This design comes from an exercise in tuning for small area and a short achievable clock period on the open sky130 flow, not from production work.
Where RTL was checked, it was by simulation tests only, not by an equivalence proof against the original.
Some runs may be left out. An edit can pass the tests and still lose a function that they never use.
For runs 2, 3 and 7 to 10, only the layout was checked, not whether the RTL still works.

==> flow/design.v <==
module cordic (
    input wire signed [31:0] angle,
    input wire clk, reset,
    output reg signed [31:0] x, y
);
parameter STAGES = 6;
reg signed [31:0] x_reg [0:STAGES];
reg signed [31:0] y_reg [0:STAGES];
reg signed [31:0] z_reg [0:STAGES];
reg [1:0] quadrant_flag [0:STAGES];
reg signed [31:0] mapped_angle;
reg [1:0] quadrant;
wire signed [31:0] atan_table [0:STAGES];
assign atan_table[0] = 32'sd8192; 
assign atan_table[1] = 32'sd4830; 
assign atan_table[2] = 32'sd2556; 
assign atan_table[3] = 32'sd1298; 
assign atan_table[4] = 32'sd651; 
assign atan_table[5] = 32'sd326; 
assign atan_table[6] = 32'sd163; 
always @(*) begin
    if (angle >= 0 && angle <= 32'sd16386) begin  
        mapped_angle = angle;
        quadrant = 2'b00;
    end else if (angle > 32'sd16386 && angle <= 32'sd32768) begin  
        mapped_angle = 32'sd32768 - angle;  
        quadrant = 2'b01;
    end else if (angle > 32'sd32768 && angle <= 32'sd49151) begin  
        mapped_angle = angle - 32'sd32768;  
        quadrant = 2'b10;
    end else begin  
        mapped_angle = 32'sd65535 - angle;  
        quadrant = 2'b11;
    end
end
always @(posedge clk) begin
    if (reset) begin
        x_reg[0] <= 32'sd0;
        y_reg[0] <= 32'sd0;
        z_reg[0] <= 32'sd0;
        quadrant_flag[0] <= 2'b00;
    end else begin
        quadrant_flag[0] <= quadrant;
        x_reg[0] <= 32'sd256;
        y_reg[0] <= 32'sd0;
        z_reg[0] <= mapped_angle;
    end
end
genvar i;
generate for (i = 0; i < STAGES; i = i + 1) begin : cordic_stages
    always @(posedge clk) begin
        if (reset) begin
            x_reg[i+1] <= 32'sd0;
            y_reg[i+1] <= 32'sd0;
            z_reg[i+1] <= 32'sd0;
            quadrant_flag[i+1] <= 2'b00;
        end else begin
            quadrant_flag[i+1] <= quadrant_flag[i];
            if (z_reg[i][31]) begin  
                x_reg[i+1] <= x_reg[i] + (y_reg[i] >>> i);
                y_reg[i+1] <= y_reg[i] - (x_reg[i] >>> i);
                z_reg[i+1] <= z_reg[i] + atan_table[i];
            end else begin  
                x_reg[i+1] <= x_reg[i] - (y_reg[i] >>> i);
                y_reg[i+1] <= y_reg[i] + (x_reg[i] >>> i);
                z_reg[i+1] <= z_reg[i] - atan_table[i];
            end
        end
    end
end
endgenerate
always @(posedge clk) begin
    if (reset) begin
        x <= 32'sd0;
        y <= 32'sd0;
    end else begin
        case (quadrant_flag[STAGES])
            2'b00: begin  
                x <= x_reg[STAGES];
                y <= y_reg[STAGES];
            end
            2'b01: begin  
                x <= -x_reg[STAGES];
                y <= y_reg[STAGES];
            end
            2'b10: begin  
                x <= -x_reg[STAGES];
                y <= -y_reg[STAGES];
            end
            2'b11: begin  
                x <= x_reg[STAGES];
                y <= -y_reg[STAGES];
            end
        endcase
    end
end
endmodule
==> flow/run.sh <==
#!/bin/bash
# synth_recipe.tcl (not shown) runs the flow's synth.tcl, then flattens the netlist and writes it again
# the make line also repeats each setting of config.mk as NAME=value (left out here)
make -C /OpenROAD-flow-scripts/flow DESIGN_CONFIG=/design/flow/config.mk WORK_HOME=/design/flow/orfs CLKGATE_MAP_FILE= SYNTH_SCRIPT=/design/flow/synth_recipe.tcl finish
==> flow/config.mk <==
export PLATFORM = sky130hd
export DESIGN_NAME = cordic
export DESIGN_NICKNAME = cordic
export VERILOG_FILES = /design/flow/design.v
export SDC_FILE = /design/flow/constraint.sdc
export NUM_CORES = 4
export LEC_CHECK = 0
export CAP_MARGIN = 20
export CORE_MARGIN = 2
export CORE_UTILIZATION = 40
export SLEW_MARGIN = 20
==> flow/constraint.sdc <==
create_clock -name core_clock -period 5.0 [get_ports {clk}]
set_input_delay 1.0000 -clock core_clock [delete_from_list [all_inputs] [get_ports {clk}]]
set_output_delay 1.0000 -clock core_clock [all_outputs]
set_load 0.01 [all_outputs]
Fig. 1: run 1, metal layers overlaid
The bar under the picture is 100 um long.
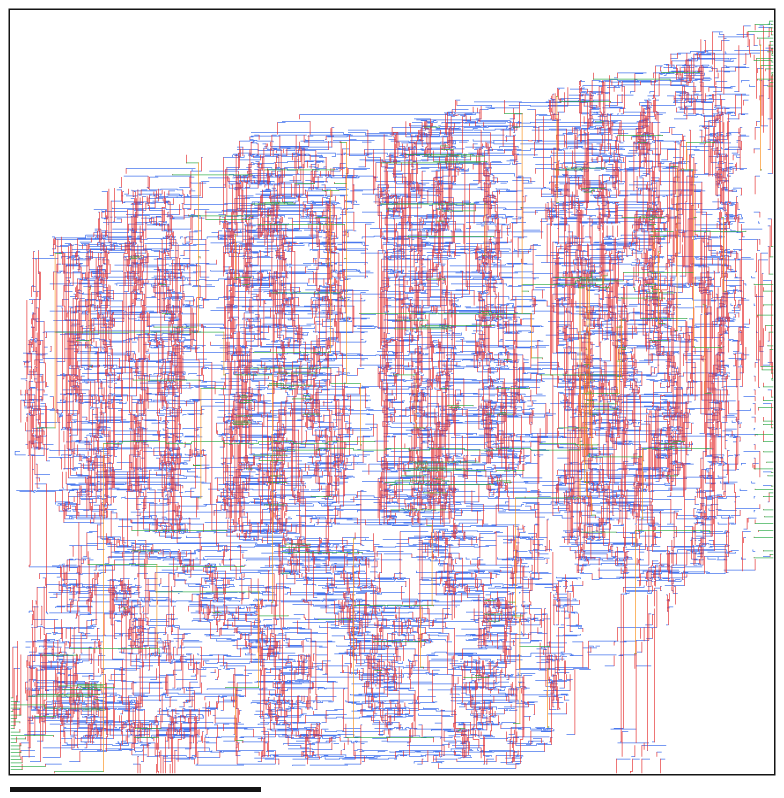
orange -> met4  # wire length 1940 um
green -> met3  # wire length 3190 um
red -> met2  # wire length 40.1 mm
blue -> met1  # wire length 44.6 mm

Fig. 2: run 1, routed metal per tile
The bar under the picture is 100 um long. 30 x 30 tiles, from black (low) to pale yellow (high), scaled to the fullest tile. Values are wire area over tile area, all layers added.
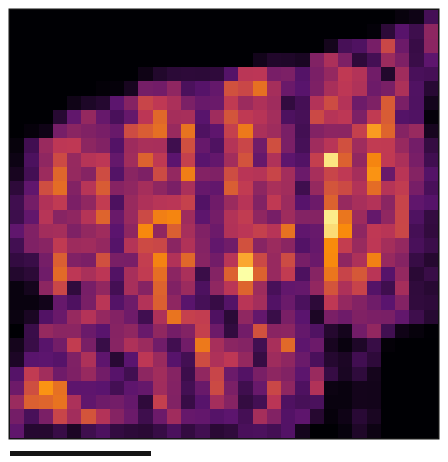
fullest tile = 0.52
densest ninth of the die = centre
nearly empty tiles = 17%

==> key figures, run 1 <==
Outcome
  • Outcome: timing/DRC/antenna clean

Route
  • DRC Markers: 0
  • Detailed Route Iter0 Violations: 1621
  • Vias: 30500
  • Detail Route Antenna Nets: 0
  • Detail Route met2 WL: 40.1 mm
  • Top sig layer: met4
  • DR WL/cell: 15.7 um
  • Final WL: 89.8 mm
  • Vias per cell: 5.32

Yosys
  • Top-count cell post-synth: nor2_1
  • Async set-or-reset flop fraction in the synthesized netlist: 0%
  • Adder-cell share of the synthesized area: 15.1%
  • Top cell type by total area after synthesis: dfxtp_1
  • Post-synthesis simple-gate area fraction: 20.5%
  • Yosys Warn Count: 5
  • Yosys reg bits: 497
  • Xor/xnor cell area share of the yosys netlist: 11.0%
  • Post-Syn Instances: 4440
  • Post-synth EDFFs: 0
  • Largest family of logic cells by synthesized area: compound AO/OA/AOI/OAI gates
  • Mux contribution to synthesized area: 1.08%
  • Leading post-synthesis cells by cell area: dfxtp_1 (28%), ha_1 (15%), nor2_1 (6.5%)

CTS
  • H-tree levels: 2
  • Clock sink count: 497
  • CTS max path bufs: 3
  • Clk root buf: clkbuf_16
  • Clock Pin Slew Worst Setup and Hold Paths: 0.06 ns
  • Hold_buf cts: 0
  • CTS tree: built
  • CTS Buf Count: 57

Global routing
  • GRT Residual Overflow: 0
  • Grt met3 use: 1.92%
  • Initial antenna violation count: 0
  • Largest net degree at the start of global routing: 215
  • Met2 Use GR: 31.3%
  • Most used routing layer: met2

Min path
  • Hold/Removal Path Class: flip-flop to flip-flop
  • Hold path start: quadrant_flag[3][1]
  • Cells on Worst Hold Path: 1

Critical path
  • Reg2Reg Depth: 19
  • Worst EP required: 5.48 ns
  • Critical path's top delay family: compound AO/OA/AOI/OAI gates
  • Worst setup path class: flip-flop to flip-flop
  • Worst path depth: 19
  • Cell Chain, Critical Path: inv_1 > ha_1 > nand2b_1 > or4_1 > or2_2 > nor3_1 > and3_1 > a21oi_1 > xnor2_1 > ha_1 > a21o_1 > a21o_1 > a21o_1 > a21o_1 > a221o_1 > a21oi_1 > nor4b_1 > a211oi_1 > o211ai_1
  • Critical Path Fanout Max: 6
  • Reg2Reg Setup Slack: 0.42 ns
  • Worst r2r src: x_reg[4][4]
  • Delay of the slowest critical-path stage: 0.42 ns
  • Worst Setup End Kind: flip-flop
  • CP max-delay cell: or4_1
  • Critical Path End: y_reg[5][31]

Finish
  • P&R area growth vs syn: 12.1%
  • Post-route insts no fill: 5731
  • Multi-input logic portion of the cell area: 61.7%
  • Most frequent cells in the layout: nor2_1 (622), dfxtp_1 (493), ha_1 (418)
  • Post-route cell area: 0.0403 mm2
  • Comb_multi_in: 3638
  • CLK BUF: 76
  • Final nets: 4970
  • Seq Cell Count: 497
  • Sequential cell area share: 24.7%
  • Commonest non-fill, non-tap cell in the layout: nor2_1

STA
  • Worst-Margin Slew: 1.03 ns
  • Setup violations, final: 0
  • Final worst slack: 0.425 ns
  • Final Max Slew Viols: 0
  • Rel. slew slack: 31.2%
  • Setup TNS: 0 ns
  • RSZ-0062 raised after global routing: false

Placed design
  • Post-Place Cell Area: 0.0383 mm2
  • Placed insts: 5624

Die
  • Ports: 98
  • Total core area: 0.0896 mm2
  • Die W: 304 um
  • Row count: 110
Fig. 3: run 1, nets reached from selected ports
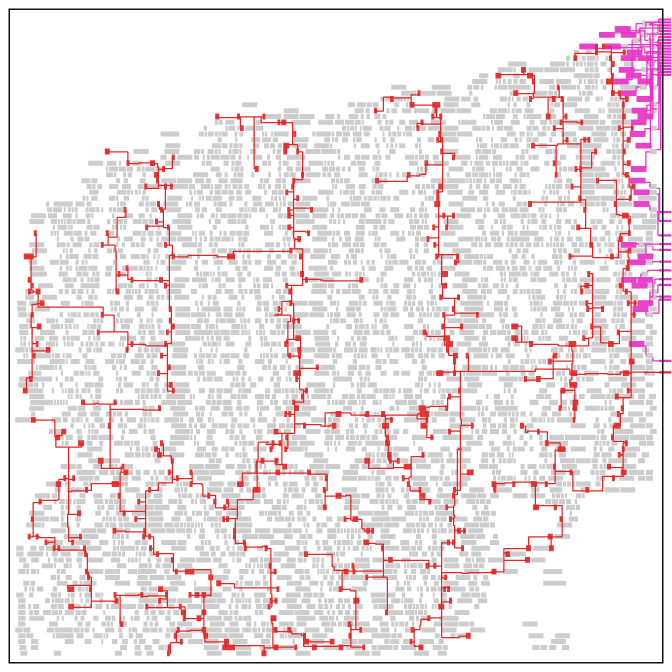
red -> reset  # bits 1, direction input, end cells 505, buffers 4, wire 4410 um
magenta -> x  # bits 32, direction output, end cells 32, buffers 32, wire 670 um

--- run 2 (changed files replaced; the others as in run 1) ---
==> flow/design.v <==
module cordic (
    input wire signed [31:0] angle,
    input wire clk, reset,
    output wire signed [31:0] x, y
);
reg [2:0] vcnt;
always @(posedge clk)
    if (reset) vcnt <= 3'd0;
    else if (vcnt != 3'd7) vcnt <= vcnt + 3'd1;
reg [15:0] lo1;
reg s1, h01, zr1;
always @(posedge clk) begin
    lo1 <= angle[15:0];
    s1  <= angle[31];
    h01 <= angle[16];
    zr1 <= (angle[30:17] == 14'd0);
end
wire in_r  = ~s1 & zr1 & ~h01;
wire h1    = ~s1 & zr1 & h01;
wire sneg  = (~s1 & ~zr1) | (s1 & zr1 & ~h01);
wire h1big = h1 & (lo1 > 16'd17526);
wire q0 = in_r & (lo1 <= 16'd16386);
wire q1 = in_r & (lo1 > 16'd16386) & (lo1 <= 16'd32768);
wire q2 = in_r & (lo1 > 16'd32768) & (lo1 <= 16'd49151);
wire force_ = ~in_r & ~(h1 & ~h1big);
wire neg = q1 | (in_r & ~q0 & ~q1 & ~q2);
wire [14:0] lop = neg ? ~lo1[14:0] : lo1[14:0];
wire [14:0] z1c = lop + 15'h6000 + {14'd0, q1};
reg [14:0] z1_2;
reg [1:0] q_2;
reg f_2;
always @(posedge clk) begin
    z1_2 <= force_ ? 15'd9335 : z1c;
    q_2  <= q0 ? 2'd0 : q1 ? 2'd1 : q2 ? 2'd2 : 2'd3;
    f_2  <= h1 | sneg;
end
wire d1 = z1_2[14];
wire [14:0] z2f = d1 ? z1_2 + 15'd4830 : z1_2 - 15'd4830;
wire [13:0] z2 = z2f[13:0];
wire d2 = z2[13];
wire [13:0] z3f = d2 ? z2 + 14'd2556 : z2 - 14'd2556;
reg [12:0] z3_3;
reg [1:0] d_3;
reg [1:0] q_3;
reg f_3;
always @(posedge clk) begin
    z3_3 <= z3f[12:0];
    d_3  <= {d2, d1};
    q_3  <= q_2;
    f_3  <= f_2;
end
wire d3 = z3_3[12];
wire [12:0] z4f = d3 ? z3_3 + 13'd1298 : z3_3 - 13'd1298;
wire signed [11:0] z4 = z4f[11:0];
wire d4 = z4[11];
wire d5 = d4 ? (z4 < -12'sd651) : (z4 < 12'sd651);
reg [7:0] code_4, code_5, code_6, code_7;
always @(posedge clk) begin
    code_4 <= {q_3, {d5, d4, d3, d_3} ^ {5{f_3}}, f_3};
    code_5 <= code_4;
    code_6 <= code_5;
    code_7 <= code_6;
end
reg [9:0] tx, ty;
always @(*) begin
    case (code_7)
            8'd0: begin tx = 10'd965; ty = 10'd416; end
            8'd1: begin tx = 10'd418; ty = 10'd59; end
            8'd2: begin tx = 10'd299; ty = 10'd297; end
            8'd3: begin tx = 10'd299; ty = 10'd725; end
            8'd4: begin tx = 10'd145; ty = 10'd395; end
            8'd5: begin tx = 10'd397; ty = 10'd879; end
            8'd6: begin tx = 10'd404; ty = 10'd121; end
            8'd7: begin tx = 10'd123; ty = 10'd620; end
            8'd8: begin tx = 10'd46; ty = 10'd418; end
            8'd9: begin tx = 10'd420; ty = 10'd978; end
            8'd10: begin tx = 10'd363; ty = 10'd214; end
            8'd11: begin tx = 10'd216; ty = 10'd661; end
            8'd12: begin tx = 10'd238; ty = 10'd347; end
            8'd13: begin tx = 10'd349; ty = 10'd786; end
            8'd14: begin tx = 10'd422; ty = 10'd19; end
            8'd15: begin tx = 10'd21; ty = 10'd602; end
            8'd16: begin tx = 10'd1017; ty = 10'd422; end
            8'd17: begin tx = 10'd422; ty = 10'd7; end
            8'd18: begin tx = 10'd333; ty = 10'd258; end
            8'd19: begin tx = 10'd258; ty = 10'd691; end
            8'd20: begin tx = 10'd192; ty = 10'd375; end
            8'd21: begin tx = 10'd375; ty = 10'd832; end
            8'd22: begin tx = 10'd416; ty = 10'd72; end
            8'd23: begin tx = 10'd72; ty = 10'd608; end
            8'd24: begin tx = 10'd97; ty = 10'd410; end
            8'd25: begin tx = 10'd410; ty = 10'd927; end
            8'd26: begin tx = 10'd387; ty = 10'd169; end
            8'd27: begin tx = 10'd169; ty = 10'd637; end
            8'd28: begin tx = 10'd279; ty = 10'd317; end
            8'd29: begin tx = 10'd316; ty = 10'd745; end
            8'd30: begin tx = 10'd420; ty = 10'd991; end
            8'd31: begin tx = 10'd991; ty = 10'd604; end
            8'd32: begin tx = 10'd991; ty = 10'd420; end
            8'd33: begin tx = 10'd420; ty = 10'd33; end
            8'd34: begin tx = 10'd317; ty = 10'd279; end
            8'd35: begin tx = 10'd279; ty = 10'd707; end
            8'd36: begin tx = 10'd169; ty = 10'd387; end
            8'd37: begin tx = 10'd387; ty = 10'd855; end
            8'd38: begin tx = 10'd410; ty = 10'd97; end
            8'd39: begin tx = 10'd97; ty = 10'd614; end
            8'd40: begin tx = 10'd72; ty = 10'd416; end
            8'd41: begin tx = 10'd416; ty = 10'd952; end
            8'd42: begin tx = 10'd375; ty = 10'd192; end
            8'd43: begin tx = 10'd192; ty = 10'd649; end
            8'd44: begin tx = 10'd258; ty = 10'd333; end
            8'd45: begin tx = 10'd333; ty = 10'd766; end
            8'd46: begin tx = 10'd422; ty = 10'd1017; end
            8'd47: begin tx = 10'd1017; ty = 10'd602; end
            8'd48: begin tx = 10'd19; ty = 10'd422; end
            8'd49: begin tx = 10'd420; ty = 10'd1005; end
            8'd50: begin tx = 10'd347; ty = 10'd238; end
            8'd51: begin tx = 10'd236; ty = 10'd677; end
            8'd52: begin tx = 10'd214; ty = 10'd363; end
            8'd53: begin tx = 10'd361; ty = 10'd810; end
            8'd54: begin tx = 10'd418; ty = 10'd46; end
            8'd55: begin tx = 10'd44; ty = 10'd606; end
            8'd56: begin tx = 10'd121; ty = 10'd404; end
            8'd57: begin tx = 10'd402; ty = 10'd903; end
            8'd58: begin tx = 10'd395; ty = 10'd145; end
            8'd59: begin tx = 10'd143; ty = 10'd629; end
            8'd60: begin tx = 10'd297; ty = 10'd299; end
            8'd61: begin tx = 10'd298; ty = 10'd727; end
            8'd62: begin tx = 10'd416; ty = 10'd965; end
            8'd63: begin tx = 10'd963; ty = 10'd608; end
            8'd64: begin tx = 10'd59; ty = 10'd416; end
            8'd65: begin tx = 10'd606; ty = 10'd59; end
            8'd66: begin tx = 10'd725; ty = 10'd297; end
            8'd67: begin tx = 10'd725; ty = 10'd725; end
            8'd68: begin tx = 10'd879; ty = 10'd395; end
            8'd69: begin tx = 10'd627; ty = 10'd879; end
            8'd70: begin tx = 10'd620; ty = 10'd121; end
            8'd71: begin tx = 10'd901; ty = 10'd620; end
            8'd72: begin tx = 10'd978; ty = 10'd418; end
            8'd73: begin tx = 10'd604; ty = 10'd978; end
            8'd74: begin tx = 10'd661; ty = 10'd214; end
            8'd75: begin tx = 10'd808; ty = 10'd661; end
            8'd76: begin tx = 10'd786; ty = 10'd347; end
            8'd77: begin tx = 10'd675; ty = 10'd786; end
            8'd78: begin tx = 10'd602; ty = 10'd19; end
            8'd79: begin tx = 10'd1003; ty = 10'd602; end
            8'd80: begin tx = 10'd7; ty = 10'd422; end
            8'd81: begin tx = 10'd602; ty = 10'd7; end
            8'd82: begin tx = 10'd691; ty = 10'd258; end
            8'd83: begin tx = 10'd766; ty = 10'd691; end
            8'd84: begin tx = 10'd832; ty = 10'd375; end
            8'd85: begin tx = 10'd649; ty = 10'd832; end
            8'd86: begin tx = 10'd608; ty = 10'd72; end
            8'd87: begin tx = 10'd952; ty = 10'd608; end
            8'd88: begin tx = 10'd927; ty = 10'd410; end
            8'd89: begin tx = 10'd614; ty = 10'd927; end
            8'd90: begin tx = 10'd637; ty = 10'd169; end
            8'd91: begin tx = 10'd855; ty = 10'd637; end
            8'd92: begin tx = 10'd745; ty = 10'd317; end
            8'd93: begin tx = 10'd708; ty = 10'd745; end
            8'd94: begin tx = 10'd604; ty = 10'd991; end
            8'd95: begin tx = 10'd33; ty = 10'd604; end
            8'd96: begin tx = 10'd33; ty = 10'd420; end
            8'd97: begin tx = 10'd604; ty = 10'd33; end
            8'd98: begin tx = 10'd707; ty = 10'd279; end
            8'd99: begin tx = 10'd745; ty = 10'd707; end
            8'd100: begin tx = 10'd855; ty = 10'd387; end
            8'd101: begin tx = 10'd637; ty = 10'd855; end
            8'd102: begin tx = 10'd614; ty = 10'd97; end
            8'd103: begin tx = 10'd927; ty = 10'd614; end
            8'd104: begin tx = 10'd952; ty = 10'd416; end
            8'd105: begin tx = 10'd608; ty = 10'd952; end
            8'd106: begin tx = 10'd649; ty = 10'd192; end
            8'd107: begin tx = 10'd832; ty = 10'd649; end
            8'd108: begin tx = 10'd766; ty = 10'd333; end
            8'd109: begin tx = 10'd691; ty = 10'd766; end
            8'd110: begin tx = 10'd602; ty = 10'd1017; end
            8'd111: begin tx = 10'd7; ty = 10'd602; end
            8'd112: begin tx = 10'd1005; ty = 10'd422; end
            8'd113: begin tx = 10'd604; ty = 10'd1005; end
            8'd114: begin tx = 10'd677; ty = 10'd238; end
            8'd115: begin tx = 10'd788; ty = 10'd677; end
            8'd116: begin tx = 10'd810; ty = 10'd363; end
            8'd117: begin tx = 10'd663; ty = 10'd810; end
            8'd118: begin tx = 10'd606; ty = 10'd46; end
            8'd119: begin tx = 10'd980; ty = 10'd606; end
            8'd120: begin tx = 10'd903; ty = 10'd404; end
            8'd121: begin tx = 10'd622; ty = 10'd903; end
            8'd122: begin tx = 10'd629; ty = 10'd145; end
            8'd123: begin tx = 10'd881; ty = 10'd629; end
            8'd124: begin tx = 10'd727; ty = 10'd299; end
            8'd125: begin tx = 10'd726; ty = 10'd727; end
            8'd126: begin tx = 10'd608; ty = 10'd965; end
            8'd127: begin tx = 10'd61; ty = 10'd608; end
            8'd128: begin tx = 10'd59; ty = 10'd608; end
            8'd129: begin tx = 10'd606; ty = 10'd965; end
            8'd130: begin tx = 10'd725; ty = 10'd727; end
            8'd131: begin tx = 10'd725; ty = 10'd299; end
            8'd132: begin tx = 10'd879; ty = 10'd629; end
            8'd133: begin tx = 10'd627; ty = 10'd145; end
            8'd134: begin tx = 10'd620; ty = 10'd903; end
            8'd135: begin tx = 10'd901; ty = 10'd404; end
            8'd136: begin tx = 10'd978; ty = 10'd606; end
            8'd137: begin tx = 10'd604; ty = 10'd46; end
            8'd138: begin tx = 10'd661; ty = 10'd810; end
            8'd139: begin tx = 10'd808; ty = 10'd363; end
            8'd140: begin tx = 10'd786; ty = 10'd677; end
            8'd141: begin tx = 10'd675; ty = 10'd238; end
            8'd142: begin tx = 10'd602; ty = 10'd1005; end
            8'd143: begin tx = 10'd1003; ty = 10'd422; end
            8'd144: begin tx = 10'd7; ty = 10'd602; end
            8'd145: begin tx = 10'd602; ty = 10'd1017; end
            8'd146: begin tx = 10'd691; ty = 10'd766; end
            8'd147: begin tx = 10'd766; ty = 10'd333; end
            8'd148: begin tx = 10'd832; ty = 10'd649; end
            8'd149: begin tx = 10'd649; ty = 10'd192; end
            8'd150: begin tx = 10'd608; ty = 10'd952; end
            8'd151: begin tx = 10'd952; ty = 10'd416; end
            8'd152: begin tx = 10'd927; ty = 10'd614; end
            8'd153: begin tx = 10'd614; ty = 10'd97; end
            8'd154: begin tx = 10'd637; ty = 10'd855; end
            8'd155: begin tx = 10'd855; ty = 10'd387; end
            8'd156: begin tx = 10'd745; ty = 10'd707; end
            8'd157: begin tx = 10'd708; ty = 10'd279; end
            8'd158: begin tx = 10'd604; ty = 10'd33; end
            8'd159: begin tx = 10'd33; ty = 10'd420; end
            8'd160: begin tx = 10'd33; ty = 10'd604; end
            8'd161: begin tx = 10'd604; ty = 10'd991; end
            8'd162: begin tx = 10'd707; ty = 10'd745; end
            8'd163: begin tx = 10'd745; ty = 10'd317; end
            8'd164: begin tx = 10'd855; ty = 10'd637; end
            8'd165: begin tx = 10'd637; ty = 10'd169; end
            8'd166: begin tx = 10'd614; ty = 10'd927; end
            8'd167: begin tx = 10'd927; ty = 10'd410; end
            8'd168: begin tx = 10'd952; ty = 10'd608; end
            8'd169: begin tx = 10'd608; ty = 10'd72; end
            8'd170: begin tx = 10'd649; ty = 10'd832; end
            8'd171: begin tx = 10'd832; ty = 10'd375; end
            8'd172: begin tx = 10'd766; ty = 10'd691; end
            8'd173: begin tx = 10'd691; ty = 10'd258; end
            8'd174: begin tx = 10'd602; ty = 10'd7; end
            8'd175: begin tx = 10'd7; ty = 10'd422; end
            8'd176: begin tx = 10'd1005; ty = 10'd602; end
            8'd177: begin tx = 10'd604; ty = 10'd19; end
            8'd178: begin tx = 10'd677; ty = 10'd786; end
            8'd179: begin tx = 10'd788; ty = 10'd347; end
            8'd180: begin tx = 10'd810; ty = 10'd661; end
            8'd181: begin tx = 10'd663; ty = 10'd214; end
            8'd182: begin tx = 10'd606; ty = 10'd978; end
            8'd183: begin tx = 10'd980; ty = 10'd418; end
            8'd184: begin tx = 10'd903; ty = 10'd620; end
            8'd185: begin tx = 10'd622; ty = 10'd121; end
            8'd186: begin tx = 10'd629; ty = 10'd879; end
            8'd187: begin tx = 10'd881; ty = 10'd395; end
            8'd188: begin tx = 10'd727; ty = 10'd725; end
            8'd189: begin tx = 10'd726; ty = 10'd297; end
            8'd190: begin tx = 10'd608; ty = 10'd59; end
            8'd191: begin tx = 10'd61; ty = 10'd416; end
            8'd192: begin tx = 10'd965; ty = 10'd608; end
            8'd193: begin tx = 10'd418; ty = 10'd965; end
            8'd194: begin tx = 10'd299; ty = 10'd727; end
            8'd195: begin tx = 10'd299; ty = 10'd299; end
            8'd196: begin tx = 10'd145; ty = 10'd629; end
            8'd197: begin tx = 10'd397; ty = 10'd145; end
            8'd198: begin tx = 10'd404; ty = 10'd903; end
            8'd199: begin tx = 10'd123; ty = 10'd404; end
            8'd200: begin tx = 10'd46; ty = 10'd606; end
            8'd201: begin tx = 10'd420; ty = 10'd46; end
            8'd202: begin tx = 10'd363; ty = 10'd810; end
            8'd203: begin tx = 10'd216; ty = 10'd363; end
            8'd204: begin tx = 10'd238; ty = 10'd677; end
            8'd205: begin tx = 10'd349; ty = 10'd238; end
            8'd206: begin tx = 10'd422; ty = 10'd1005; end
            8'd207: begin tx = 10'd21; ty = 10'd422; end
            8'd208: begin tx = 10'd1017; ty = 10'd602; end
            8'd209: begin tx = 10'd422; ty = 10'd1017; end
            8'd210: begin tx = 10'd333; ty = 10'd766; end
            8'd211: begin tx = 10'd258; ty = 10'd333; end
            8'd212: begin tx = 10'd192; ty = 10'd649; end
            8'd213: begin tx = 10'd375; ty = 10'd192; end
            8'd214: begin tx = 10'd416; ty = 10'd952; end
            8'd215: begin tx = 10'd72; ty = 10'd416; end
            8'd216: begin tx = 10'd97; ty = 10'd614; end
            8'd217: begin tx = 10'd410; ty = 10'd97; end
            8'd218: begin tx = 10'd387; ty = 10'd855; end
            8'd219: begin tx = 10'd169; ty = 10'd387; end
            8'd220: begin tx = 10'd279; ty = 10'd707; end
            8'd221: begin tx = 10'd316; ty = 10'd279; end
            8'd222: begin tx = 10'd420; ty = 10'd33; end
            8'd223: begin tx = 10'd991; ty = 10'd420; end
            8'd224: begin tx = 10'd991; ty = 10'd604; end
            8'd225: begin tx = 10'd420; ty = 10'd991; end
            8'd226: begin tx = 10'd317; ty = 10'd745; end
            8'd227: begin tx = 10'd279; ty = 10'd317; end
            8'd228: begin tx = 10'd169; ty = 10'd637; end
            8'd229: begin tx = 10'd387; ty = 10'd169; end
            8'd230: begin tx = 10'd410; ty = 10'd927; end
            8'd231: begin tx = 10'd97; ty = 10'd410; end
            8'd232: begin tx = 10'd72; ty = 10'd608; end
            8'd233: begin tx = 10'd416; ty = 10'd72; end
            8'd234: begin tx = 10'd375; ty = 10'd832; end
            8'd235: begin tx = 10'd192; ty = 10'd375; end
            8'd236: begin tx = 10'd258; ty = 10'd691; end
            8'd237: begin tx = 10'd333; ty = 10'd258; end
            8'd238: begin tx = 10'd422; ty = 10'd7; end
            8'd239: begin tx = 10'd1017; ty = 10'd422; end
            8'd240: begin tx = 10'd19; ty = 10'd602; end
            8'd241: begin tx = 10'd420; ty = 10'd19; end
            8'd242: begin tx = 10'd347; ty = 10'd786; end
            8'd243: begin tx = 10'd236; ty = 10'd347; end
            8'd244: begin tx = 10'd214; ty = 10'd661; end
            8'd245: begin tx = 10'd361; ty = 10'd214; end
            8'd246: begin tx = 10'd418; ty = 10'd978; end
            8'd247: begin tx = 10'd44; ty = 10'd418; end
            8'd248: begin tx = 10'd121; ty = 10'd620; end
            8'd249: begin tx = 10'd402; ty = 10'd121; end
            8'd250: begin tx = 10'd395; ty = 10'd879; end
            8'd251: begin tx = 10'd143; ty = 10'd395; end
            8'd252: begin tx = 10'd297; ty = 10'd725; end
            8'd253: begin tx = 10'd298; ty = 10'd297; end
            8'd254: begin tx = 10'd416; ty = 10'd59; end
            8'd255: begin tx = 10'd963; ty = 10'd416; end
        default: begin tx = 10'd0; ty = 10'd0; end
    endcase
end
reg [9:0] xr, yr;
always @(posedge clk) begin
    if (reset || vcnt != 3'd7) begin
        xr <= 10'd0;
        yr <= 10'd0;
    end else begin
        xr <= tx;
        yr <= ty;
    end
end
assign x = {{22{xr[9]}}, xr};
assign y = {{22{yr[9]}}, yr};
endmodule
==> run 2 against run 1 <==
  * The run now fails in synthesis
==> key figures, run 2 <==
Outcome
  • Tool Error: ERROR: TCL interpreter returned an error: Source files actually used in the design:
  • Halt Stage: synthesis
  • Outcome: aborted with a tool error

Yosys
  • Yosys Warn Count: 1 (-4)
## Run 3: files that changed since run 2, shown whole
==> flow/design.v <==
module cordic (
    input wire signed [31:0] angle,
    input wire clk, reset,
    output wire signed [31:0] x, y
);
reg [2:0] vcnt;
always @(posedge clk)
    if (reset) vcnt <= 3'd0;
    else if (vcnt != 3'd7) vcnt <= vcnt + 3'd1;
reg [15:0] lo1;
reg s1, h01, zr1;
always @(posedge clk) begin
    lo1 <= angle[15:0];
    s1  <= angle[31];
    h01 <= angle[16];
    zr1 <= (angle[30:17] == 14'd0);
end
wire in_r  = ~s1 & zr1 & ~h01;
wire h1    = ~s1 & zr1 & h01;
wire sneg  = (~s1 & ~zr1) | (s1 & zr1 & ~h01);
wire h1big = h1 & (lo1 > 16'd17526);
wire q0 = in_r & (lo1 <= 16'd16386);
wire q1 = in_r & (lo1 > 16'd16386) & (lo1 <= 16'd32768);
wire q2 = in_r & (lo1 > 16'd32768) & (lo1 <= 16'd49151);
wire force_ = ~in_r & ~(h1 & ~h1big);
wire neg = q1 | (in_r & ~q0 & ~q1 & ~q2);
wire [14:0] lop = neg ? ~lo1[14:0] : lo1[14:0];
wire [14:0] z1c = lop + 15'h6000 + {14'd0, q1};
reg [14:0] z1_2;
reg [1:0] q_2;
reg f_2;
always @(posedge clk) begin
    z1_2 <= force_ ? 15'd9335 : z1c;
    q_2  <= q0 ? 2'd0 : q1 ? 2'd1 : q2 ? 2'd2 : 2'd3;
    f_2  <= h1 | sneg;
end
wire d1 = z1_2[14];
wire [14:0] z2f = d1 ? z1_2 + 15'd4830 : z1_2 - 15'd4830;
wire [13:0] z2 = z2f[13:0];
wire d2 = z2[13];
wire [13:0] z3f = d2 ? z2 + 14'd2556 : z2 - 14'd2556;
reg [12:0] z3_3;
reg [1:0] d_3;
reg [1:0] q_3;
reg f_3;
always @(posedge clk) begin
    z3_3 <= z3f[12:0];
    d_3  <= {d2, d1};
    q_3  <= q_2;
    f_3  <= f_2;
end
wire d3 = z3_3[12];
wire [12:0] z4f = d3 ? z3_3 + 13'd1298 : z3_3 - 13'd1298;
wire signed [11:0] z4 = z4f[11:0];
wire d4 = z4[11];
wire d5 = d4 ? (z4 < -12'sd651) : (z4 < 12'sd651);
reg [7:0] code_4, code_5, code_6, code_7;
always @(posedge clk) begin
    code_4 <= {q_3, {d5, d4, d3, d_3} ^ {5{f_3}}, f_3};
    code_5 <= code_4;
    code_6 <= code_5;
    code_7 <= code_6;
end
wire [9:0] x6, y6;
cordic_tab tab (.d(code_7[5:0]), .xo(x6), .yo(y6));
wire nx = code_7[6] ^ code_7[7];
wire ny = code_7[7];
wire [9:0] tx = nx ? -x6 : x6;
wire [9:0] ty = ny ? -y6 : y6;
reg [9:0] xr, yr;
always @(posedge clk) begin
    if (reset || vcnt != 3'd7) begin
        xr <= 10'd0;
        yr <= 10'd0;
    end else begin
        xr <= tx;
        yr <= ty;
    end
end
assign x = {{22{xr[9]}}, xr};
assign y = {{22{yr[9]}}, yr};
endmodule
module cordic_tab(d, xo, yo);
  input [5:0] d;
  wire [5:0] d;
  output [9:0] xo;
  wire [9:0] xo;
  output [9:0] yo;
  wire [9:0] yo;
  wire _000_;
  wire _001_;
  wire _002_;
  wire _003_;
  wire _004_;
  wire _005_;
  wire _006_;
  wire _007_;
  wire _008_;
  wire _009_;
  wire _010_;
  wire _011_;
  wire _012_;
  wire _013_;
  wire _014_;
  wire _015_;
  wire _016_;
  wire _017_;
  wire _018_;
  wire _019_;
  wire _020_;
  wire _021_;
  wire _022_;
  wire _023_;
  wire _024_;
  wire _025_;
  wire _026_;
  wire _027_;
  wire _028_;
  wire _029_;
  wire _030_;
  wire _031_;
  wire _032_;
  wire _033_;
  wire _034_;
  wire _035_;
  wire _036_;
  wire _037_;
  wire _038_;
  wire _039_;
  wire _040_;
  wire _041_;
  wire _042_;
  wire _043_;
  wire _044_;
  wire _045_;
  wire _046_;
  wire _047_;
  wire _048_;
  wire _049_;
  wire _050_;
  wire _051_;
  wire _052_;
  wire _053_;
  wire _054_;
  wire _055_;
  wire _056_;
  wire _057_;
  wire _058_;
  wire _059_;
  wire _060_;
  wire _061_;
  wire _062_;
  wire _063_;
  wire _064_;
  wire _065_;
  wire _066_;
  wire _067_;
  wire _068_;
  wire _069_;
  wire _070_;
  wire _071_;
  wire _072_;
  wire _073_;
  wire _074_;
  wire _075_;
  wire _076_;
  wire _077_;
  wire _078_;
  wire _079_;
  wire _080_;
  wire _081_;
  wire _082_;
  wire _083_;
  wire _084_;
  wire _085_;
  wire _086_;
  wire _087_;
  wire _088_;
  wire _089_;
  wire _090_;
  wire _091_;
  wire _092_;
  wire _093_;
  wire _094_;
  wire _095_;
  wire _096_;
  wire _097_;
  wire _098_;
  wire _099_;
  wire _100_;
  wire _101_;
  wire _102_;
  wire _103_;
  wire _104_;
  wire _105_;
  wire _106_;
  wire _107_;
  wire _108_;
  wire _109_;
  wire _110_;
  wire _111_;
  wire _112_;
  wire _113_;
  wire _114_;
  wire _115_;
  wire _116_;
  wire _117_;
  wire _118_;
  wire _119_;
  wire _120_;
  wire _121_;
  wire _122_;
  wire _123_;
  wire _124_;
  wire _125_;
  wire _126_;
  wire _127_;
  wire _128_;
  wire _129_;
  wire _130_;
  wire _131_;
  wire _132_;
  wire _133_;
  wire _134_;
  wire _135_;
  wire _136_;
  wire _137_;
  wire _138_;
  wire _139_;
  wire _140_;
  wire _141_;
  wire _142_;
  wire _143_;
  wire _144_;
  wire _145_;
  wire _146_;
  wire _147_;
  wire _148_;
  wire _149_;
  wire _150_;
  wire _151_;
  wire _152_;
  wire _153_;
  wire _154_;
  wire _155_;
  wire _156_;
  wire _157_;
  wire _158_;
  wire _159_;
  wire _160_;
  wire _161_;
  wire _162_;
  wire _163_;
  wire _164_;
  wire _165_;
  wire _166_;
  wire _167_;
  wire _168_;
  wire _169_;
  wire _170_;
  wire _171_;
  wire _172_;
  wire _173_;
  wire _174_;
  wire _175_;
  wire _176_;
  wire _177_;
  wire _178_;
  wire _179_;
  wire _180_;
  wire _181_;
  wire _182_;
  wire _183_;
  wire _184_;
  wire _185_;
  wire _186_;
  wire _187_;
  wire _188_;
  wire _189_;
  wire _190_;
  wire _191_;
  wire _192_;
  wire _193_;
  wire _194_;
  wire _195_;
  wire _196_;
  wire _197_;
  wire _198_;
  wire _199_;
  wire _200_;
  wire _201_;
  wire _202_;
  wire _203_;
  wire _204_;
  wire _205_;
  wire _206_;
  wire _207_;
  wire _208_;
  wire _209_;
  wire _210_;
  wire _211_;
  wire _212_;
  wire _213_;
  wire _214_;
  wire _215_;
  wire _216_;
  wire _217_;
  wire _218_;
  wire _219_;
  wire _220_;
  wire _221_;
  wire _222_;
  wire _223_;
  wire _224_;
  wire _225_;
  wire _226_;
  wire _227_;
  wire _228_;
  wire _229_;
  wire _230_;
  wire _231_;
  wire _232_;
  wire _233_;
  wire _234_;
  wire _235_;
  wire _236_;
  wire _237_;
  wire _238_;
  wire _239_;
  wire _240_;
  wire _241_;
  wire _242_;
  wire _243_;
  wire _244_;
  wire _245_;
  wire _246_;
  wire _247_;
  wire _248_;
  wire _249_;
  wire _250_;
  wire _251_;
  wire _252_;
  wire _253_;
  wire _254_;
  wire _255_;
  wire _256_;
  wire _257_;
  wire _258_;
  wire _259_;
  wire _260_;
  wire _261_;
  wire _262_;
  wire _263_;
  wire _264_;
  wire _265_;
  wire _266_;
  wire _267_;
  wire _268_;
  wire _269_;
  wire _270_;
  wire _271_;
  wire _272_;
  wire _273_;
  wire _274_;
  wire _275_;
  wire _276_;
  wire _277_;
  wire _278_;
  wire _279_;
  wire _280_;
  wire _281_;
  wire _282_;
  wire _283_;
  wire _284_;
  wire _285_;
  wire _286_;
  wire _287_;
  assign _247_ = d[2] & _179_;
  assign _248_ = _246_ & ~(_247_);
  assign _249_ = _248_ | ~(d[3]);
  assign _250_ = d[5] | _249_;
  assign _251_ = ~(d[2] & d[0]);
  assign _252_ = ~(d[2] & _158_);
  assign _253_ = _169_ & _252_;
  assign _254_ = d[3] | _253_;
  assign _255_ = d[2] | ~(d[0]);
  assign _256_ = d[3] & d[5];
  assign _257_ = ~(d[2] & d[3]);
  assign _258_ = d[0] | ~(d[3]);
  assign _259_ = ~(_255_ & _256_);
  assign _260_ = _234_ | _259_;
  assign _261_ = _254_ & _260_;
  assign _262_ = ~(_250_ & _261_);
  assign _263_ = d[4] | _262_;
  assign _264_ = _253_ | ~(d[3]);
  assign _265_ = d[4] & _264_;
  assign _266_ = _224_ ? _239_ : _228_;
  assign _267_ = ~(_265_ & _266_);
  assign yo[6] = _263_ & _267_;
  assign _268_ = d[3] | ~(_251_);
  assign _269_ = ~(d[2] ^ d[0]);
  assign _270_ = ~(d[3] | _269_);
  assign _271_ = ~(_231_ | _234_);
  assign _272_ = ~(_270_ & _271_);
  assign _273_ = d[0] & d[3];
  assign _274_ = ~(d[0] & d[3]);
  assign _275_ = ~(d[4] | _273_);
  assign _276_ = _275_ & ~(_236_);
  assign _277_ = ~(_272_ & _276_);
  assign _278_ = d[1] & ~(d[2]);
  assign _279_ = d[1] | ~(d[2]);
  assign _280_ = d[3] & _279_;
  assign _281_ = d[1] | ~(d[3]);
  assign _282_ = d[3] & ~(_278_);
  assign _283_ = ~(_279_ & _282_);
  assign _284_ = d[4] & ~(_199_);
  assign _285_ = ~(_283_ & _284_);
  assign _286_ = _277_ & _285_;
  assign _287_ = d[5] | _286_;
  assign _000_ = d[0] | ~(d[2]);
  assign _001_ = ~(d[2] & _169_);
  assign _002_ = _252_ | ~(_169_);
  assign _003_ = ~(_236_ & _002_);
  assign _004_ = d[1] & ~(d[3]);
  assign _005_ = d[3] | ~(d[1]);
  assign _006_ = _232_ & _235_;
  assign _007_ = d[4] & d[5];
  assign _008_ = ~(d[4] | d[5]);
  assign _009_ = _007_ | _008_;
  assign _010_ = d[5] & ~(d[4]);
  assign _011_ = _010_ & ~(_006_);
  assign _012_ = ~(_003_ & _011_);
  assign _013_ = _230_ & _268_;
  assign _014_ = ~(_238_ & _013_);
  assign _015_ = ~(_007_ & _014_);
  assign _016_ = _287_ & _015_;
  assign yo[5] = ~(_012_ & _016_);
  assign _017_ = d[1] | _251_;
  assign _018_ = d[1] ? _245_ : _251_;
  assign _019_ = ~(d[3] & _018_);
  assign _020_ = d[4] & _272_;
  assign _021_ = ~(_019_ & _020_);
  assign _022_ = _269_ | ~(_158_);
  assign _023_ = ~(_158_ & _270_);
  assign _024_ = ~(_276_ & _023_);
  assign _025_ = _021_ & _024_;
  assign _026_ = d[0] ? _279_ : d[2];
  assign _027_ = d[3] & _245_;
  assign _028_ = ~(_282_ & _026_);
  assign _029_ = d[4] & _028_;
  assign _030_ = ~(_013_ & _029_);
  assign _031_ = d[3] | _018_;
  assign _032_ = ~(_158_ & _282_);
  assign _033_ = _031_ & _032_;
  assign _034_ = d[4] | _033_;
  assign _035_ = ~(_030_ & _034_);
  assign yo[4] = d[5] ? _035_ : _025_;
  assign _036_ = ~(_199_ & _009_);
  assign _037_ = ~(_247_ & _008_);
  assign _038_ = _036_ & _037_;
  assign _039_ = d[0] | _279_;
  assign _040_ = ~(_239_ & _039_);
  assign _041_ = ~(_007_ & _040_);
  assign _042_ = ~(_010_ & _027_);
  assign _043_ = d[0] & ~(d[3]);
  assign _044_ = _043_ | ~(_209_);
  assign _045_ = _232_ | _044_;
  assign _046_ = _042_ & _045_;
  assign _047_ = _041_ & _046_;
  assign yo[3] = ~(_038_ & _047_);
  assign _048_ = _003_ | ~(_255_);
  assign _049_ = d[3] | _279_;
  assign _050_ = _007_ & _049_;
  assign _051_ = ~(_048_ & _050_);
  assign _052_ = _229_ | _027_;
  assign _053_ = _209_ & _017_;
  assign _054_ = ~(_052_ & _053_);
  assign _055_ = ~(_270_ | _280_);
  assign _056_ = ~(_010_ & _055_);
  assign _057_ = ~(_235_ & _043_);
  assign _058_ = ~(d[3] & _278_);
  assign _059_ = ~(_057_ & _058_);
  assign _060_ = ~(_008_ & _059_);
  assign _061_ = _056_ & _060_;
  assign _062_ = _054_ & _061_;
  assign yo[2] = ~(_051_ & _062_);
  assign _063_ = d[3] | ~(_255_);
  assign _064_ = _281_ | ~(_245_);
  assign _065_ = d[4] & _064_;
  assign _066_ = ~(_063_ & _065_);
  assign _067_ = d[4] | ~(_251_);
  assign _068_ = _006_ | _067_;
  assign _069_ = d[5] & _066_;
  assign _070_ = ~(_068_ & _069_);
  assign _071_ = _232_ | ~(_283_);
  assign _072_ = _209_ & _251_;
  assign _073_ = ~(_251_ & _282_);
  assign _074_ = ~(_071_ & _072_);
  assign _075_ = d[3] | _245_;
  assign _076_ = _005_ & _075_;
  assign _077_ = ~(_273_ & _278_);
  assign _078_ = _008_ & _077_;
  assign _079_ = ~(_076_ & _078_);
  assign _080_ = _074_ & _079_;
  assign yo[1] = ~(_070_ & _080_);
  assign _081_ = _063_ | ~(_039_);
  assign _082_ = d[0] | _235_;
  assign _083_ = d[0] ? _231_ : _234_;
  assign _084_ = ~(d[3] & _083_);
  assign _085_ = d[4] & _084_;
  assign _086_ = ~(_081_ & _085_);
  assign _087_ = _083_ & ~(d[3]);
  assign _088_ = ~(d[4] | _087_);
  assign _089_ = ~(d[3] & _269_);
  assign _090_ = ~(d[3] & _234_);
  assign _091_ = _089_ & _090_;
  assign _092_ = ~(_088_ & _091_);
  assign yo[0] = ~(_086_ & _092_);
  assign _093_ = _007_ | ~(_227_);
  assign _094_ = _158_ | _093_;
  assign _095_ = _257_ | _008_;
  assign _096_ = _169_ | _095_;
  assign xo[9] = ~(_094_ & _096_);
  assign _097_ = _093_ & _095_;
  assign xo[8] = ~(_179_ & _097_);
  assign _098_ = ~(_000_ & _004_);
  assign _099_ = ~(d[5] & _231_);
  assign _100_ = ~(_259_ & _089_);
  assign _101_ = ~(_099_ & _100_);
  assign _102_ = _098_ & _101_;
  assign _103_ = d[4] | _102_;
  assign _104_ = _268_ | _278_;
  assign _105_ = d[5] | _104_;
  assign _106_ = ~(_280_ & _082_);
  assign _107_ = _105_ & _106_;
  assign _108_ = d[4] & ~(_270_);
  assign _109_ = _209_ | _108_;
  assign _110_ = ~(_107_ & _109_);
  assign xo[7] = _103_ & _110_;
  assign _111_ = ~(_058_ & _089_);
  assign _112_ = ~(d[5] & _111_);
  assign _113_ = _088_ & _112_;
  assign _114_ = _085_ | _113_;
  assign _115_ = _209_ & ~(d[3]);
  assign _116_ = ~(_022_ & _115_);
  assign _117_ = _008_ & ~(_231_);
  assign _118_ = ~(_236_ & _117_);
  assign _119_ = ~(_006_ & _007_);
  assign _120_ = _116_ & _118_;
  assign _121_ = _119_ & _120_;
  assign xo[6] = ~(_114_ & _121_);
  assign _122_ = ~(d[2] & _281_);
  assign _123_ = _199_ | _122_;
  assign _124_ = ~(_246_ & _123_);
  assign _125_ = ~(_010_ & _124_);
  assign _126_ = _158_ & _001_;
  assign _127_ = ~(d[3] & _126_);
  assign _128_ = d[0] | ~(_232_);
  assign _129_ = _007_ & _128_;
  assign _130_ = ~(_127_ & _129_);
  assign _131_ = _125_ & _130_;
  assign _132_ = ~(_235_ & _002_);
  assign _133_ = d[3] ? _248_ : _132_;
  assign _134_ = ~(_209_ & _133_);
  assign _135_ = _258_ & _090_;
  assign _136_ = d[3] | ~(_126_);
  assign _137_ = ~(_135_ & _136_);
  assign _138_ = ~(_008_ & _137_);
  assign _139_ = _134_ & _138_;
  assign xo[5] = ~(_131_ & _139_);
  assign _140_ = _065_ & _076_;
  assign _141_ = ~(_251_ & _140_);
  assign _142_ = ~(_232_ & _000_);
  assign _143_ = _135_ & _142_;
  assign _144_ = d[4] | _143_;
  assign _145_ = d[4] & _004_;
  assign _146_ = ~(d[5] | _145_);
  assign _147_ = _144_ & _146_;
  assign _148_ = ~(_141_ & _147_);
  assign _149_ = _251_ & ~(_076_);
  assign _150_ = d[1] & ~(_089_);
  assign _151_ = d[4] | _150_;
  assign _152_ = _149_ | _151_;
  assign _153_ = d[4] & _090_;
  assign _154_ = ~(_128_ & _153_);
  assign _155_ = d[5] & _154_;
  assign _156_ = ~(_152_ & _155_);
  assign xo[4] = ~(_148_ & _156_);
  assign _157_ = _283_ | ~(_245_);
  assign _159_ = ~(_104_ & _157_);
  assign _160_ = ~(_009_ & _159_);
  assign _161_ = d[0] & ~(_232_);
  assign _162_ = ~(_209_ & _075_);
  assign _163_ = _231_ | ~(_043_);
  assign _164_ = _161_ | _162_;
  assign _165_ = _234_ | _258_;
  assign _166_ = d[0] ? _257_ : _236_;
  assign _167_ = ~(_010_ & _166_);
  assign _168_ = _164_ & _167_;
  assign xo[3] = _160_ & _168_;
  assign _170_ = ~(_199_ & _000_);
  assign _171_ = ~(_257_ & _170_);
  assign _172_ = ~(_209_ & _171_);
  assign _173_ = d[3] | ~(_082_);
  assign _174_ = _173_ | ~(_002_);
  assign _175_ = _008_ & _058_;
  assign _176_ = ~(_174_ & _175_);
  assign _177_ = _239_ & _010_;
  assign _178_ = _090_ & _177_;
  assign _180_ = ~(_237_ & _178_);
  assign _181_ = d[2] ? _179_ : d[0];
  assign _182_ = _282_ | ~(_007_);
  assign _183_ = _182_ | ~(_181_);
  assign _184_ = _176_ & _180_;
  assign _185_ = _172_ & _183_;
  assign xo[2] = ~(_184_ & _185_);
  assign _186_ = ~(_232_ & _255_);
  assign _187_ = _007_ | _186_;
  assign _188_ = _008_ | _073_;
  assign _190_ = _281_ | ~(_008_);
  assign _191_ = ~(_229_ & _007_);
  assign _192_ = _190_ & _191_;
  assign _193_ = _188_ & _192_;
  assign yo[8] = ~(_187_ & _193_);
  assign _194_ = d[3] | ~(_248_);
  assign _195_ = ~(_165_ & _194_);
  assign _196_ = ~(_010_ & _195_);
  assign _197_ = d[4] & _163_;
  assign _198_ = ~(_249_ & _197_);
  assign _200_ = d[4] | ~(_258_);
  assign _201_ = _200_ | ~(_136_);
  assign _202_ = ~(_198_ & _201_);
  assign _203_ = d[5] | _202_;
  assign _204_ = _258_ | _278_;
  assign _205_ = _007_ & ~(_043_);
  assign _206_ = ~(_204_ & _205_);
  assign _207_ = _196_ & _206_;
  assign xo[1] = ~(_203_ & _207_);
  assign _208_ = ~(d[2] & _145_);
  assign _210_ = ~(_189_ & _282_);
  assign _211_ = ~(_108_ & _210_);
  assign _212_ = ~(_236_ & _269_);
  assign _213_ = ~(_229_ & _255_);
  assign _214_ = _098_ & _213_;
  assign _215_ = _212_ & _214_;
  assign _216_ = d[4] | _215_;
  assign _217_ = ~(_211_ & _216_);
  assign xo[0] = _208_ & _217_;
  assign _218_ = d[4] | _235_;
  assign _220_ = ~(_043_ & _218_);
  assign _221_ = d[5] ? _220_ : _057_;
  assign _222_ = ~(_158_ & _027_);
  assign _223_ = _008_ ? _274_ : _222_;
  assign yo[9] = ~(_221_ & _223_);
  assign _158_ = d[1] | d[0];
  assign _169_ = ~(d[1] & d[0]);
  assign _179_ = ~(d[1] ^ d[0]);
  assign _189_ = ~_179_;
  assign _199_ = ~(d[3] | _179_);
  assign _209_ = d[4] & ~(d[5]);
  assign _219_ = ~(_199_ & _209_);
  assign _224_ = ~(d[5] & _189_);
  assign _225_ = ~(d[2] & _224_);
  assign _226_ = ~(d[3] & _225_);
  assign _227_ = ~(d[2] | d[3]);
  assign _228_ = d[2] | d[3];
  assign _229_ = ~(d[1] | d[3]);
  assign _230_ = d[1] | d[3];
  assign _231_ = d[2] & d[1];
  assign _232_ = ~(d[3] | _231_);
  assign _233_ = _179_ & _232_;
  assign _234_ = ~(d[2] | d[1]);
  assign _235_ = d[2] | d[1];
  assign _236_ = d[3] & _235_;
  assign _237_ = ~(d[3] & _179_);
  assign _238_ = ~(_179_ & _236_);
  assign _239_ = d[3] | ~(d[2]);
  assign _240_ = ~(d[4] | _233_);
  assign _241_ = ~(_226_ & _240_);
  assign _242_ = ~(_238_ & _239_);
  assign _243_ = ~(d[4] & _242_);
  assign _244_ = _219_ & _243_;
  assign yo[7] = _241_ & _244_;
  assign _245_ = d[2] | d[0];
  assign _246_ = d[2] | _179_;
endmodule
Fig. 4: run 3, nets reached from selected ports
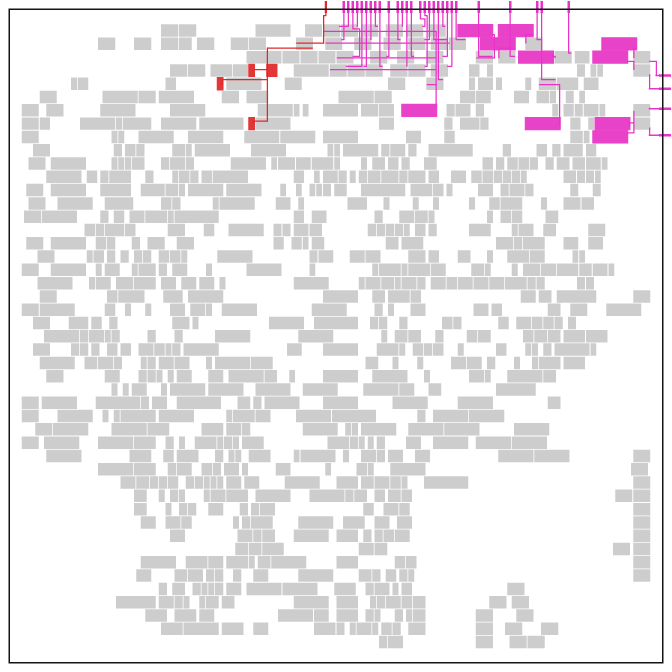
red -> reset  # bits 1, direction input, end cells 4, buffers 1, wire 52.5 um
magenta -> x  # bits 32, direction output, end cells 10, buffers 32, wire 410 um

Fig. 5: run 3, the routed nets
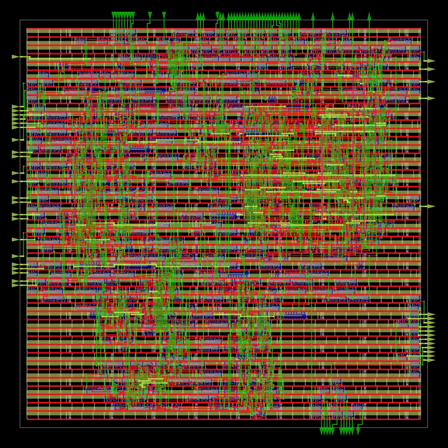
DR WL/cell: 15.2 um
Detail Route met2 WL: 7.88 mm
WL met1: 6.68 mm

==> run 3 against run 2 <==
  * Now clean on timing, DRC and antenna
==> key figures, run 3 <==
Finish
  • Multi-input logic portion of the cell area: 50.0%
  • Logic inverters: 33
  • CLK BUF: 11
  • Commonest non-fill, non-tap cell in the layout: dfxtp_1
  • Area of the multi-input gates: 0.00390 mm2
  • P&R area growth vs syn: 16.3%
  • FILL cells: 1584
  • ClkCell Share: 3.66%
  • Layout cells sized above 1: 5.08%
  • Top class by area: multi-input combinational cells
  • Post-route cell area: 0.00779 mm2
  • Comb_multi_in: 546
  • Storage cell area: 0.00220 mm2
  • Signal buffers share of area: 12.9%
  • # diodes: 0
  • Non-CTS buffers: 102
  • Largest register FFs: 16
  • Sequential cell area share: 28.3%
  • Most flops, register: lo1
  • Post-layout util: 47.3%
  • Most frequent cells in the layout: dfxtp_1 (110), clkdlybuf4s50_1 (97), nor2_1 (63)
  • Post-route insts no fill: 1027
  • Seq Cell Count: 110
  • Final nets: 891

CTS
  • Clock Pin Slew Worst Setup and Hold Paths: 0.08 ns
  • Post-cts repair resize count: 0
  • Setup Buffers After CTS: 0
  • Clk root buf: clkbuf_16
  • Clock sink count: 110
  • CTS max path bufs: 2
  • Hold_buf cts: 0
  • CTS tree: built
  • Clk Latency, worst-skew pair: 0.35 ns
  • H-tree levels: 3
  • CTS Buf Count: 9

Critical path
  • CP bufs+invs: 0
  • Worst EP required: 5.24 ns
  • Worst r2r src: z1_2[14]
  • Cell Chain, Critical Path: ha_1 > a21o_1 > a21oi_1 > o21ai_0 > o21ai_0 > a21oi_1 > xnor2_1 > ha_1 > a21oi_1 > o21ai_0 > a21oi_1 > a21oi_1 > a21o_1 > a21oi_1 > xnor3_1 > xor2_1
  • Critical Path Fanout Max: 11
  • Reg2Reg Setup Slack: 0.70 ns
  • Reg2Reg Depth: 16
  • CP startpoint kind: flip-flop
  • Critical Path End: z3_3[12]
  • Crit. Startpoint: z1_2[14]
  • Worst setup path class: flip-flop to flip-flop
  • Delay of the slowest critical-path stage: 0.57 ns
  • Worst Setup End Kind: flip-flop
  • Worst path depth: 16
  • Critical path's top delay family: compound AO/OA/AOI/OAI gates
  • RR Endpoint: z3_3[12]
  • Most used cell along the critical path: a21oi_1
  • Arr. time, crit path: 4.54 ns
  • CP max-delay cell: dfxtp_1

Die
  • Area of the die: 0.0178 mm2
  • Die H: 133 um
  • Tap cells: 220
  • Ports: 98
  • Die W: 133 um
  • Row count: 47
  • Initial Utilization: 40.7%
  • Total core area: 0.0165 mm2

Min path
  • Hold path start: code_5[6]
  • Hold/Removal Path Class: flip-flop to flip-flop
  • Cells on Worst Hold Path: 0
  • Hold EP: code_6[6]

Yosys
  • Post-synthesis simple-gate area fraction: 17.0%
  • Top_reg_cell synth: dfxtp_1
  • Sequential fraction of the synthesis area: 32.9%
  • Largest family of logic cells by synthesized area: compound AO/OA/AOI/OAI gates
  • Top cells by count, synth: dfxtp_1 (110), nor2_1 (63), ha_1 (50)
  • Compound-Gate Fraction of Synth Area: 18.2%
  • Post-synth EDFFs: 0
  • Yosys reg bits: 110
  • Post-Syn Instances: 766
  • Adder-cell share of the synthesized area: 10.8%
  • Syn_area_per_cell: 8.75 um2
  • Async set-or-reset flop fraction in the synthesized netlist: 0%
  • Top-count cell post-synth: dfxtp_1
  • Yosys Warn Count: 1 (unchanged)
  • Leading post-synthesis cells by cell area: dfxtp_1 (33%), ha_1 (9.3%), buf_4 (4.9%)
  • Mux contribution to synthesized area: 2.86%
  • Syn_nets: 855
  • Xor/xnor cell area share of the yosys netlist: 9.23%
  • Top cell type by total area after synthesis: dfxtp_1
  • Post-synth top area share: 32.9%
  • Syn Std Cell Area: 0.00670 mm2
  • Number of library cell types mapped by synthesis: 71

STA
  • Max Clock Skew: 0.0102 ns
  • Min Hold Slack: 0.320 ns
  • RSZ-0062 raised after global routing: false
  • Final Hold Violating Endpoints: 0
  • Worst-Margin Slew: 0.964 ns
  • Final worst slack: 0.699 ns
  • Setup violations, final: 0
  • Final Critical Period: 4.30 ns
  • F_max: 233 MHz
  • Final Max Slew Viols: 0
  • Final worst-path cycle share: 86.0%
  • Setup TNS: 0 ns
  • Rel. slew slack: 35.6%

Placed design
  • Post-Place Cell Area: 0.00751 mm2
  • GP Congestion: 0.942
  • I/O Buffers: 97
  • Placed insts: 1011
  • Place WS: 0.733 ns
  • DPL Wire Length: 11.6 mm

Global routing
  • Vias in the first global route: 5242
  • Largest net degree at the start of global routing: 57
  • GRT Residual Overflow: 0
  • Total track usage: 17.7%
  • Most used routing layer: met2
  • First-pass GRT wire length: 25.5 mm
  • Grt met3 use: 3.54%
  • Met2 Use GR: 31.2%
  • Global routing usage on met1: 21.5%
  • Initial antenna violation count: 0

Route
  • DRC Markers: 0
  • Top sig layer: met4
  • Routed wl met3: 714 um
  • Detail Route Antenna Nets: 0
  • Vias: 5533
  • Final WL: 15.6 mm
  • Detailed Route Iter0 Violations: 348
  • Pre-antenna DRT Iters: 5
  • Vias per cell: 5.39

Flow run
  • Max-Cap Viols: 0

Outcome
  • Outcome: timing/DRC/antenna clean
==> run 3 -> run 4 <==
--- a/flow/design.v
+++ b/flow/design.v
@@ -9,52 +9,62 @@
     else if (vcnt != 3'd7) vcnt <= vcnt + 3'd1;
-reg [15:0] lo1;
-reg s1, h01, zr1;
+wire [15:0] lo = angle[15:0];
+wire s   = angle[31];
+wire h0  = angle[16];
+wire zr  = (angle[30:17] == 14'd0);
+wire in_r = ~s & zr & ~h0;
+wire h1   = ~s & zr & h0;
+wire sneg = (~s & ~zr) | (s & zr & ~h0);
+wire spos = s & ~(zr & ~h0);
+wire a_q0 = (lo <= 16'd16386);
+wire a_q1 = ~a_q0 & (lo <= 16'd32768);
+wire a_q2 = (lo > 16'd32768) & (lo <= 16'd49151);
+wire a_q3 = lo[15] & lo[14];
+wire a_q1s = ~a_q0 & ~lo[15];    
+wire neg = in_r & (a_q1s | a_q3);
+reg [14:0] lop_1;
+reg [1:0] q_1;
+reg f_1, sat_1, cin_1;
 always @(posedge clk) begin
-    lo1 <= angle[15:0];
-    s1  <= angle[31];
-    h01 <= angle[16];
-    zr1 <= (angle[30:17] == 14'd0);
+    lop_1 <= lo[14:0] ^ {15{neg}};
+    q_1   <= ~in_r ? 2'd3 : a_q0 ? 2'd0 : a_q1 ? 2'd1 : a_q2 ? 2'd2 : 2'd3;
+    f_1   <= h1 | sneg;
+    cin_1 <= in_r & a_q1s;
+    sat_1 <= sneg | spos | (h1 & (lo > 16'd17526));
 end
-wire in_r  = ~s1 & zr1 & ~h01;
-wire h1    = ~s1 & zr1 & h01;
-wire sneg  = (~s1 & ~zr1) | (s1 & zr1 & ~h01);
-wire h1big = h1 & (lo1 > 16'd17526);
-wire q0 = in_r & (lo1 <= 16'd16386);
-wire q1 = in_r & (lo1 > 16'd16386) & (lo1 <= 16'd32768);
-wire q2 = in_r & (lo1 > 16'd32768) & (lo1 <= 16'd49151);
-wire force_ = ~in_r & ~(h1 & ~h1big);
-wire neg = q1 | (in_r & ~q0 & ~q1 & ~q2);
-wire [14:0] lop = neg ? ~lo1[14:0] : lo1[14:0];
-wire [14:0] z1c = lop + 15'h6000 + {14'd0, q1};
-reg [14:0] z1_2;
-reg [1:0] q_2;
-reg f_2;
+wire cin = cin_1;
+function lt;
+    input [14:0] a;
+    input c;
+    input [15:0] t;
+    reg [15:0] sum;
+    begin
+        sum = {1'b0, a} + {1'b0, c} + (16'h8000 - t);
+        lt = ~sum[15];
+    end
+endfunction
+wire d1  = lt(lop_1, cin, 16'd8192);
+wire d2a = lt(lop_1, cin, 16'd3362);
+wire d2b = lt(lop_1, cin, 16'd13022);
+wire d2  = d1 ? d2a : d2b;
+wire [12:0] k3 = d1 ? (d2 ? 13'd7386 : 13'd2274) : (d2 ? 13'd5918 : 13'd806);    
+wire [12:0] z3 = lop_1[12:0] + {12'd0, cin} + k3;
+reg [12:0] z3_2;
+reg [1:0] d_2, q_2;
+reg f_2, sat_2;
 always @(posedge clk) begin
-    z1_2 <= force_ ? 15'd9335 : z1c;
-    q_2  <= q0 ? 2'd0 : q1 ? 2'd1 : q2 ? 2'd2 : 2'd3;
-    f_2  <= h1 | sneg;
+    z3_2  <= z3;
+    d_2   <= {d2, d1};
+    q_2   <= q_1;
+    f_2   <= f_1;
+    sat_2 <= sat_1;
 end
-wire d1 = z1_2[14];
-wire [14:0] z2f = d1 ? z1_2 + 15'd4830 : z1_2 - 15'd4830;
-wire [13:0] z2 = z2f[13:0];
-wire d2 = z2[13];
-wire [13:0] z3f = d2 ? z2 + 14'd2556 : z2 - 14'd2556;
-reg [12:0] z3_3;
-reg [1:0] d_3;
-reg [1:0] q_3;
-reg f_3;
+wire signed [12:0] z3s = z3_2;
+wire d3 = z3s[12];
+wire d4 = d3 ? (z3s < -13'sd1298) : (z3s < 13'sd1298);
+wire d5 = d3 ? (d4 ? (z3s < -13'sd1949) : (z3s < -13'sd647))
+             : (d4 ? (z3s < 13'sd647)   : (z3s < 13'sd1949));
+reg [7:0] code_3, code_4, code_5, code_6, code_7;
 always @(posedge clk) begin
-    z3_3 <= z3f[12:0];
-    d_3  <= {d2, d1};
-    q_3  <= q_2;
-    f_3  <= f_2;
-end
-wire d3 = z3_3[12];
-wire [12:0] z4f = d3 ? z3_3 + 13'd1298 : z3_3 - 13'd1298;
-wire signed [11:0] z4 = z4f[11:0];
-wire d4 = z4[11];
-wire d5 = d4 ? (z4 < -12'sd651) : (z4 < 12'sd651);
-reg [7:0] code_4, code_5, code_6, code_7;
-always @(posedge clk) begin
-    code_4 <= {q_3, {d5, d4, d3, d_3} ^ {5{f_3}}, f_3};
+    code_3 <= {q_2, ({d5, d4, d3, d_2} & {5{~sat_2}}) ^ {5{f_2}}, f_2};
+    code_4 <= code_3;
     code_5 <= code_4;
--- a/flow/config.mk
+++ b/flow/config.mk
@@ -10,2 +10,3 @@
 export CORE_UTILIZATION = 40
+export SETUP_SLACK_MARGIN = 2.5
 export SLEW_MARGIN = 20
Fig. 6: run 4, metal layers overlaid
The bar under the picture is 50 um long.
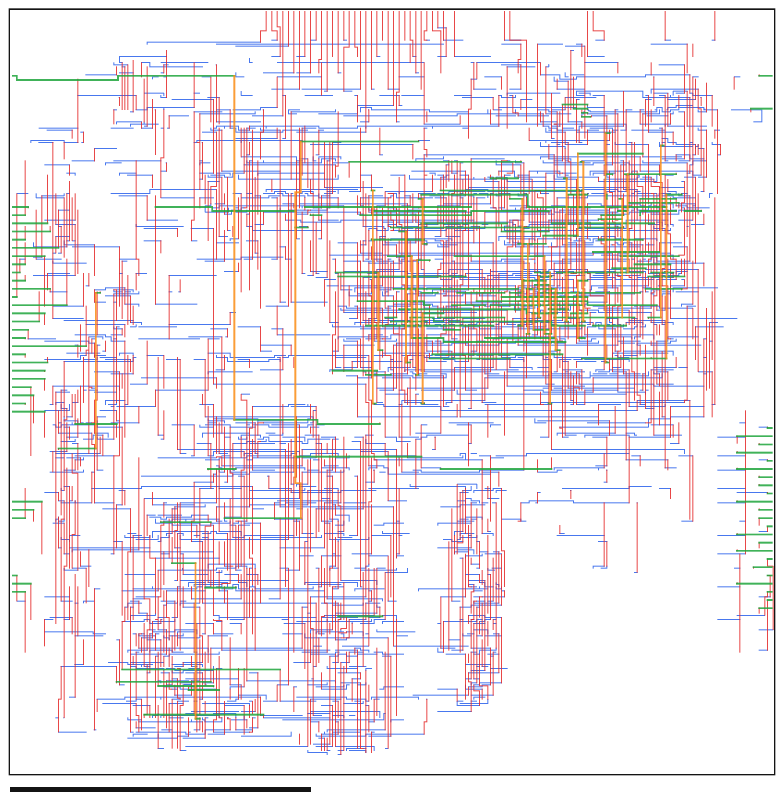
red -> met2  # wire length 8320 um
green -> met3  # wire length 1320 um
orange -> met4  # wire length 596 um
blue -> met1  # wire length 7360 um

Fig. 7: run 4, met4 routing
Supply wires on this layer in grey. Cells faint in the background.
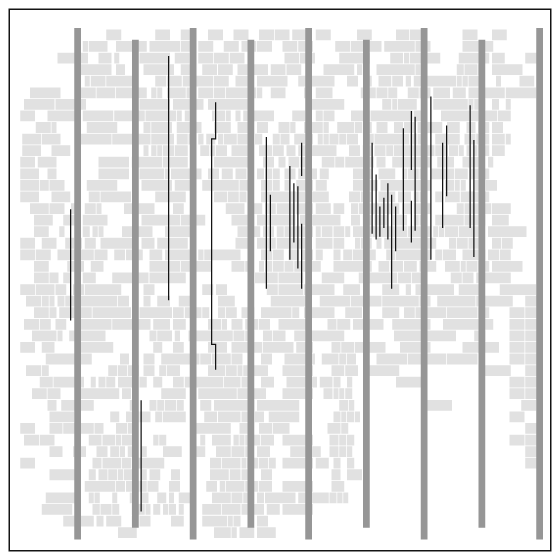
main direction = vertical
wire length on this layer = 596 um
share of all routed wire = 3.4%
longest straight run = 57.1 um

==> run 4 against run 3 <==
  * Flip-flop and latch count decreased by 8
  * Global-route usage up 3.2 points
  * Critical path type unchanged
  * Non-clock buffer count is 100 higher
  * Register-to-register slack better by 0.53 ns
  * Die area down 9.5%
==> key figures, run 4 <==
Route
  • Vias: 5808 (+5.0%)
  • DR WL/cell: 17.1 um (+12%)
  • Top sig layer: met4
  • Detailed Route Iter0 Violations: 422 (+21%)
  • Detail Route met2 WL: 8.32 mm (+5.6%)
  • Final WL: 17.6 mm (+13%)
  • DRC Markers: 0 (unchanged)
  • Vias per cell: 5.63 (+4.5%)
  • WL met1: 7.36 mm (+10%)
  • Pre-antenna DRT Iters: 6 (+1)
  • Routed wl met3: 1.32 mm (+85%)
  • Detail Route Antenna Nets: 0 (unchanged)

Placed design
  • DPL Wire Length: 10.8 mm (-6.7%)
  • Place WS: 0.787 ns (+0.0538 ns)
  • GP Congestion: 0.923 (-2.0%)
  • Placed insts: 913 (-9.7%)
  • Post-Place Cell Area: 0.00699 mm2 (-6.9%)
  • I/O Buffers: 97 (unchanged)

CTS
  • CTS tree: built
  • Post-cts repair resize count: 101 (+101)
  • Setup Buffers After CTS: 75 (+75)
  • Clock sink count: 102 (-7.3%)
  • CTS Buf Count: 9 (unchanged)
  • Hold_buf cts: 0 (unchanged)
  • Clk Latency, worst-skew pair: 0.35 ns (about the same)
  • CTS max path bufs: 2 (unchanged)
  • Clock Pin Slew Worst Setup and Hold Paths: 0.07 ns (about the same)
  • H-tree levels: 3 (unchanged)
  • Clk root buf: clkbuf_16

Global routing
  • Vias in the first global route: 5504 (+5.0%)
  • Met2 Use GR: 34.0% (+2.8 points)
  • First-pass GRT wire length: 27.3 mm (+6.9%)
  • Grt met3 use: 4.64% (+1.1 points)
  • Largest net degree at the start of global routing: 40 (-30%)
  • GRT Residual Overflow: 0 (unchanged)
  • Most used routing layer: met2
  • Total track usage: 20.9% (+3.2 points)
  • Global routing usage on met1: 26.8% (+5.3 points)
  • Initial antenna violation count: 0 (unchanged)

Die
  • Die W: 127 um (-4.9%)
  • Area of the die: 0.0161 mm2 (-9.5%)
  • Die H: 127 um (-4.9%)
  • Initial Utilization: 41.3% (+0.57 points)
  • Row count: 44 (-6.4%)
  • Tap cells: 184 (-16%)
  • Total core area: 0.0146 mm2 (-11%)
  • Ports: 98 (unchanged)

Finish
  • Layout cells sized above 1: 31.1% (+26 points)
  • Largest register FFs: 15 (-1)
  • Commonest non-fill, non-tap cell in the layout: clkdlybuf4s50_1
  • CLK BUF: 10 (-1)
  • Final nets: 912 (+2.4%)
  • Storage cell area: 0.00210 mm2 (-4.7%)
  • Signal buffers share of area: 21.5% (+8.6 points)
  • Post-route insts no fill: 1032 (+0.49%)
  • Most flops, register: lop_1
  • Most frequent cells in the layout: clkdlybuf4s50_1 (88), buf_4 (87), dfxtp_1 (85)
  • Top class by area: multi-input combinational cells
  • Logic inverters: 33 (unchanged)
  • Non-CTS buffers: 202 (+98%)
  • Multi-input logic portion of the cell area: 47.1% (-2.9 points)
  • Sequential cell area share: 23.6% (-4.7 points)
  • ClkCell Share: 3.57% (-0.090 points)
  • Comb_multi_in: 495 (-9.3%)
  • Post-layout util: 60.8% (+13 points)
  • Post-route cell area: 0.00890 mm2 (+14%)
  • Seq Cell Count: 102 (-7.3%)
  • # diodes: 0 (unchanged)
  • Area of the multi-input gates: 0.00419 mm2 (+7.5%)
  • FILL cells: 1191 (-25%)
  • P&R area growth vs syn: 47.3%

Min path
  • Hold path start: code_6[2]
  • Hold EP: code_7[2]
  • Hold/Removal Path Class: flip-flop to flip-flop
  • Cells on Worst Hold Path: 0 (unchanged)

Critical path
  • Critical Path Fanout Max: 6 (-5)
  • Worst path depth: 18 (+2)
  • Crit. Startpoint: lop_1[0]
  • CP startpoint kind: flip-flop
  • Arr. time, crit path: 4.01 ns (-0.53 ns)
  • Worst Setup End Kind: flip-flop
  • CP bufs+invs: 2 (+2)
  • Delay of the slowest critical-path stage: 0.36 ns (-0.21 ns)
  • CP max-delay cell: or3_4
  • Reg2Reg Setup Slack: 1.23 ns (+0.53 ns)
  • Worst EP required: 5.23 ns (about the same)
  • Reg2Reg Depth: 18 (+2)
  • Most used cell along the critical path: o21a_1
  • RR Endpoint: z3_2[12]
  • Critical path's top delay family: compound AO/OA/AOI/OAI gates
  • Critical Path End: z3_2[12]
  • Worst r2r src: lop_1[0]
  • Cell Chain, Critical Path: ha_4 > buf_6 > or3_4 > a21oi_2 > a221o_1 > a311oi_2 > a211oi_2 > nor2_1 > a21oi_2 > buf_4 > ha_4 > o21a_1 > o21ai_2 > a2111oi_4 > o21a_1 > o21a_1 > o41a_1 > xnor2_2
  • Worst setup path class: flip-flop to flip-flop

STA
  • Min Hold Slack: 0.319 ns (-0.00106 ns)
  • Max Clock Skew: 0.00715 ns (-0.00307 ns)
  • Final worst slack: 1.23 ns (+0.527 ns)
  • Setup TNS: 0 ns (unchanged)
  • Setup violations, final: 0 (unchanged)
  • Final Max Slew Viols: 0 (unchanged)
  • Final Critical Period: 3.77 ns (-0.527 ns)
  • F_max: 265 MHz (+14%)
  • Worst-Margin Slew: 0.979 ns (+0.0144 ns)
  • RSZ-0062 raised after global routing: true
  • Final worst-path cycle share: 75.5% (-11 points)
  • Rel. slew slack: 34.3% (-1.3 points)
  • Final Hold Violating Endpoints: 0 (unchanged)

Outcome
  • Outcome: timing/DRC/antenna clean

Yosys
  • Xor/xnor cell area share of the yosys netlist: 7.54% (-1.7 points)
  • Async set-or-reset flop fraction in the synthesized netlist: 0% (unchanged)
  • Top cells by count, synth: dfxtp_1 (102), nor2_1 (66), buf_4 (47)
  • Post-Syn Instances: 714 (-6.8%)
  • Top-count cell post-synth: dfxtp_1
  • Yosys Warn Count: 1 (unchanged)
  • Sequential fraction of the synthesis area: 33.8% (+0.93 points)
  • Yosys reg bits: 102 (-7.3%)
  • Post-synth top area share: 33.8% (+0.93 points)
  • Top cell type by total area after synthesis: dfxtp_1
  • Compound-Gate Fraction of Synth Area: 20.1% (+1.8 points)
  • Syn Std Cell Area: 0.00604 mm2 (-9.8%)
  • Adder-cell share of the synthesized area: 7.50% (-3.3 points)
  • Top_reg_cell synth: dfxtp_1
  • Post-synth EDFFs: 0 (unchanged)
  • Number of library cell types mapped by synthesis: 73 (+2.8%)
  • Largest family of logic cells by synthesized area: compound AO/OA/AOI/OAI gates
  • Leading post-synthesis cells by cell area: dfxtp_1 (34%), ha_1 (6.8%), buf_4 (5.8%)
  • Syn_area_per_cell: 8.46 um2 (-3.3%)
  • Mux contribution to synthesized area: 1.70% (-1.2 points)
  • Post-synthesis simple-gate area fraction: 18.9% (+1.9 points)
  • Syn_nets: 783 (-8.4%)

Flow run
  • Max-Cap Viols: 0 (unchanged)
==> run 4 -> run 5 <==
--- a/flow/config.mk
+++ b/flow/config.mk
@@ -10,3 +10,2 @@
 export CORE_UTILIZATION = 40
-export SETUP_SLACK_MARGIN = 2.5
 export SLEW_MARGIN = 20
Fig. 8: run 5, the routed nets
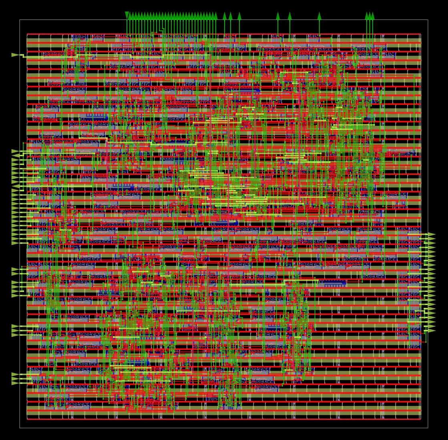
routed wl met3: 866 um
DR WL/cell: 15.9 um
top sig layer: met4

Fig. 9: run 5, metal layers overlaid
The bar under the picture is 50 um long.
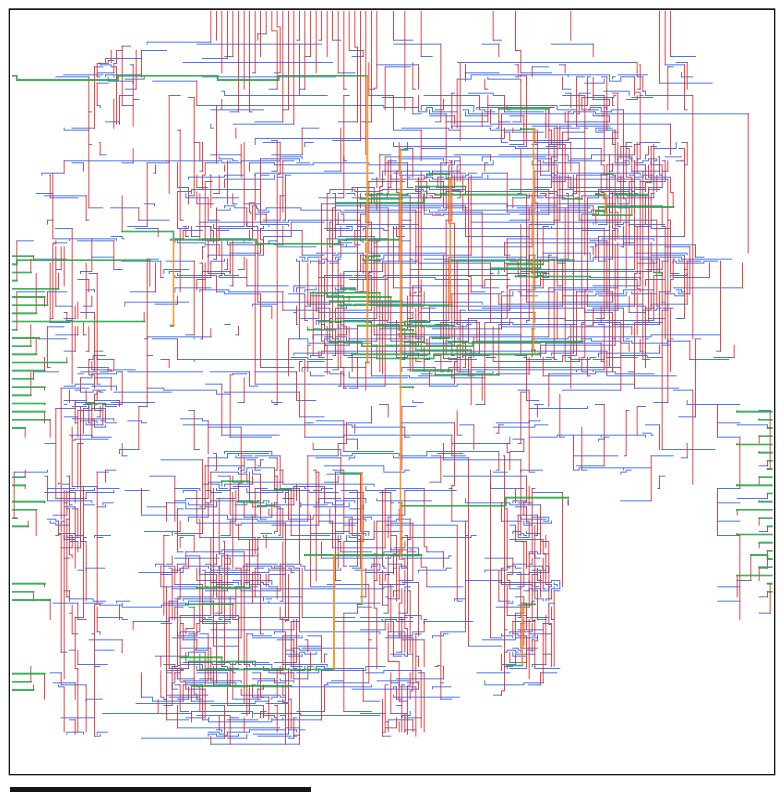
final WL: 14.8 mm
total track usage: 18.4%
vias: 5162

==> run 5 against run 4 <==
  * Critical endpoint unchanged
  * Synthesized cell count stayed put
  * Cell count shrank 9.4%
  * Core utilization down 12 points
  * Largest cell class unchanged
  * Flip-flop and latch count did not move
==> key figures, run 5 <==
Finish
  • Most frequent cells in the layout: dfxtp_1 (102), clkdlybuf4s50_1 (97), nor2_1 (66)
  • Signal buffers share of area: 14.6% (-6.9 points)
  • Most flops, register: lop_1
  • ClkCell Share: 4.38% (+0.81 points)
  • Logic inverters: 33 (unchanged)
  • Sequential cell area share: 28.7% (+5.1 points)
  • Final nets: 816 (-11%)
  • Post-route insts no fill: 935 (-9.4%)
  • Comb_multi_in: 495 (unchanged)
  • Area of the multi-input gates: 0.00337 mm2 (-20%)
  • P&R area growth vs syn: 17.7%
  • CLK BUF: 10 (unchanged)
  • Top class by area: multi-input combinational cells
  • Layout cells sized above 1: 4.39% (-27 points)

Min path
  • Cells on Worst Hold Path: 0 (unchanged)
  • Hold/Removal Path Class: flip-flop to flip-flop

CTS
  • Hold_buf cts: 0 (unchanged)
  • Clk Latency, worst-skew pair: 0.35 ns (about the same)
  • CTS max path bufs: 2 (unchanged)
  • H-tree levels: 3 (unchanged)
  • Post-cts repair resize count: 0 (-100%)
  • Clock Pin Slew Worst Setup and Hold Paths: 0.06 ns (about the same)
  • Clock sink count: 102 (unchanged)
  • CTS Buf Count: 9 (unchanged)
  • Setup Buffers After CTS: 0 (-100%)

Critical path
  • CP startpoint kind: flip-flop
  • Most used cell along the critical path: o21a_1
  • Cell Chain, Critical Path: inv_1 > ha_1 > nand4b_1 > a21oi_1 > a221o_1 > a311oi_1 > a211oi_1 > nor2_1 > a21oi_1 > ha_1 > o21a_1 > o21ai_0 > a2111oi_0 > o21a_1 > o21a_1 > o41a_1 > xnor2_1
  • Worst r2r src: lop_1[1]
  • Delay of the slowest critical-path stage: 0.54 ns (+0.18 ns)
  • Worst setup path class: flip-flop to flip-flop
  • Reg2Reg Setup Slack: 0.59 ns (-0.64 ns)
  • Critical Path Fanout Max: 10 (+4)
  • Critical path's top delay family: compound AO/OA/AOI/OAI gates
  • Worst EP required: 5.23 ns (about the same)

Yosys
  • Xor/xnor cell area share of the yosys netlist: 7.54% (unchanged)
  • Adder-cell share of the synthesized area: 7.50% (unchanged)
  • Number of library cell types mapped by synthesis: 73 (unchanged)
  • Top_reg_cell synth: dfxtp_1
  • Post-synthesis simple-gate area fraction: 18.9% (unchanged)
  • Syn_nets: 783 (unchanged)
  • Syn Std Cell Area: 0.00604 mm2 (unchanged)
  • Mux contribution to synthesized area: 1.70% (unchanged)
  • Yosys Warn Count: 1 (unchanged)
  • Top cells by count, synth: dfxtp_1 (102), nor2_1 (66), buf_4 (47)
  • Largest family of logic cells by synthesized area: compound AO/OA/AOI/OAI gates
  • Compound-Gate Fraction of Synth Area: 20.1% (unchanged)

Global routing
  • First-pass GRT wire length: 24.2 mm (-11%)
  • Global routing usage on met1: 25.2% (-1.6 points)
  • Initial antenna violation count: 0 (unchanged)
  • Met2 Use GR: 28.8% (-5.2 points)
  • Grt met3 use: 4.26% (-0.38 points)
  • Most used routing layer: met2

Placed design
  • Place WS: 0.652 ns (-0.135 ns)
  • DPL Wire Length: 10.9 mm (+0.73%)
  • I/O Buffers: 97 (unchanged)

Die
  • Row count: 44 (unchanged)
  • Die W: 127 um (unchanged)
  • Total core area: 0.0146 mm2 (unchanged)
  • Die H: 127 um (unchanged)
  • Initial Utilization: 41.3% (unchanged)
  • Ports: 98 (unchanged)

STA
  • Final worst slack: 0.591 ns (-0.635 ns)
  • Rel. slew slack: 39.0% (+4.7 points)
  • Min Hold Slack: 0.326 ns (+0.00690 ns)
  • Final worst-path cycle share: 88.2% (+13 points)
  • Setup TNS: 0 ns (unchanged)
  • Setup violations, final: 0 (unchanged)
  • Final Hold Violating Endpoints: 0 (unchanged)
  • Final Critical Period: 4.41 ns (+0.635 ns)
  • RSZ-0062 raised after global routing: false

Route
  • Pre-antenna DRT Iters: 5 (-1)
  • Detailed Route Iter0 Violations: 371 (-12%)
  • DRC Markers: 0 (unchanged)

Flow run
  • Max-Cap Viols: 0 (unchanged)

Outcome
  • Outcome: timing/DRC/antenna clean
==> run 5 -> run 6 <==
==> flow/flow/run.sh (new file) <==
#!/bin/bash
# Standard ORFS layout, except that the port buffers are plain buffers
# (buf_2) instead of the delay cells buffer_ports picks by default.
set -euo pipefail
export BUFFER_PORTS_ARGS="-buffer_cell sky130_fd_sc_hd__buf_2"
bash standard.sh finish > flow_standard.log 2>&1
==> flow/standard.sh (new file) <==
#!/bin/bash
# synth_recipe.tcl (not shown) runs the flow's synth.tcl, then flattens the netlist and writes it again
# the make line also repeats each setting of config.mk as NAME=value (left out here)
make -C /OpenROAD-flow-scripts/flow DESIGN_CONFIG=/design/flow/config.mk WORK_HOME=/design/flow/orfs CLKGATE_MAP_FILE= SYNTH_SCRIPT=/design/flow/synth_recipe.tcl "${@:-finish}"
removed: flow/run.sh
Fig. 10: run 6, the routed nets
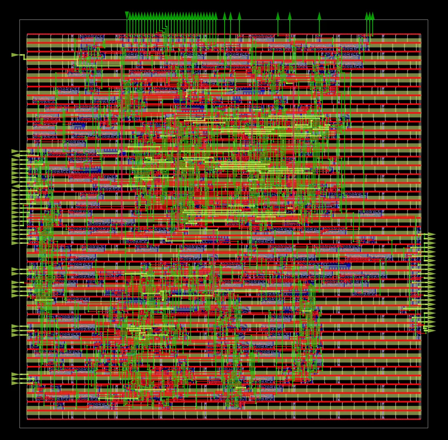
Detail Route met2 WL: 6.30 mm
DR WL/cell: 15.2 um
final WL: 14.2 mm

Fig. 11: run 6, metal layers overlaid
The bar under the picture is 50 um long.
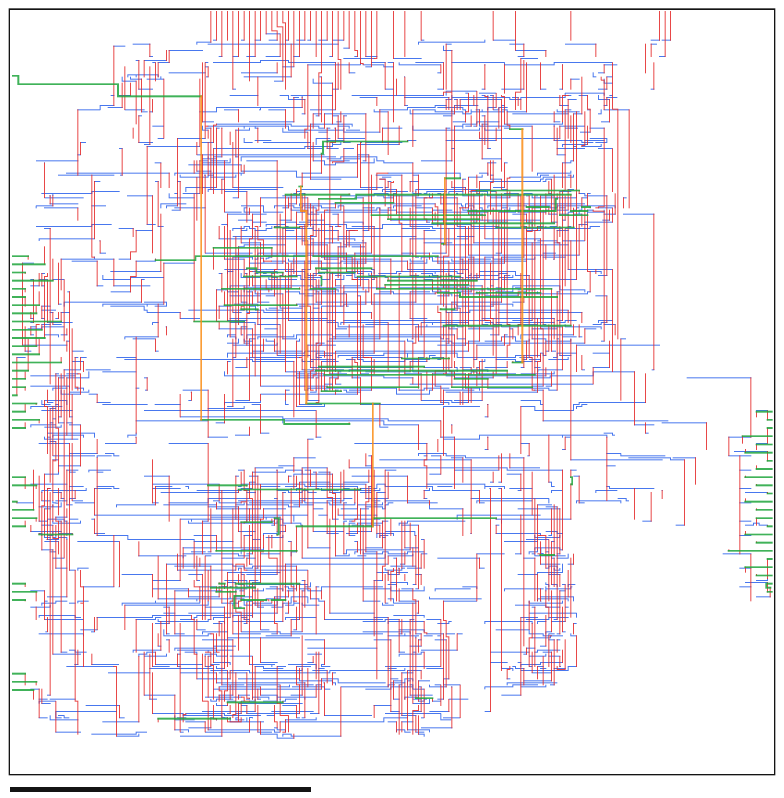
total track usage: 17.4%
vias: 5192

==> run 6 against run 5 <==
  * Still clean
  * Fmax decreased by 2.4%
  * Final area is 7.2% lower
  * Synthesized cell count is the same
  * Non-clock buffer count decreased by 1
  * First-iteration DRC count rose by 12%
  * Setup slack lost 0.11 ns
  * Register-to-register slack got worse by 0.11 ns
  * Sequential share of layout area is 2.2 points higher
  * Critical endpoint is now z3_2[11]
==> key figures, run 6 <==
Outcome
  • Outcome: timing/DRC/antenna clean

Global routing
  • Vias in the first global route: 4593
  • Grt met3 use: 4.39% (+0.13 points)
  • Most used routing layer: met2
  • First-pass GRT wire length: 22.9 mm (-5.3%)
  • Met2 Use GR: 26.6% (-2.2 points)
  • Global routing usage on met1: 24.5% (-0.65 points)
  • Largest net degree at the start of global routing: 26
  • Initial antenna violation count: 0 (unchanged)
  • GRT Residual Overflow: 0

Die
  • Total core area: 0.0146 mm2 (unchanged)
  • Row count: 44 (unchanged)
  • Die W: 127 um (unchanged)
  • Die H: 127 um (unchanged)
  • Tap cells: 184
  • Ports: 98 (unchanged)
  • Area of the die: 0.0161 mm2
  • Initial Utilization: 41.3% (unchanged)

STA
  • Worst-Margin Slew: 0.831 ns
  • Final worst slack: 0.483 ns (-0.107 ns)
  • F_max: 221 MHz
  • Final Hold Violating Endpoints: 0 (unchanged)
  • Setup TNS: 0 ns (unchanged)
  • Final worst-path cycle share: 90.3% (+2.1 points)
  • Setup violations, final: 0 (unchanged)
  • RSZ-0062 raised after global routing: false
  • Final Critical Period: 4.52 ns (+0.107 ns)
  • Rel. slew slack: 44.6% (+5.6 points)
  • Max Clock Skew: 0.00572 ns
  • Min Hold Slack: 0.323 ns (-0.00244 ns)
  • Final Max Slew Viols: 0

Critical path
  • Reg2Reg Depth: 18
  • Worst EP required: 5.28 ns (+0.05 ns)
  • Most used cell along the critical path: a21oi_1
  • Critical path's top delay family: compound AO/OA/AOI/OAI gates
  • Worst r2r src: lop_1[0]
  • Crit. Startpoint: lop_1[0]
  • RR Endpoint: z3_2[11]
  • Cell Chain, Critical Path: ha_2 > inv_1 > ha_1 > nand4b_1 > a21oi_1 > a221o_1 > a311oi_1 > a211oi_1 > nor2_1 > a21oi_1 > ha_1 > and4_1 > a221oi_1 > o21ai_0 > a211oi_1 > o21bai_1 > a21oi_1 > xnor2_1
  • Worst path depth: 18
  • Reg2Reg Setup Slack: 0.48 ns (-0.11 ns)
  • Arr. time, crit path: 4.79 ns
  • Critical Path End: z3_2[11]
  • Worst Setup End Kind: flip-flop
  • Worst setup path class: flip-flop to flip-flop
  • Critical Path Fanout Max: 14 (+4)
  • Delay of the slowest critical-path stage: 0.38 ns (-0.16 ns)
  • CP startpoint kind: flip-flop
  • CP bufs+invs: 1
  • CP max-delay cell: a21oi_1

Finish
  • Layout cells sized above 1: 17.6% (+13 points)
  • Sequential cell area share: 30.9% (+2.2 points)
  • Post-route cell area: 0.00660 mm2
  • Non-CTS buffers: 105
  • Storage cell area: 0.00204 mm2
  • Signal buffers share of area: 8.26% (-6.3 points)
  • Multi-input logic portion of the cell area: 51.0%
  • Post-layout util: 45.1%
  • P&R area growth vs syn: 9.28%
  • Post-route insts no fill: 935 (unchanged)
  • Largest register FFs: 15
  • Top class by area: multi-input combinational cells
  • Area of the multi-input gates: 0.00337 mm2 (about the same)
  • Seq Cell Count: 102
  • Commonest non-fill, non-tap cell in the layout: dfxtp_1
  • FILL cells: 1433
  • ClkCell Share: 4.42% (+0.035 points)
  • Most flops, register: lop_1
  • Logic inverters: 33 (unchanged)
  • Final nets: 815 (-0.12%)
  • # diodes: 0
  • Comb_multi_in: 495 (unchanged)
  • Most frequent cells in the layout: dfxtp_1 (102), buf_2 (97), nor2_1 (66)
  • CLK BUF: 10 (unchanged)

Route
  • Detail Route Antenna Nets: 0
  • Top sig layer: met4
  • WL met1: 6.78 mm
  • DRC Markers: 0 (unchanged)
  • Pre-antenna DRT Iters: 4 (-1)
  • Detailed Route Iter0 Violations: 414 (+12%)
  • Vias per cell: 5.55
  • Routed wl met3: 989 um (+14%)

CTS
  • H-tree levels: 3 (unchanged)
  • Clk Latency, worst-skew pair: 0.35 ns (about the same)
  • Post-cts repair resize count: 0 (unchanged)
  • Setup Buffers After CTS: 0 (unchanged)
  • Hold_buf cts: 0 (unchanged)
  • Clock sink count: 102 (unchanged)
  • CTS tree: built
  • Clk root buf: clkbuf_16
  • CTS max path bufs: 2 (unchanged)
  • Clock Pin Slew Worst Setup and Hold Paths: 0.07 ns (about the same)
  • CTS Buf Count: 9 (unchanged)

Placed design
  • GP Congestion: 0.982
  • DPL Wire Length: 10.4 mm (-4.2%)
  • Place WS: 0.327 ns (-0.325 ns)
  • Placed insts: 919
  • Post-Place Cell Area: 0.00631 mm2
  • I/O Buffers: 97 (unchanged)

Flow run
  • Max-Cap Viols: 0 (unchanged)

Min path
  • Hold path start: code_3[3]
  • Cells on Worst Hold Path: 0 (unchanged)
  • Hold/Removal Path Class: flip-flop to flip-flop
  • Hold EP: code_4[3]

Yosys
  • Top cells by count, synth: dfxtp_1 (102), nor2_1 (66), buf_4 (47)
  • Xor/xnor cell area share of the yosys netlist: 7.54% (unchanged)
  • Sequential fraction of the synthesis area: 33.8%
  • Async set-or-reset flop fraction in the synthesized netlist: 0%
  • Post-synth EDFFs: 0
  • Compound-Gate Fraction of Synth Area: 20.1% (unchanged)
  • Syn_area_per_cell: 8.46 um2
  • Top_reg_cell synth: dfxtp_1
  • Mux contribution to synthesized area: 1.70% (unchanged)
  • Number of library cell types mapped by synthesis: 73 (unchanged)
  • Post-synthesis simple-gate area fraction: 18.9% (unchanged)
  • Post-Syn Instances: 714
  • Adder-cell share of the synthesized area: 7.50% (unchanged)
  • Syn_nets: 783 (unchanged)
  • Yosys reg bits: 102
  • Post-synth top area share: 33.8%
  • Top cell type by total area after synthesis: dfxtp_1
  • Leading post-synthesis cells by cell area: dfxtp_1 (34%), ha_1 (6.8%), buf_4 (5.8%)
  • Syn Std Cell Area: 0.00604 mm2 (unchanged)
  • Largest family of logic cells by synthesized area: compound AO/OA/AOI/OAI gates
  • Yosys Warn Count: 1 (unchanged)
==> run 7: too many edits to list; what changed since run 6 <==
flow/design.v: 696 -> 815 lines; modules unchanged: 0
  cordic: edited, 92 -> 107 lines
  cordic_tab: edited, 604 -> 708 lines
Fig. 12: run 7, the routed nets
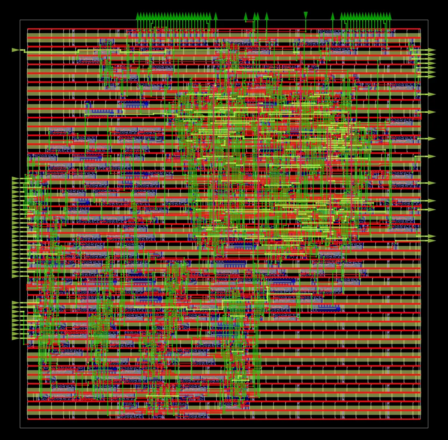
Detail Route met2 WL: 6.67 mm
DR WL/cell: 15.8 um

Fig. 13: run 7, met4 routing
Supply wires on this layer in grey. Cells faint in the background.
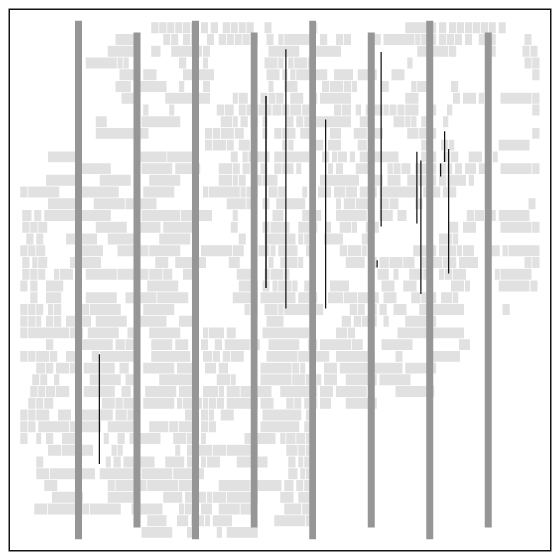
vias: 4980
final WL: 14.1 mm

==> run 7 against run 6 <==
  * Fmax grew 59%
  * Highest routed layer unchanged
  * Wire length shrank 0.70%
  * Still clean
  * Cell count shrank 4.2%
  * Largest cell class unchanged
  * Critical path depth shrank 9
  * Worst hold slack lost 0.0095 ns
==> key figures, run 7 <==
Min path
  • Hold EP: code_6[6]
  • Hold/Removal Path Class: flip-flop to flip-flop
  • Hold path start: code_5[6]
  • Cells on Worst Hold Path: 0 (unchanged)

Yosys
  • Syn_nets: 728 (-7.0%)
  • Top cells by count, synth: dfxtp_1 (114), nor2_1 (56), buf_4 (45)
  • Top cell type by total area after synthesis: dfxtp_1
  • Largest family of logic cells by synthesized area: compound AO/OA/AOI/OAI gates
  • Syn Std Cell Area: 0.00587 mm2 (-2.8%)
  • Top-count cell post-synth: dfxtp_1
  • Top_reg_cell synth: dfxtp_1
  • Syn_area_per_cell: 8.90 um2 (+5.2%)
  • Adder-cell share of the synthesized area: 7.63% (+0.13 points)
  • Leading post-synthesis cells by cell area: dfxtp_1 (39%), ha_1 (6.6%), xnor2_1 (6.0%)
  • Yosys Warn Count: 1 (unchanged)
  • Yosys reg bits: 114 (+12%)
  • Xor/xnor cell area share of the yosys netlist: 7.31% (-0.23 points)
  • Async set-or-reset flop fraction in the synthesized netlist: 0% (unchanged)
  • Compound-Gate Fraction of Synth Area: 20.0% (-0.10 points)
  • Mux contribution to synthesized area: 1.66% (-0.036 points)
  • Post-synth EDFFs: 0 (unchanged)
  • Post-Syn Instances: 660 (-7.6%)
  • Number of library cell types mapped by synthesis: 67 (-8.2%)
  • Post-synth top area share: 38.9% (+5.1 points)
  • Post-synthesis simple-gate area fraction: 14.9% (-4.0 points)
  • Sequential fraction of the synthesis area: 38.9% (+5.1 points)

Finish
  • FILL cells: 1361 (-5.0%)
  • Logic inverters: 22 (-33%)
  • Sequential cell area share: 34.0% (+3.1 points)
  • ClkCell Share: 8.57% (+4.1 points)
  • Post-layout util: 46.6% (+1.5 points)
  • Layout cells sized above 1: 20.8% (+3.2 points)
  • Storage cell area: 0.00228 mm2 (+12%)
  • Seq Cell Count: 114 (+12%)
  • Comb_multi_in: 443 (-11%)
  • # diodes: 0 (unchanged)
  • Multi-input logic portion of the cell area: 45.1% (-5.9 points)
  • Largest register FFs: 15 (unchanged)
  • Most frequent cells in the layout: dfxtp_1 (113), buf_2 (97), nor2_1 (56)
  • Final nets: 767 (-5.9%)
  • Non-CTS buffers: 101 (-3.8%)
  • Post-route insts no fill: 896 (-4.2%)
  • CLK BUF: 21 (+11)
  • Area of the multi-input gates: 0.00303 mm2 (-10%)
  • Post-route cell area: 0.00672 mm2 (+1.8%)
  • Signal buffers share of area: 7.67% (-0.59 points)
  • Commonest non-fill, non-tap cell in the layout: dfxtp_1
  • P&R area growth vs syn: 14.4%
  • Top class by area: multi-input combinational cells
  • Most flops, register: lop_1

Route
  • Pre-antenna DRT Iters: 5 (+1)
  • Detail Route Antenna Nets: 0 (unchanged)
  • WL met1: 5.95 mm (-12%)
  • Vias per cell: 5.56 (about the same)
  • DRC Markers: 0 (unchanged)
  • Routed wl met3: 1.21 mm (+22%)
  • Top sig layer: met4
  • Detailed Route Iter0 Violations: 627 (+51%)

Placed design
  • DPL Wire Length: 9.73 mm (-6.5%)
  • Placed insts: 864 (-6.0%)
  • GP Congestion: 0.914 (-6.9%)
  • Post-Place Cell Area: 0.00614 mm2 (-2.6%)
  • I/O Buffers: 97 (unchanged)
  • Place WS: 2.20 ns (+1.87 ns)

Critical path
  • Critical Path Fanout Max: 25 (+11)
  • Cell Chain, Critical Path: buf_4 > inv_1 > ha_1 > nand2b_1 > o21ai_0 > mux4_2 > a221oi_1 > xnor2_1 > nor2_1
  • Worst path depth: 9 (-9)
  • Worst EP required: 5.27 ns (about the same)
  • RR Endpoint: yr[4]
  • Arr. time, crit path: 3.11 ns (-1.68 ns)
  • Critical Path End: yr[4]
  • Reg2Reg Setup Slack: 2.16 ns (+1.68 ns)
  • Worst setup path class: flip-flop to flip-flop
  • Delay of the slowest critical-path stage: 0.52 ns (+0.14 ns)
  • CP startpoint kind: flip-flop
  • Worst Setup End Kind: flip-flop
  • CP max-delay cell: ha_1
  • Critical path's top delay family: adder cells
  • Worst r2r src: code_7[2]
  • CP bufs+invs: 2 (+1)
  • Reg2Reg Depth: 9 (-9)
  • Crit. Startpoint: code_7[2]

Global routing
  • First-pass GRT wire length: 23.1 mm (+0.97%)
  • Grt met3 use: 4.54% (+0.15 points)
  • Met2 Use GR: 30.0% (+3.4 points)
  • Most used routing layer: met2
  • Global routing usage on met1: 22.9% (-1.6 points)
  • GRT Residual Overflow: 0 (unchanged)
  • Vias in the first global route: 4639 (+1.0%)
  • Largest net degree at the start of global routing: 48 (+85%)
  • Total track usage: 18.2% (+0.75 points)
  • Initial antenna violation count: 0 (unchanged)

STA
  • Final worst-path cycle share: 56.8% (-34 points)
  • Final Hold Violating Endpoints: 0 (unchanged)
  • Final Critical Period: 2.84 ns (-1.68 ns)
  • Final Max Slew Viols: 0 (unchanged)
  • Setup TNS: 0 ns (unchanged)
  • F_max: 352 MHz (+59%)
  • Max Clock Skew: 0.00962 ns (+0.00390 ns)
  • Min Hold Slack: 0.314 ns (-0.00951 ns)
  • Rel. slew slack: 40.7% (-3.9 points)
  • RSZ-0062 raised after global routing: false
  • Final worst slack: 2.16 ns (+1.68 ns)
  • Worst-Margin Slew: 0.888 ns (+0.0571 ns)
  • Setup violations, final: 0 (unchanged)

Die
  • Initial Utilization: 40.7% (-0.54 points)
  • Ports: 98 (unchanged)
  • Total core area: 0.0144 mm2 (-1.5%)
  • Die W: 125 um (-1.4%)
  • Die H: 125 um (-1.4%)
  • Tap cells: 184 (unchanged)
  • Area of the die: 0.0157 mm2 (-2.7%)
  • Row count: 44 (unchanged)

CTS
  • Clk Latency, worst-skew pair: 0.41 ns (+0.06 ns)
  • Clock Pin Slew Worst Setup and Hold Paths: 0.06 ns (about the same)
  • CTS Buf Count: 17 (+8)
  • Clock sink count: 114 (+12%)
  • Hold_buf cts: 0 (unchanged)
  • Post-cts repair resize count: 0 (unchanged)
  • Setup Buffers After CTS: 0 (unchanged)
  • CTS max path bufs: 2 (unchanged)
  • CTS tree: built
  • Clk root buf: clkbuf_16
  • H-tree levels: 4 (+1)

Flow run
  • Max-Cap Viols: 0 (unchanged)

Outcome
  • Outcome: timing/DRC/antenna clean
==> run 7 -> run 8 <==
--- a/flow/config.mk
+++ b/flow/config.mk
@@ -10,2 +10,3 @@
 export CORE_UTILIZATION = 40
+export SETUP_SLACK_MARGIN = 2.7
 export SLEW_MARGIN = 20
Fig. 14: run 8, met4 routing
Supply wires on this layer in grey. Cells faint in the background.
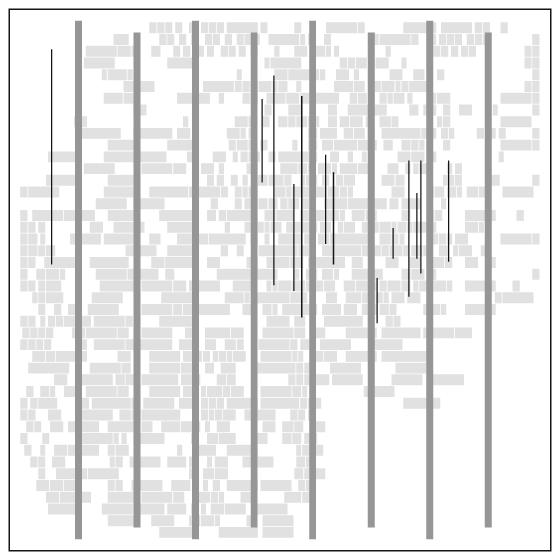
nets with wire on the layer = 13
wire length on this layer = 346 um
longest straight run = 51.0 um
main direction = vertical

Fig. 15: run 8, nets reached from selected ports
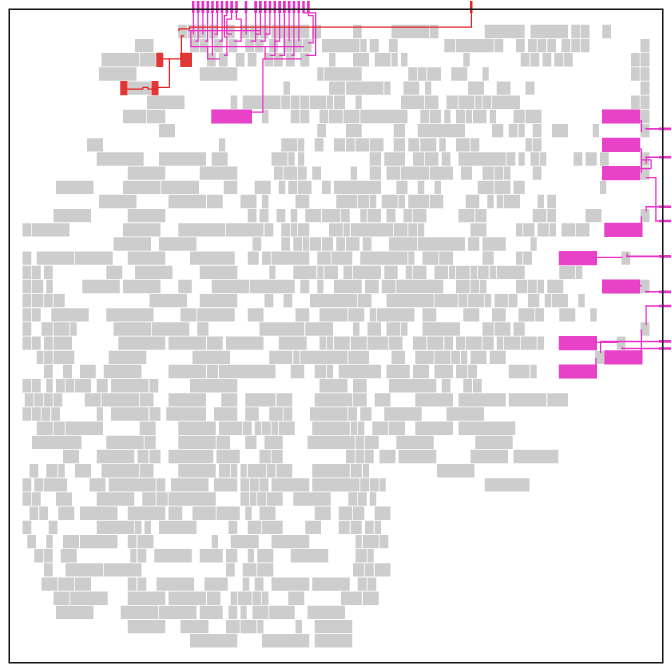
red -> reset  # bits 1, direction input, end cells 4, buffers 1, wire 83.3 um
magenta -> x  # bits 32, direction output, end cells 10, buffers 32, wire 312 um

==> run 8 against run 7 <==
  * Sequential share of layout area shrank 1.7 points
  * Fmax grew 25%
  * Global-route usage decreased by 0.12 points
  * Flip-flop and latch count unchanged
  * Count of clock-buffer cells in the layout fell by 4
  * Critical path type unchanged
  * First-iteration DRC count decreased by 27%
  * Core utilization increased by 2.9 points
  * Setup slack better by 0.56 ns
  * Non-clock buffer count is 23 higher
==> key figures, run 8 <==
Outcome
  • Outcome: timing/DRC/antenna clean

Critical path
  • Reg2Reg Depth: 9 (unchanged)
  • Cell Chain, Critical Path: buf_12 > clkinvlp_4 > buf_4 > ha_1 > or4_1 > a31o_1 > a21oi_1 > xnor2_1 > nor2_1
  • Critical path's top delay family: buffers and inverters
  • Reg2Reg Setup Slack: 2.72 ns (+0.56 ns)
  • Critical Path Fanout Max: 15 (-40%)
  • Arr. time, crit path: 2.54 ns (-0.57 ns)
  • CP startpoint kind: flip-flop
  • CP max-delay cell: or4_1
  • Worst EP required: 5.27 ns (about the same)
  • Worst setup path class: flip-flop to flip-flop
  • Worst path depth: 9 (unchanged)
  • Delay of the slowest critical-path stage: 0.42 ns (-0.10 ns)
  • Worst Setup End Kind: flip-flop
  • Critical Path End: xr[3]
  • RR Endpoint: xr[3]
  • CP bufs+invs: 3 (+1)

Route
  • Detailed Route Iter0 Violations: 457 (-27%)
  • WL met1: 6.01 mm (+1.1%)
  • Detail Route met2 WL: 6.77 mm (+1.5%)
  • Detail Route Antenna Nets: 0 (unchanged)
  • DRC Markers: 0 (unchanged)
  • Vias: 5036 (+1.1%)
  • DR WL/cell: 15.7 um (-0.65%)
  • Vias per cell: 5.48 (-1.4%)
  • Routed wl met3: 1.27 mm (+4.9%)
  • Top sig layer: met4

Finish
  • Signal buffers share of area: 10.3% (+2.7 points)
  • Commonest non-fill, non-tap cell in the layout: dfxtp_1
  • Post-route cell area: 0.00714 mm2 (+6.3%)
  • ClkCell Share: 8.41% (-0.16 points)
  • # diodes: 0 (unchanged)
  • FILL cells: 1349 (-0.88%)
  • Logic inverters: 22 (unchanged)
  • Most flops, register: lop_1
  • Layout cells sized above 1: 28.3% (+7.5 points)
  • Most frequent cells in the layout: dfxtp_1 (105), buf_2 (97), nor2_1 (55)
  • Area of the multi-input gates: 0.00317 mm2 (+4.5%)
  • CLK BUF: 17 (-19%)
  • Sequential cell area share: 32.3% (-1.7 points)
  • Multi-input logic portion of the cell area: 44.3% (-0.80 points)
  • Post-layout util: 49.5% (+2.9 points)
  • Non-CTS buffers: 124 (+23%)
  • P&R area growth vs syn: 21.7%
  • Comb_multi_in: 443 (unchanged)
  • Seq Cell Count: 114 (unchanged)
  • Largest register FFs: 15 (unchanged)

Yosys
  • Post-synth EDFFs: 0 (unchanged)
  • Yosys Warn Count: 1 (unchanged)
  • Yosys reg bits: 114 (unchanged)
  • Syn_area_per_cell: 8.90 um2 (unchanged)
  • Syn Std Cell Area: 0.00587 mm2 (unchanged)
  • Post-synthesis simple-gate area fraction: 14.9% (unchanged)
  • Adder-cell share of the synthesized area: 7.63% (unchanged)
  • Async set-or-reset flop fraction in the synthesized netlist: 0% (unchanged)
  • Post-synth top area share: 38.9% (unchanged)
  • Post-Syn Instances: 660 (unchanged)
  • Largest family of logic cells by synthesized area: compound AO/OA/AOI/OAI gates
  • Sequential fraction of the synthesis area: 38.9% (unchanged)
  • Top cells by count, synth: dfxtp_1 (114), nor2_1 (56), buf_4 (45)
  • Top-count cell post-synth: dfxtp_1
  • Xor/xnor cell area share of the yosys netlist: 7.31% (unchanged)
  • Compound-Gate Fraction of Synth Area: 20.0% (unchanged)
  • Top cell type by total area after synthesis: dfxtp_1
  • Leading post-synthesis cells by cell area: dfxtp_1 (39%), ha_1 (6.6%), xnor2_1 (6.0%)
  • Top_reg_cell synth: dfxtp_1
  • Syn_nets: 728 (unchanged)
  • Number of library cell types mapped by synthesis: 67 (unchanged)

STA
  • Worst-Margin Slew: 0.788 ns (-0.0996 ns)
  • Final worst-path cycle share: 45.6% (-11 points)
  • Final Critical Period: 2.28 ns (-0.563 ns)
  • Min Hold Slack: 0.317 ns (+0.00314 ns)
  • Max Clock Skew: 0.00776 ns (-0.00186 ns)
  • RSZ-0062 raised after global routing: true
  • Rel. slew slack: 47.5% (+6.8 points)
  • Final Max Slew Viols: 0 (unchanged)
  • Final worst slack: 2.72 ns (+0.563 ns)
  • Setup TNS: 0 ns (unchanged)
  • Final Hold Violating Endpoints: 0 (unchanged)

CTS
  • Clk Latency, worst-skew pair: 0.41 ns (about the same)
  • Clock sink count: 114 (unchanged)
  • Clock Pin Slew Worst Setup and Hold Paths: 0.06 ns (about the same)
  • Setup Buffers After CTS: 8 (+8)
  • CTS Buf Count: 17 (unchanged)
  • H-tree levels: 4 (unchanged)
  • Hold_buf cts: 0 (unchanged)
  • CTS tree: built
  • CTS max path bufs: 2 (unchanged)
  • Post-cts repair resize count: 30 (+30)
  • Clk root buf: clkbuf_16

Global routing
  • Met2 Use GR: 29.4% (-0.54 points)
  • Global routing usage on met1: 22.0% (-0.91 points)
  • Grt met3 use: 5.73% (+1.2 points)
  • Initial antenna violation count: 0 (unchanged)
  • Largest net degree at the start of global routing: 50 (+4.2%)
  • Most used routing layer: met2
  • Total track usage: 18.1% (-0.12 points)
  • First-pass GRT wire length: 23.0 mm (-0.51%)
  • Vias in the first global route: 4719 (+1.7%)

Die
  • Total core area: 0.0144 mm2 (unchanged)
  • Row count: 44 (unchanged)
  • Die H: 125 um (unchanged)
  • Tap cells: 184 (unchanged)
  • Die W: 125 um (unchanged)
  • Initial Utilization: 40.7% (unchanged)
  • Area of the die: 0.0157 mm2 (unchanged)

Placed design
  • Place WS: 2.18 ns (-0.0177 ns)
  • Placed insts: 864 (unchanged)
  • DPL Wire Length: 9.70 mm (-0.34%)
  • GP Congestion: 0.928 (+1.5%)

Min path
  • Hold path start: code_6[1]
  • Hold/Removal Path Class: flip-flop to flip-flop
  • Hold EP: code_7[1]

Flow run
  • Max-Cap Viols: 0 (unchanged)
==> run 8 -> run 9 <==
--- a/flow/config.mk
+++ b/flow/config.mk
@@ -10,3 +10,3 @@
 export CORE_UTILIZATION = 40
-export SETUP_SLACK_MARGIN = 2.7
+export SETUP_SLACK_MARGIN = 2.4
 export SLEW_MARGIN = 20
Fig. 16: run 9, routed metal per tile
The bar under the picture is 50 um long. 25 x 25 tiles, from black (low) to pale yellow (high), scaled to the fullest tile. Values are wire area over tile area, all layers added.
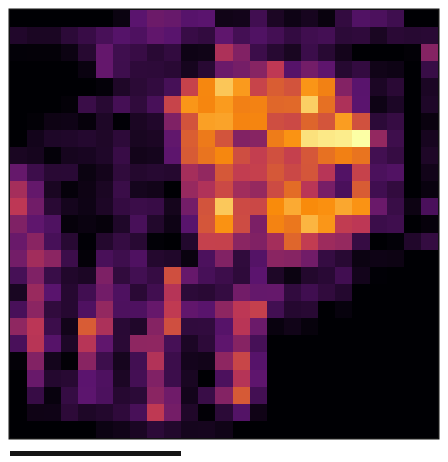
DR WL/cell: 15.7 um
total track usage: 18.3%
vias: 4954

Fig. 17: run 9, nets reached from selected ports
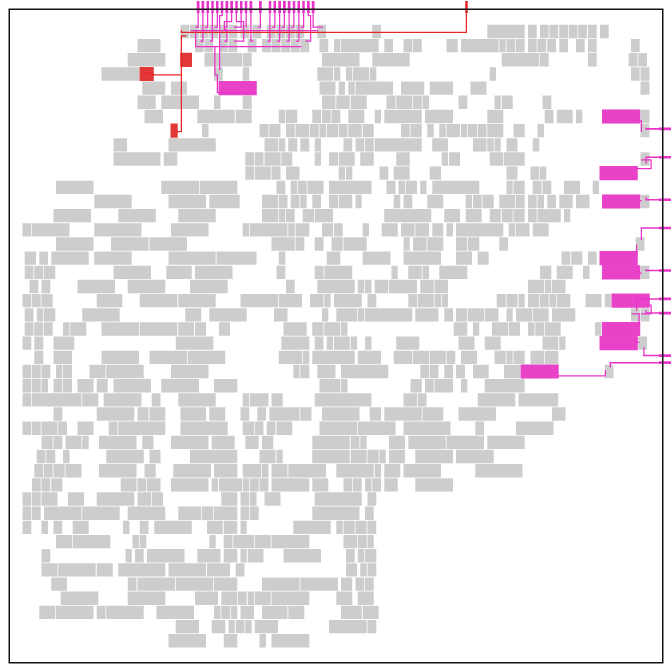
magenta -> x  # bits 32, direction output, end cells 10, buffers 32, wire 258 um
red -> reset  # bits 1, direction input, end cells 4, buffers 1, wire 86.8 um

==> run 9 against run 8 <==
  * Wire length is 1.8% lower
  * Global-route usage rose by 0.26 points
  * Core utilization down 2.3 points
  * Cell count decreased by 2.1%
  * Final area down 4.7%
==> key figures, run 9 <==
Outcome
  • Outcome: timing/DRC/antenna clean

CTS
  • Setup Buffers After CTS: 4 (-4)
  • CTS tree: built
  • CTS max path bufs: 2 (unchanged)
  • CTS Buf Count: 17 (unchanged)
  • Clock sink count: 114 (unchanged)
  • Clk Latency, worst-skew pair: 0.41 ns (about the same)
  • H-tree levels: 4 (unchanged)

STA
  • Final worst slack: 2.42 ns (-0.297 ns)
  • Min Hold Slack: 0.313 ns (-0.00432 ns)
  • Final Critical Period: 2.58 ns (+0.297 ns)
  • Max Clock Skew: 0.0108 ns (+0.00305 ns)
  • Rel. slew slack: 40.7% (-6.8 points)

Critical path
  • Worst path depth: 9 (unchanged)
  • CP startpoint kind: flip-flop
  • Worst Setup End Kind: flip-flop
  • CP bufs+invs: 2 (-1)
  • Worst setup path class: flip-flop to flip-flop
  • Critical Path Fanout Max: 30 (+15)
  • Reg2Reg Depth: 9 (unchanged)
  • Reg2Reg Setup Slack: 2.42 ns (-0.30 ns)
  • Worst EP required: 5.33 ns (+0.06 ns)

Route
  • Detail Route met2 WL: 6.65 mm (-1.8%)
  • Detailed Route Iter0 Violations: 534 (+17%)
  • Top sig layer: met4
  • WL met1: 6.04 mm (+0.52%)

Yosys
  • Syn_nets: 728 (unchanged)
  • Syn Std Cell Area: 0.00587 mm2 (unchanged)
  • Xor/xnor cell area share of the yosys netlist: 7.31% (unchanged)
  • Leading post-synthesis cells by cell area: dfxtp_1 (39%), ha_1 (6.6%), xnor2_1 (6.0%)
  • Largest family of logic cells by synthesized area: compound AO/OA/AOI/OAI gates
  • Top_reg_cell synth: dfxtp_1
  • Sequential fraction of the synthesis area: 38.9% (unchanged)
  • Yosys Warn Count: 1 (unchanged)
  • Compound-Gate Fraction of Synth Area: 20.0% (unchanged)
  • Adder-cell share of the synthesized area: 7.63% (unchanged)
  • Async set-or-reset flop fraction in the synthesized netlist: 0% (unchanged)
  • Post-Syn Instances: 660 (unchanged)
  • Top cell type by total area after synthesis: dfxtp_1
  • Top-count cell post-synth: dfxtp_1
  • Post-synthesis simple-gate area fraction: 14.9% (unchanged)

Finish
  • Largest register FFs: 15 (unchanged)
  • FILL cells: 1350 (+0.074%)
  • Logic inverters: 22 (unchanged)
  • Area of the multi-input gates: 0.00308 mm2 (-2.8%)
  • Most flops, register: lop_1
  • Non-CTS buffers: 105 (-15%)
  • Commonest non-fill, non-tap cell in the layout: dfxtp_1
  • Sequential cell area share: 33.6% (+1.3 points)

Global routing
  • Met2 Use GR: 30.0% (+0.54 points)
  • Vias in the first global route: 4666 (-1.1%)

Placed design
  • Placed insts: 864 (unchanged)

Flow run
  • Max-Cap Viols: 0 (unchanged)

Min path
  • Hold path start: code_5[6]
  • Hold EP: code_6[6]

Die
  • Row count: 44 (unchanged)
  • Area of the die: 0.0157 mm2 (unchanged)
  • Total core area: 0.0144 mm2 (unchanged)
==> run 9 -> run 10 <==
==> flow/flow/run.sh (replaced) <==
#!/bin/bash
# Standard ORFS layout, except that the port buffers are plain buffers
# (buf_1) instead of the delay cells buffer_ports picks by default.
set -euo pipefail
export BUFFER_PORTS_ARGS="-buffer_cell sky130_fd_sc_hd__buf_1"
bash standard.sh finish > flow_standard.log 2>&1
--- a/flow/config.mk
+++ b/flow/config.mk
@@ -10,3 +10,2 @@
 export CORE_UTILIZATION = 40
-export SETUP_SLACK_MARGIN = 2.4
 export SLEW_MARGIN = 20
Fig. 18: run 10, nets reached from selected ports
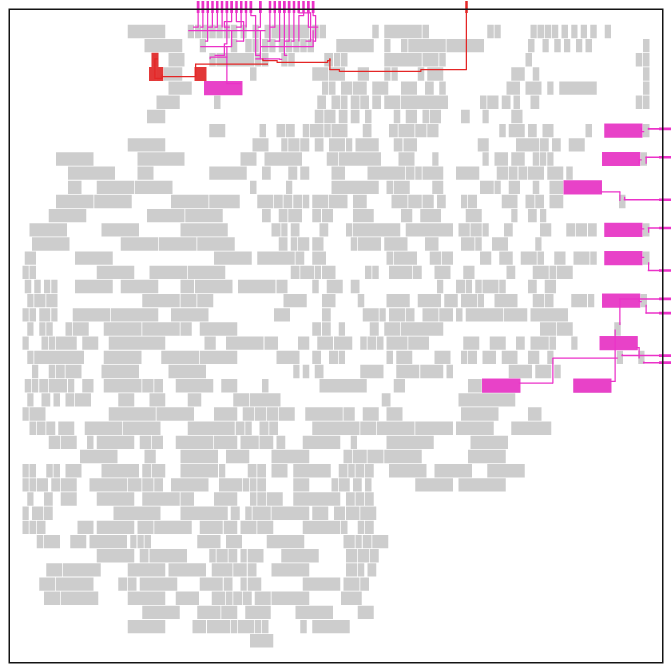
red -> reset  # bits 1, direction input, end cells 4, buffers 1, wire 83.1 um
magenta -> x  # bits 32, direction output, end cells 10, buffers 32, wire 288 um

Fig. 19: run 10, the routed nets
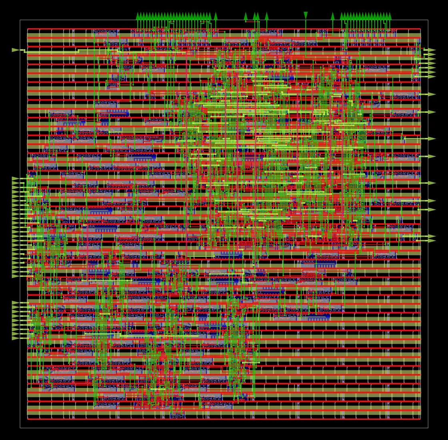
DR WL/cell: 15.5 um
WL met1: 5.94 mm

==> run 10 against run 9 <==
  * Non-clock buffer count fell by 5
  * Via count fell by 1.9%
  * Global-route usage fell by 0.58 points
  * Cell count fell by 0.56%
  * Fmax fell by 21%
  * Sequential share of layout area rose by 0.95 points
  * Worst hold slack improved by 0.0063 ns
  * Wire length fell by 1.8%
  * Clock skew fell by 0.0042 ns
  * Critical endpoint is now yr[4]
  * Largest cell class unchanged
==> key figures, run 10 <==
Global routing
  • Total track usage: 17.8% (-0.58 points)
  • Largest net degree at the start of global routing: 45
  • Vias in the first global route: 4543 (-2.6%)
  • Grt met3 use: 5.48%
  • Most used routing layer: met2
  • Met2 Use GR: 28.3% (-1.7 points)

Critical path
  • Reg2Reg Depth: 8 (-1)
  • CP max-delay cell: dfxtp_1
  • Worst path depth: 8 (-1)
  • CP bufs+invs: 1 (-1)
  • Critical Path End: yr[4]
  • Reg2Reg Setup Slack: 1.75 ns (-0.68 ns)
  • Critical Path Fanout Max: 25 (-17%)
  • CP startpoint kind: flip-flop
  • Arr. time, crit path: 3.52 ns
  • Worst EP required: 5.27 ns (-0.06 ns)
  • Worst Setup End Kind: flip-flop
  • Critical path's top delay family: flip-flops
  • Worst setup path class: flip-flop to flip-flop

Yosys
  • Yosys Warn Count: 1 (unchanged)
  • Top_reg_cell synth: dfxtp_1
  • Number of library cell types mapped by synthesis: 67
  • Largest family of logic cells by synthesized area: compound AO/OA/AOI/OAI gates
  • Compound-Gate Fraction of Synth Area: 20.0% (unchanged)
  • Syn Std Cell Area: 0.00587 mm2 (unchanged)
  • Top-count cell post-synth: dfxtp_1
  • Syn_nets: 728 (unchanged)
  • Leading post-synthesis cells by cell area: dfxtp_1 (39%), ha_1 (6.6%), xnor2_1 (6.0%)
  • Sequential fraction of the synthesis area: 38.9% (unchanged)
  • Post-Syn Instances: 660 (unchanged)
  • Post-synthesis simple-gate area fraction: 14.9% (unchanged)
  • Yosys reg bits: 114
  • Post-synth EDFFs: 0
  • Xor/xnor cell area share of the yosys netlist: 7.31% (unchanged)
  • Async set-or-reset flop fraction in the synthesized netlist: 0% (unchanged)
  • Adder-cell share of the synthesized area: 7.63% (unchanged)
  • Syn_area_per_cell: 8.90 um2
  • Top cells by count, synth: dfxtp_1 (114), nor2_1 (56), buf_4 (45)
  • Top cell type by total area after synthesis: dfxtp_1

Route
  • Vias: 4859 (-1.9%)
  • Routed wl met3: 1.07 mm
  • Detail Route met2 WL: 6.51 mm (-2.2%)
  • Detailed Route Iter0 Violations: 405 (-24%)
  • DRC Markers: 0
  • Final WL: 13.9 mm
  • Top sig layer: met4

CTS
  • CTS tree: built
  • Setup Buffers After CTS: 0 (-4)
  • Clock Pin Slew Worst Setup and Hold Paths: 0.06 ns
  • Clk Latency, worst-skew pair: 0.41 ns (about the same)
  • CTS max path bufs: 2 (unchanged)
  • Post-cts repair resize count: 0
  • Clock sink count: 114 (unchanged)
  • H-tree levels: 4 (unchanged)
  • Clk root buf: clkbuf_16
  • CTS Buf Count: 17 (unchanged)

Placed design
  • Post-Place Cell Area: 0.00601 mm2
  • DPL Wire Length: 9.71 mm
  • Placed insts: 863 (-0.12%)

STA
  • Worst-Margin Slew: 0.984 ns
  • Max Clock Skew: 0.00657 ns (-0.00424 ns)
  • Setup TNS: 0 ns
  • Rel. slew slack: 34.3% (-6.4 points)
  • Final Max Slew Viols: 0
  • Final worst-path cycle share: 65.0%
  • Final worst slack: 1.75 ns (-0.675 ns)
  • Min Hold Slack: 0.319 ns (+0.00628 ns)
  • Setup violations, final: 0
  • Final Critical Period: 3.25 ns (+0.675 ns)
  • RSZ-0062 raised after global routing: false

Flow run
  • Max-Cap Viols: 0 (unchanged)

Finish
  • Most frequent cells in the layout: dfxtp_1 (113), buf_1 (97), nor2_1 (56)
  • CLK BUF: 17
  • Sequential cell area share: 34.5% (+0.95 points)
  • Final nets: 766
  • Post-route cell area: 0.00661 mm2
  • Multi-input logic portion of the cell area: 45.8%
  • Most flops, register: lop_1
  • Non-CTS buffers: 100 (-4.8%)
  • # diodes: 0
  • Logic inverters: 22 (unchanged)
  • Post-layout util: 45.9%
  • Area of the multi-input gates: 0.00303 mm2 (-1.5%)
  • Commonest non-fill, non-tap cell in the layout: dfxtp_1
  • Storage cell area: 0.00228 mm2
  • ClkCell Share: 9.06%
  • Largest register FFs: 15 (unchanged)
  • FILL cells: 1409 (+4.4%)
  • P&R area growth vs syn: 12.6%
  • Top class by area: multi-input combinational cells

Min path
  • Hold/Removal Path Class: flip-flop to flip-flop
  • Hold EP: code_7[1]
  • Hold path start: code_6[1]
  • Cells on Worst Hold Path: 0

Die
  • Row count: 44 (unchanged)
  • Die W: 125 um
  • Die H: 125 um
  • Total core area: 0.0144 mm2 (unchanged)
  • Initial Utilization: 40.7%
  • Area of the die: 0.0157 mm2 (unchanged)

Outcome
  • Outcome: timing/DRC/antenna clean

==> layout pictures side by side <==
The routed nets.
panel A
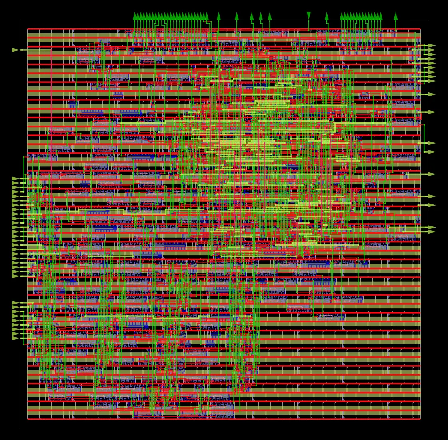
panel B
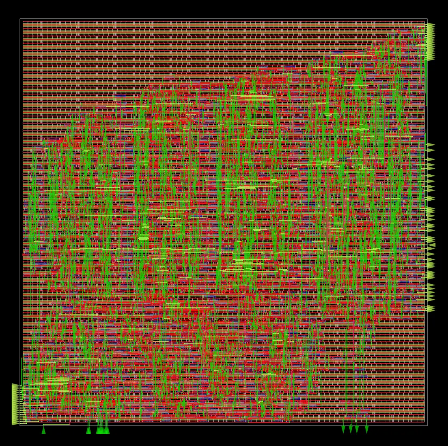
panel C
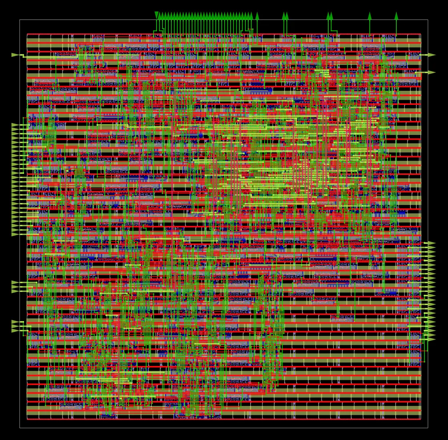
Panel B comes from run 1.
Panel A comes from run 8.
Panel C comes from run 4.
The one with the most wire is panel B.
The one with the least wire is panel A.

[port drivers added, routing unchanged]
The results above use ideal ports. As a check the final layouts listed here were re-extracted and re-timed, cells and wires unchanged. Step 1 assumes that a clkbuf_16 drives the clock port and a buf_2 every other input. Step 2 adds t to the input delays and takes it off the output delays; t is the mean of the earliest and latest rising clock arrival at the registers after step 1. Input paths then give back, and output paths get back, about the clock's delay inside the block. Slacks: ideal ports / drivers / drivers and shift; pairs: ideal ports / drivers.
| run | t (ns) | setup slack, ns | hold WS [ns] | worst setup path at the end | pins driven straight from the clock port |
|---|---|---|---|---|---|
| run 1 | 0.689 | 0.425 / 0.425 / 0.425 | 0.436 / 0.436 / 0.436 | register to register | 1 |
| run 3 | 0.389 | 0.699 / 0.699 / 0.699 | 0.320 / 0.320 / 0.320 | register to register | 1 |
| run 4 | 0.389 | 1.226 / 1.226 / 1.226 | 0.319 / 0.319 / 0.319 | register to register | 1 |
| run 5 | 0.388 | 0.591 / 0.591 / 0.591 | 0.326 / 0.326 / 0.326 | register to register | 1 |
| run 6 | 0.390 | 0.483 / 0.483 / 0.483 | 0.323 / 0.323 / 0.323 | register to register | 1 |
| run 7 | 0.452 | 2.158 / 2.158 / 2.158 | 0.314 / 0.314 / 0.314 | register to register | 1 |
| run 8 | 0.447 | 2.721 / 2.721 / 2.495 | 0.317 / 0.317 / 0.317 | input to register | 1 |
| run 9 | 0.451 | 2.424 / 2.424 / 2.211 | 0.313 / 0.313 / 0.313 | input to register | 1 |
| run 10 | 0.450 | 1.749 / 1.749 / 1.749 | 0.319 / 0.319 / 0.319 | register to register | 1 |
After both steps every run listed still meets setup and hold. For run 8, which loses most, drivers alone change the setup slack by 0.000 ns; drivers and shift together by -0.226 ns.
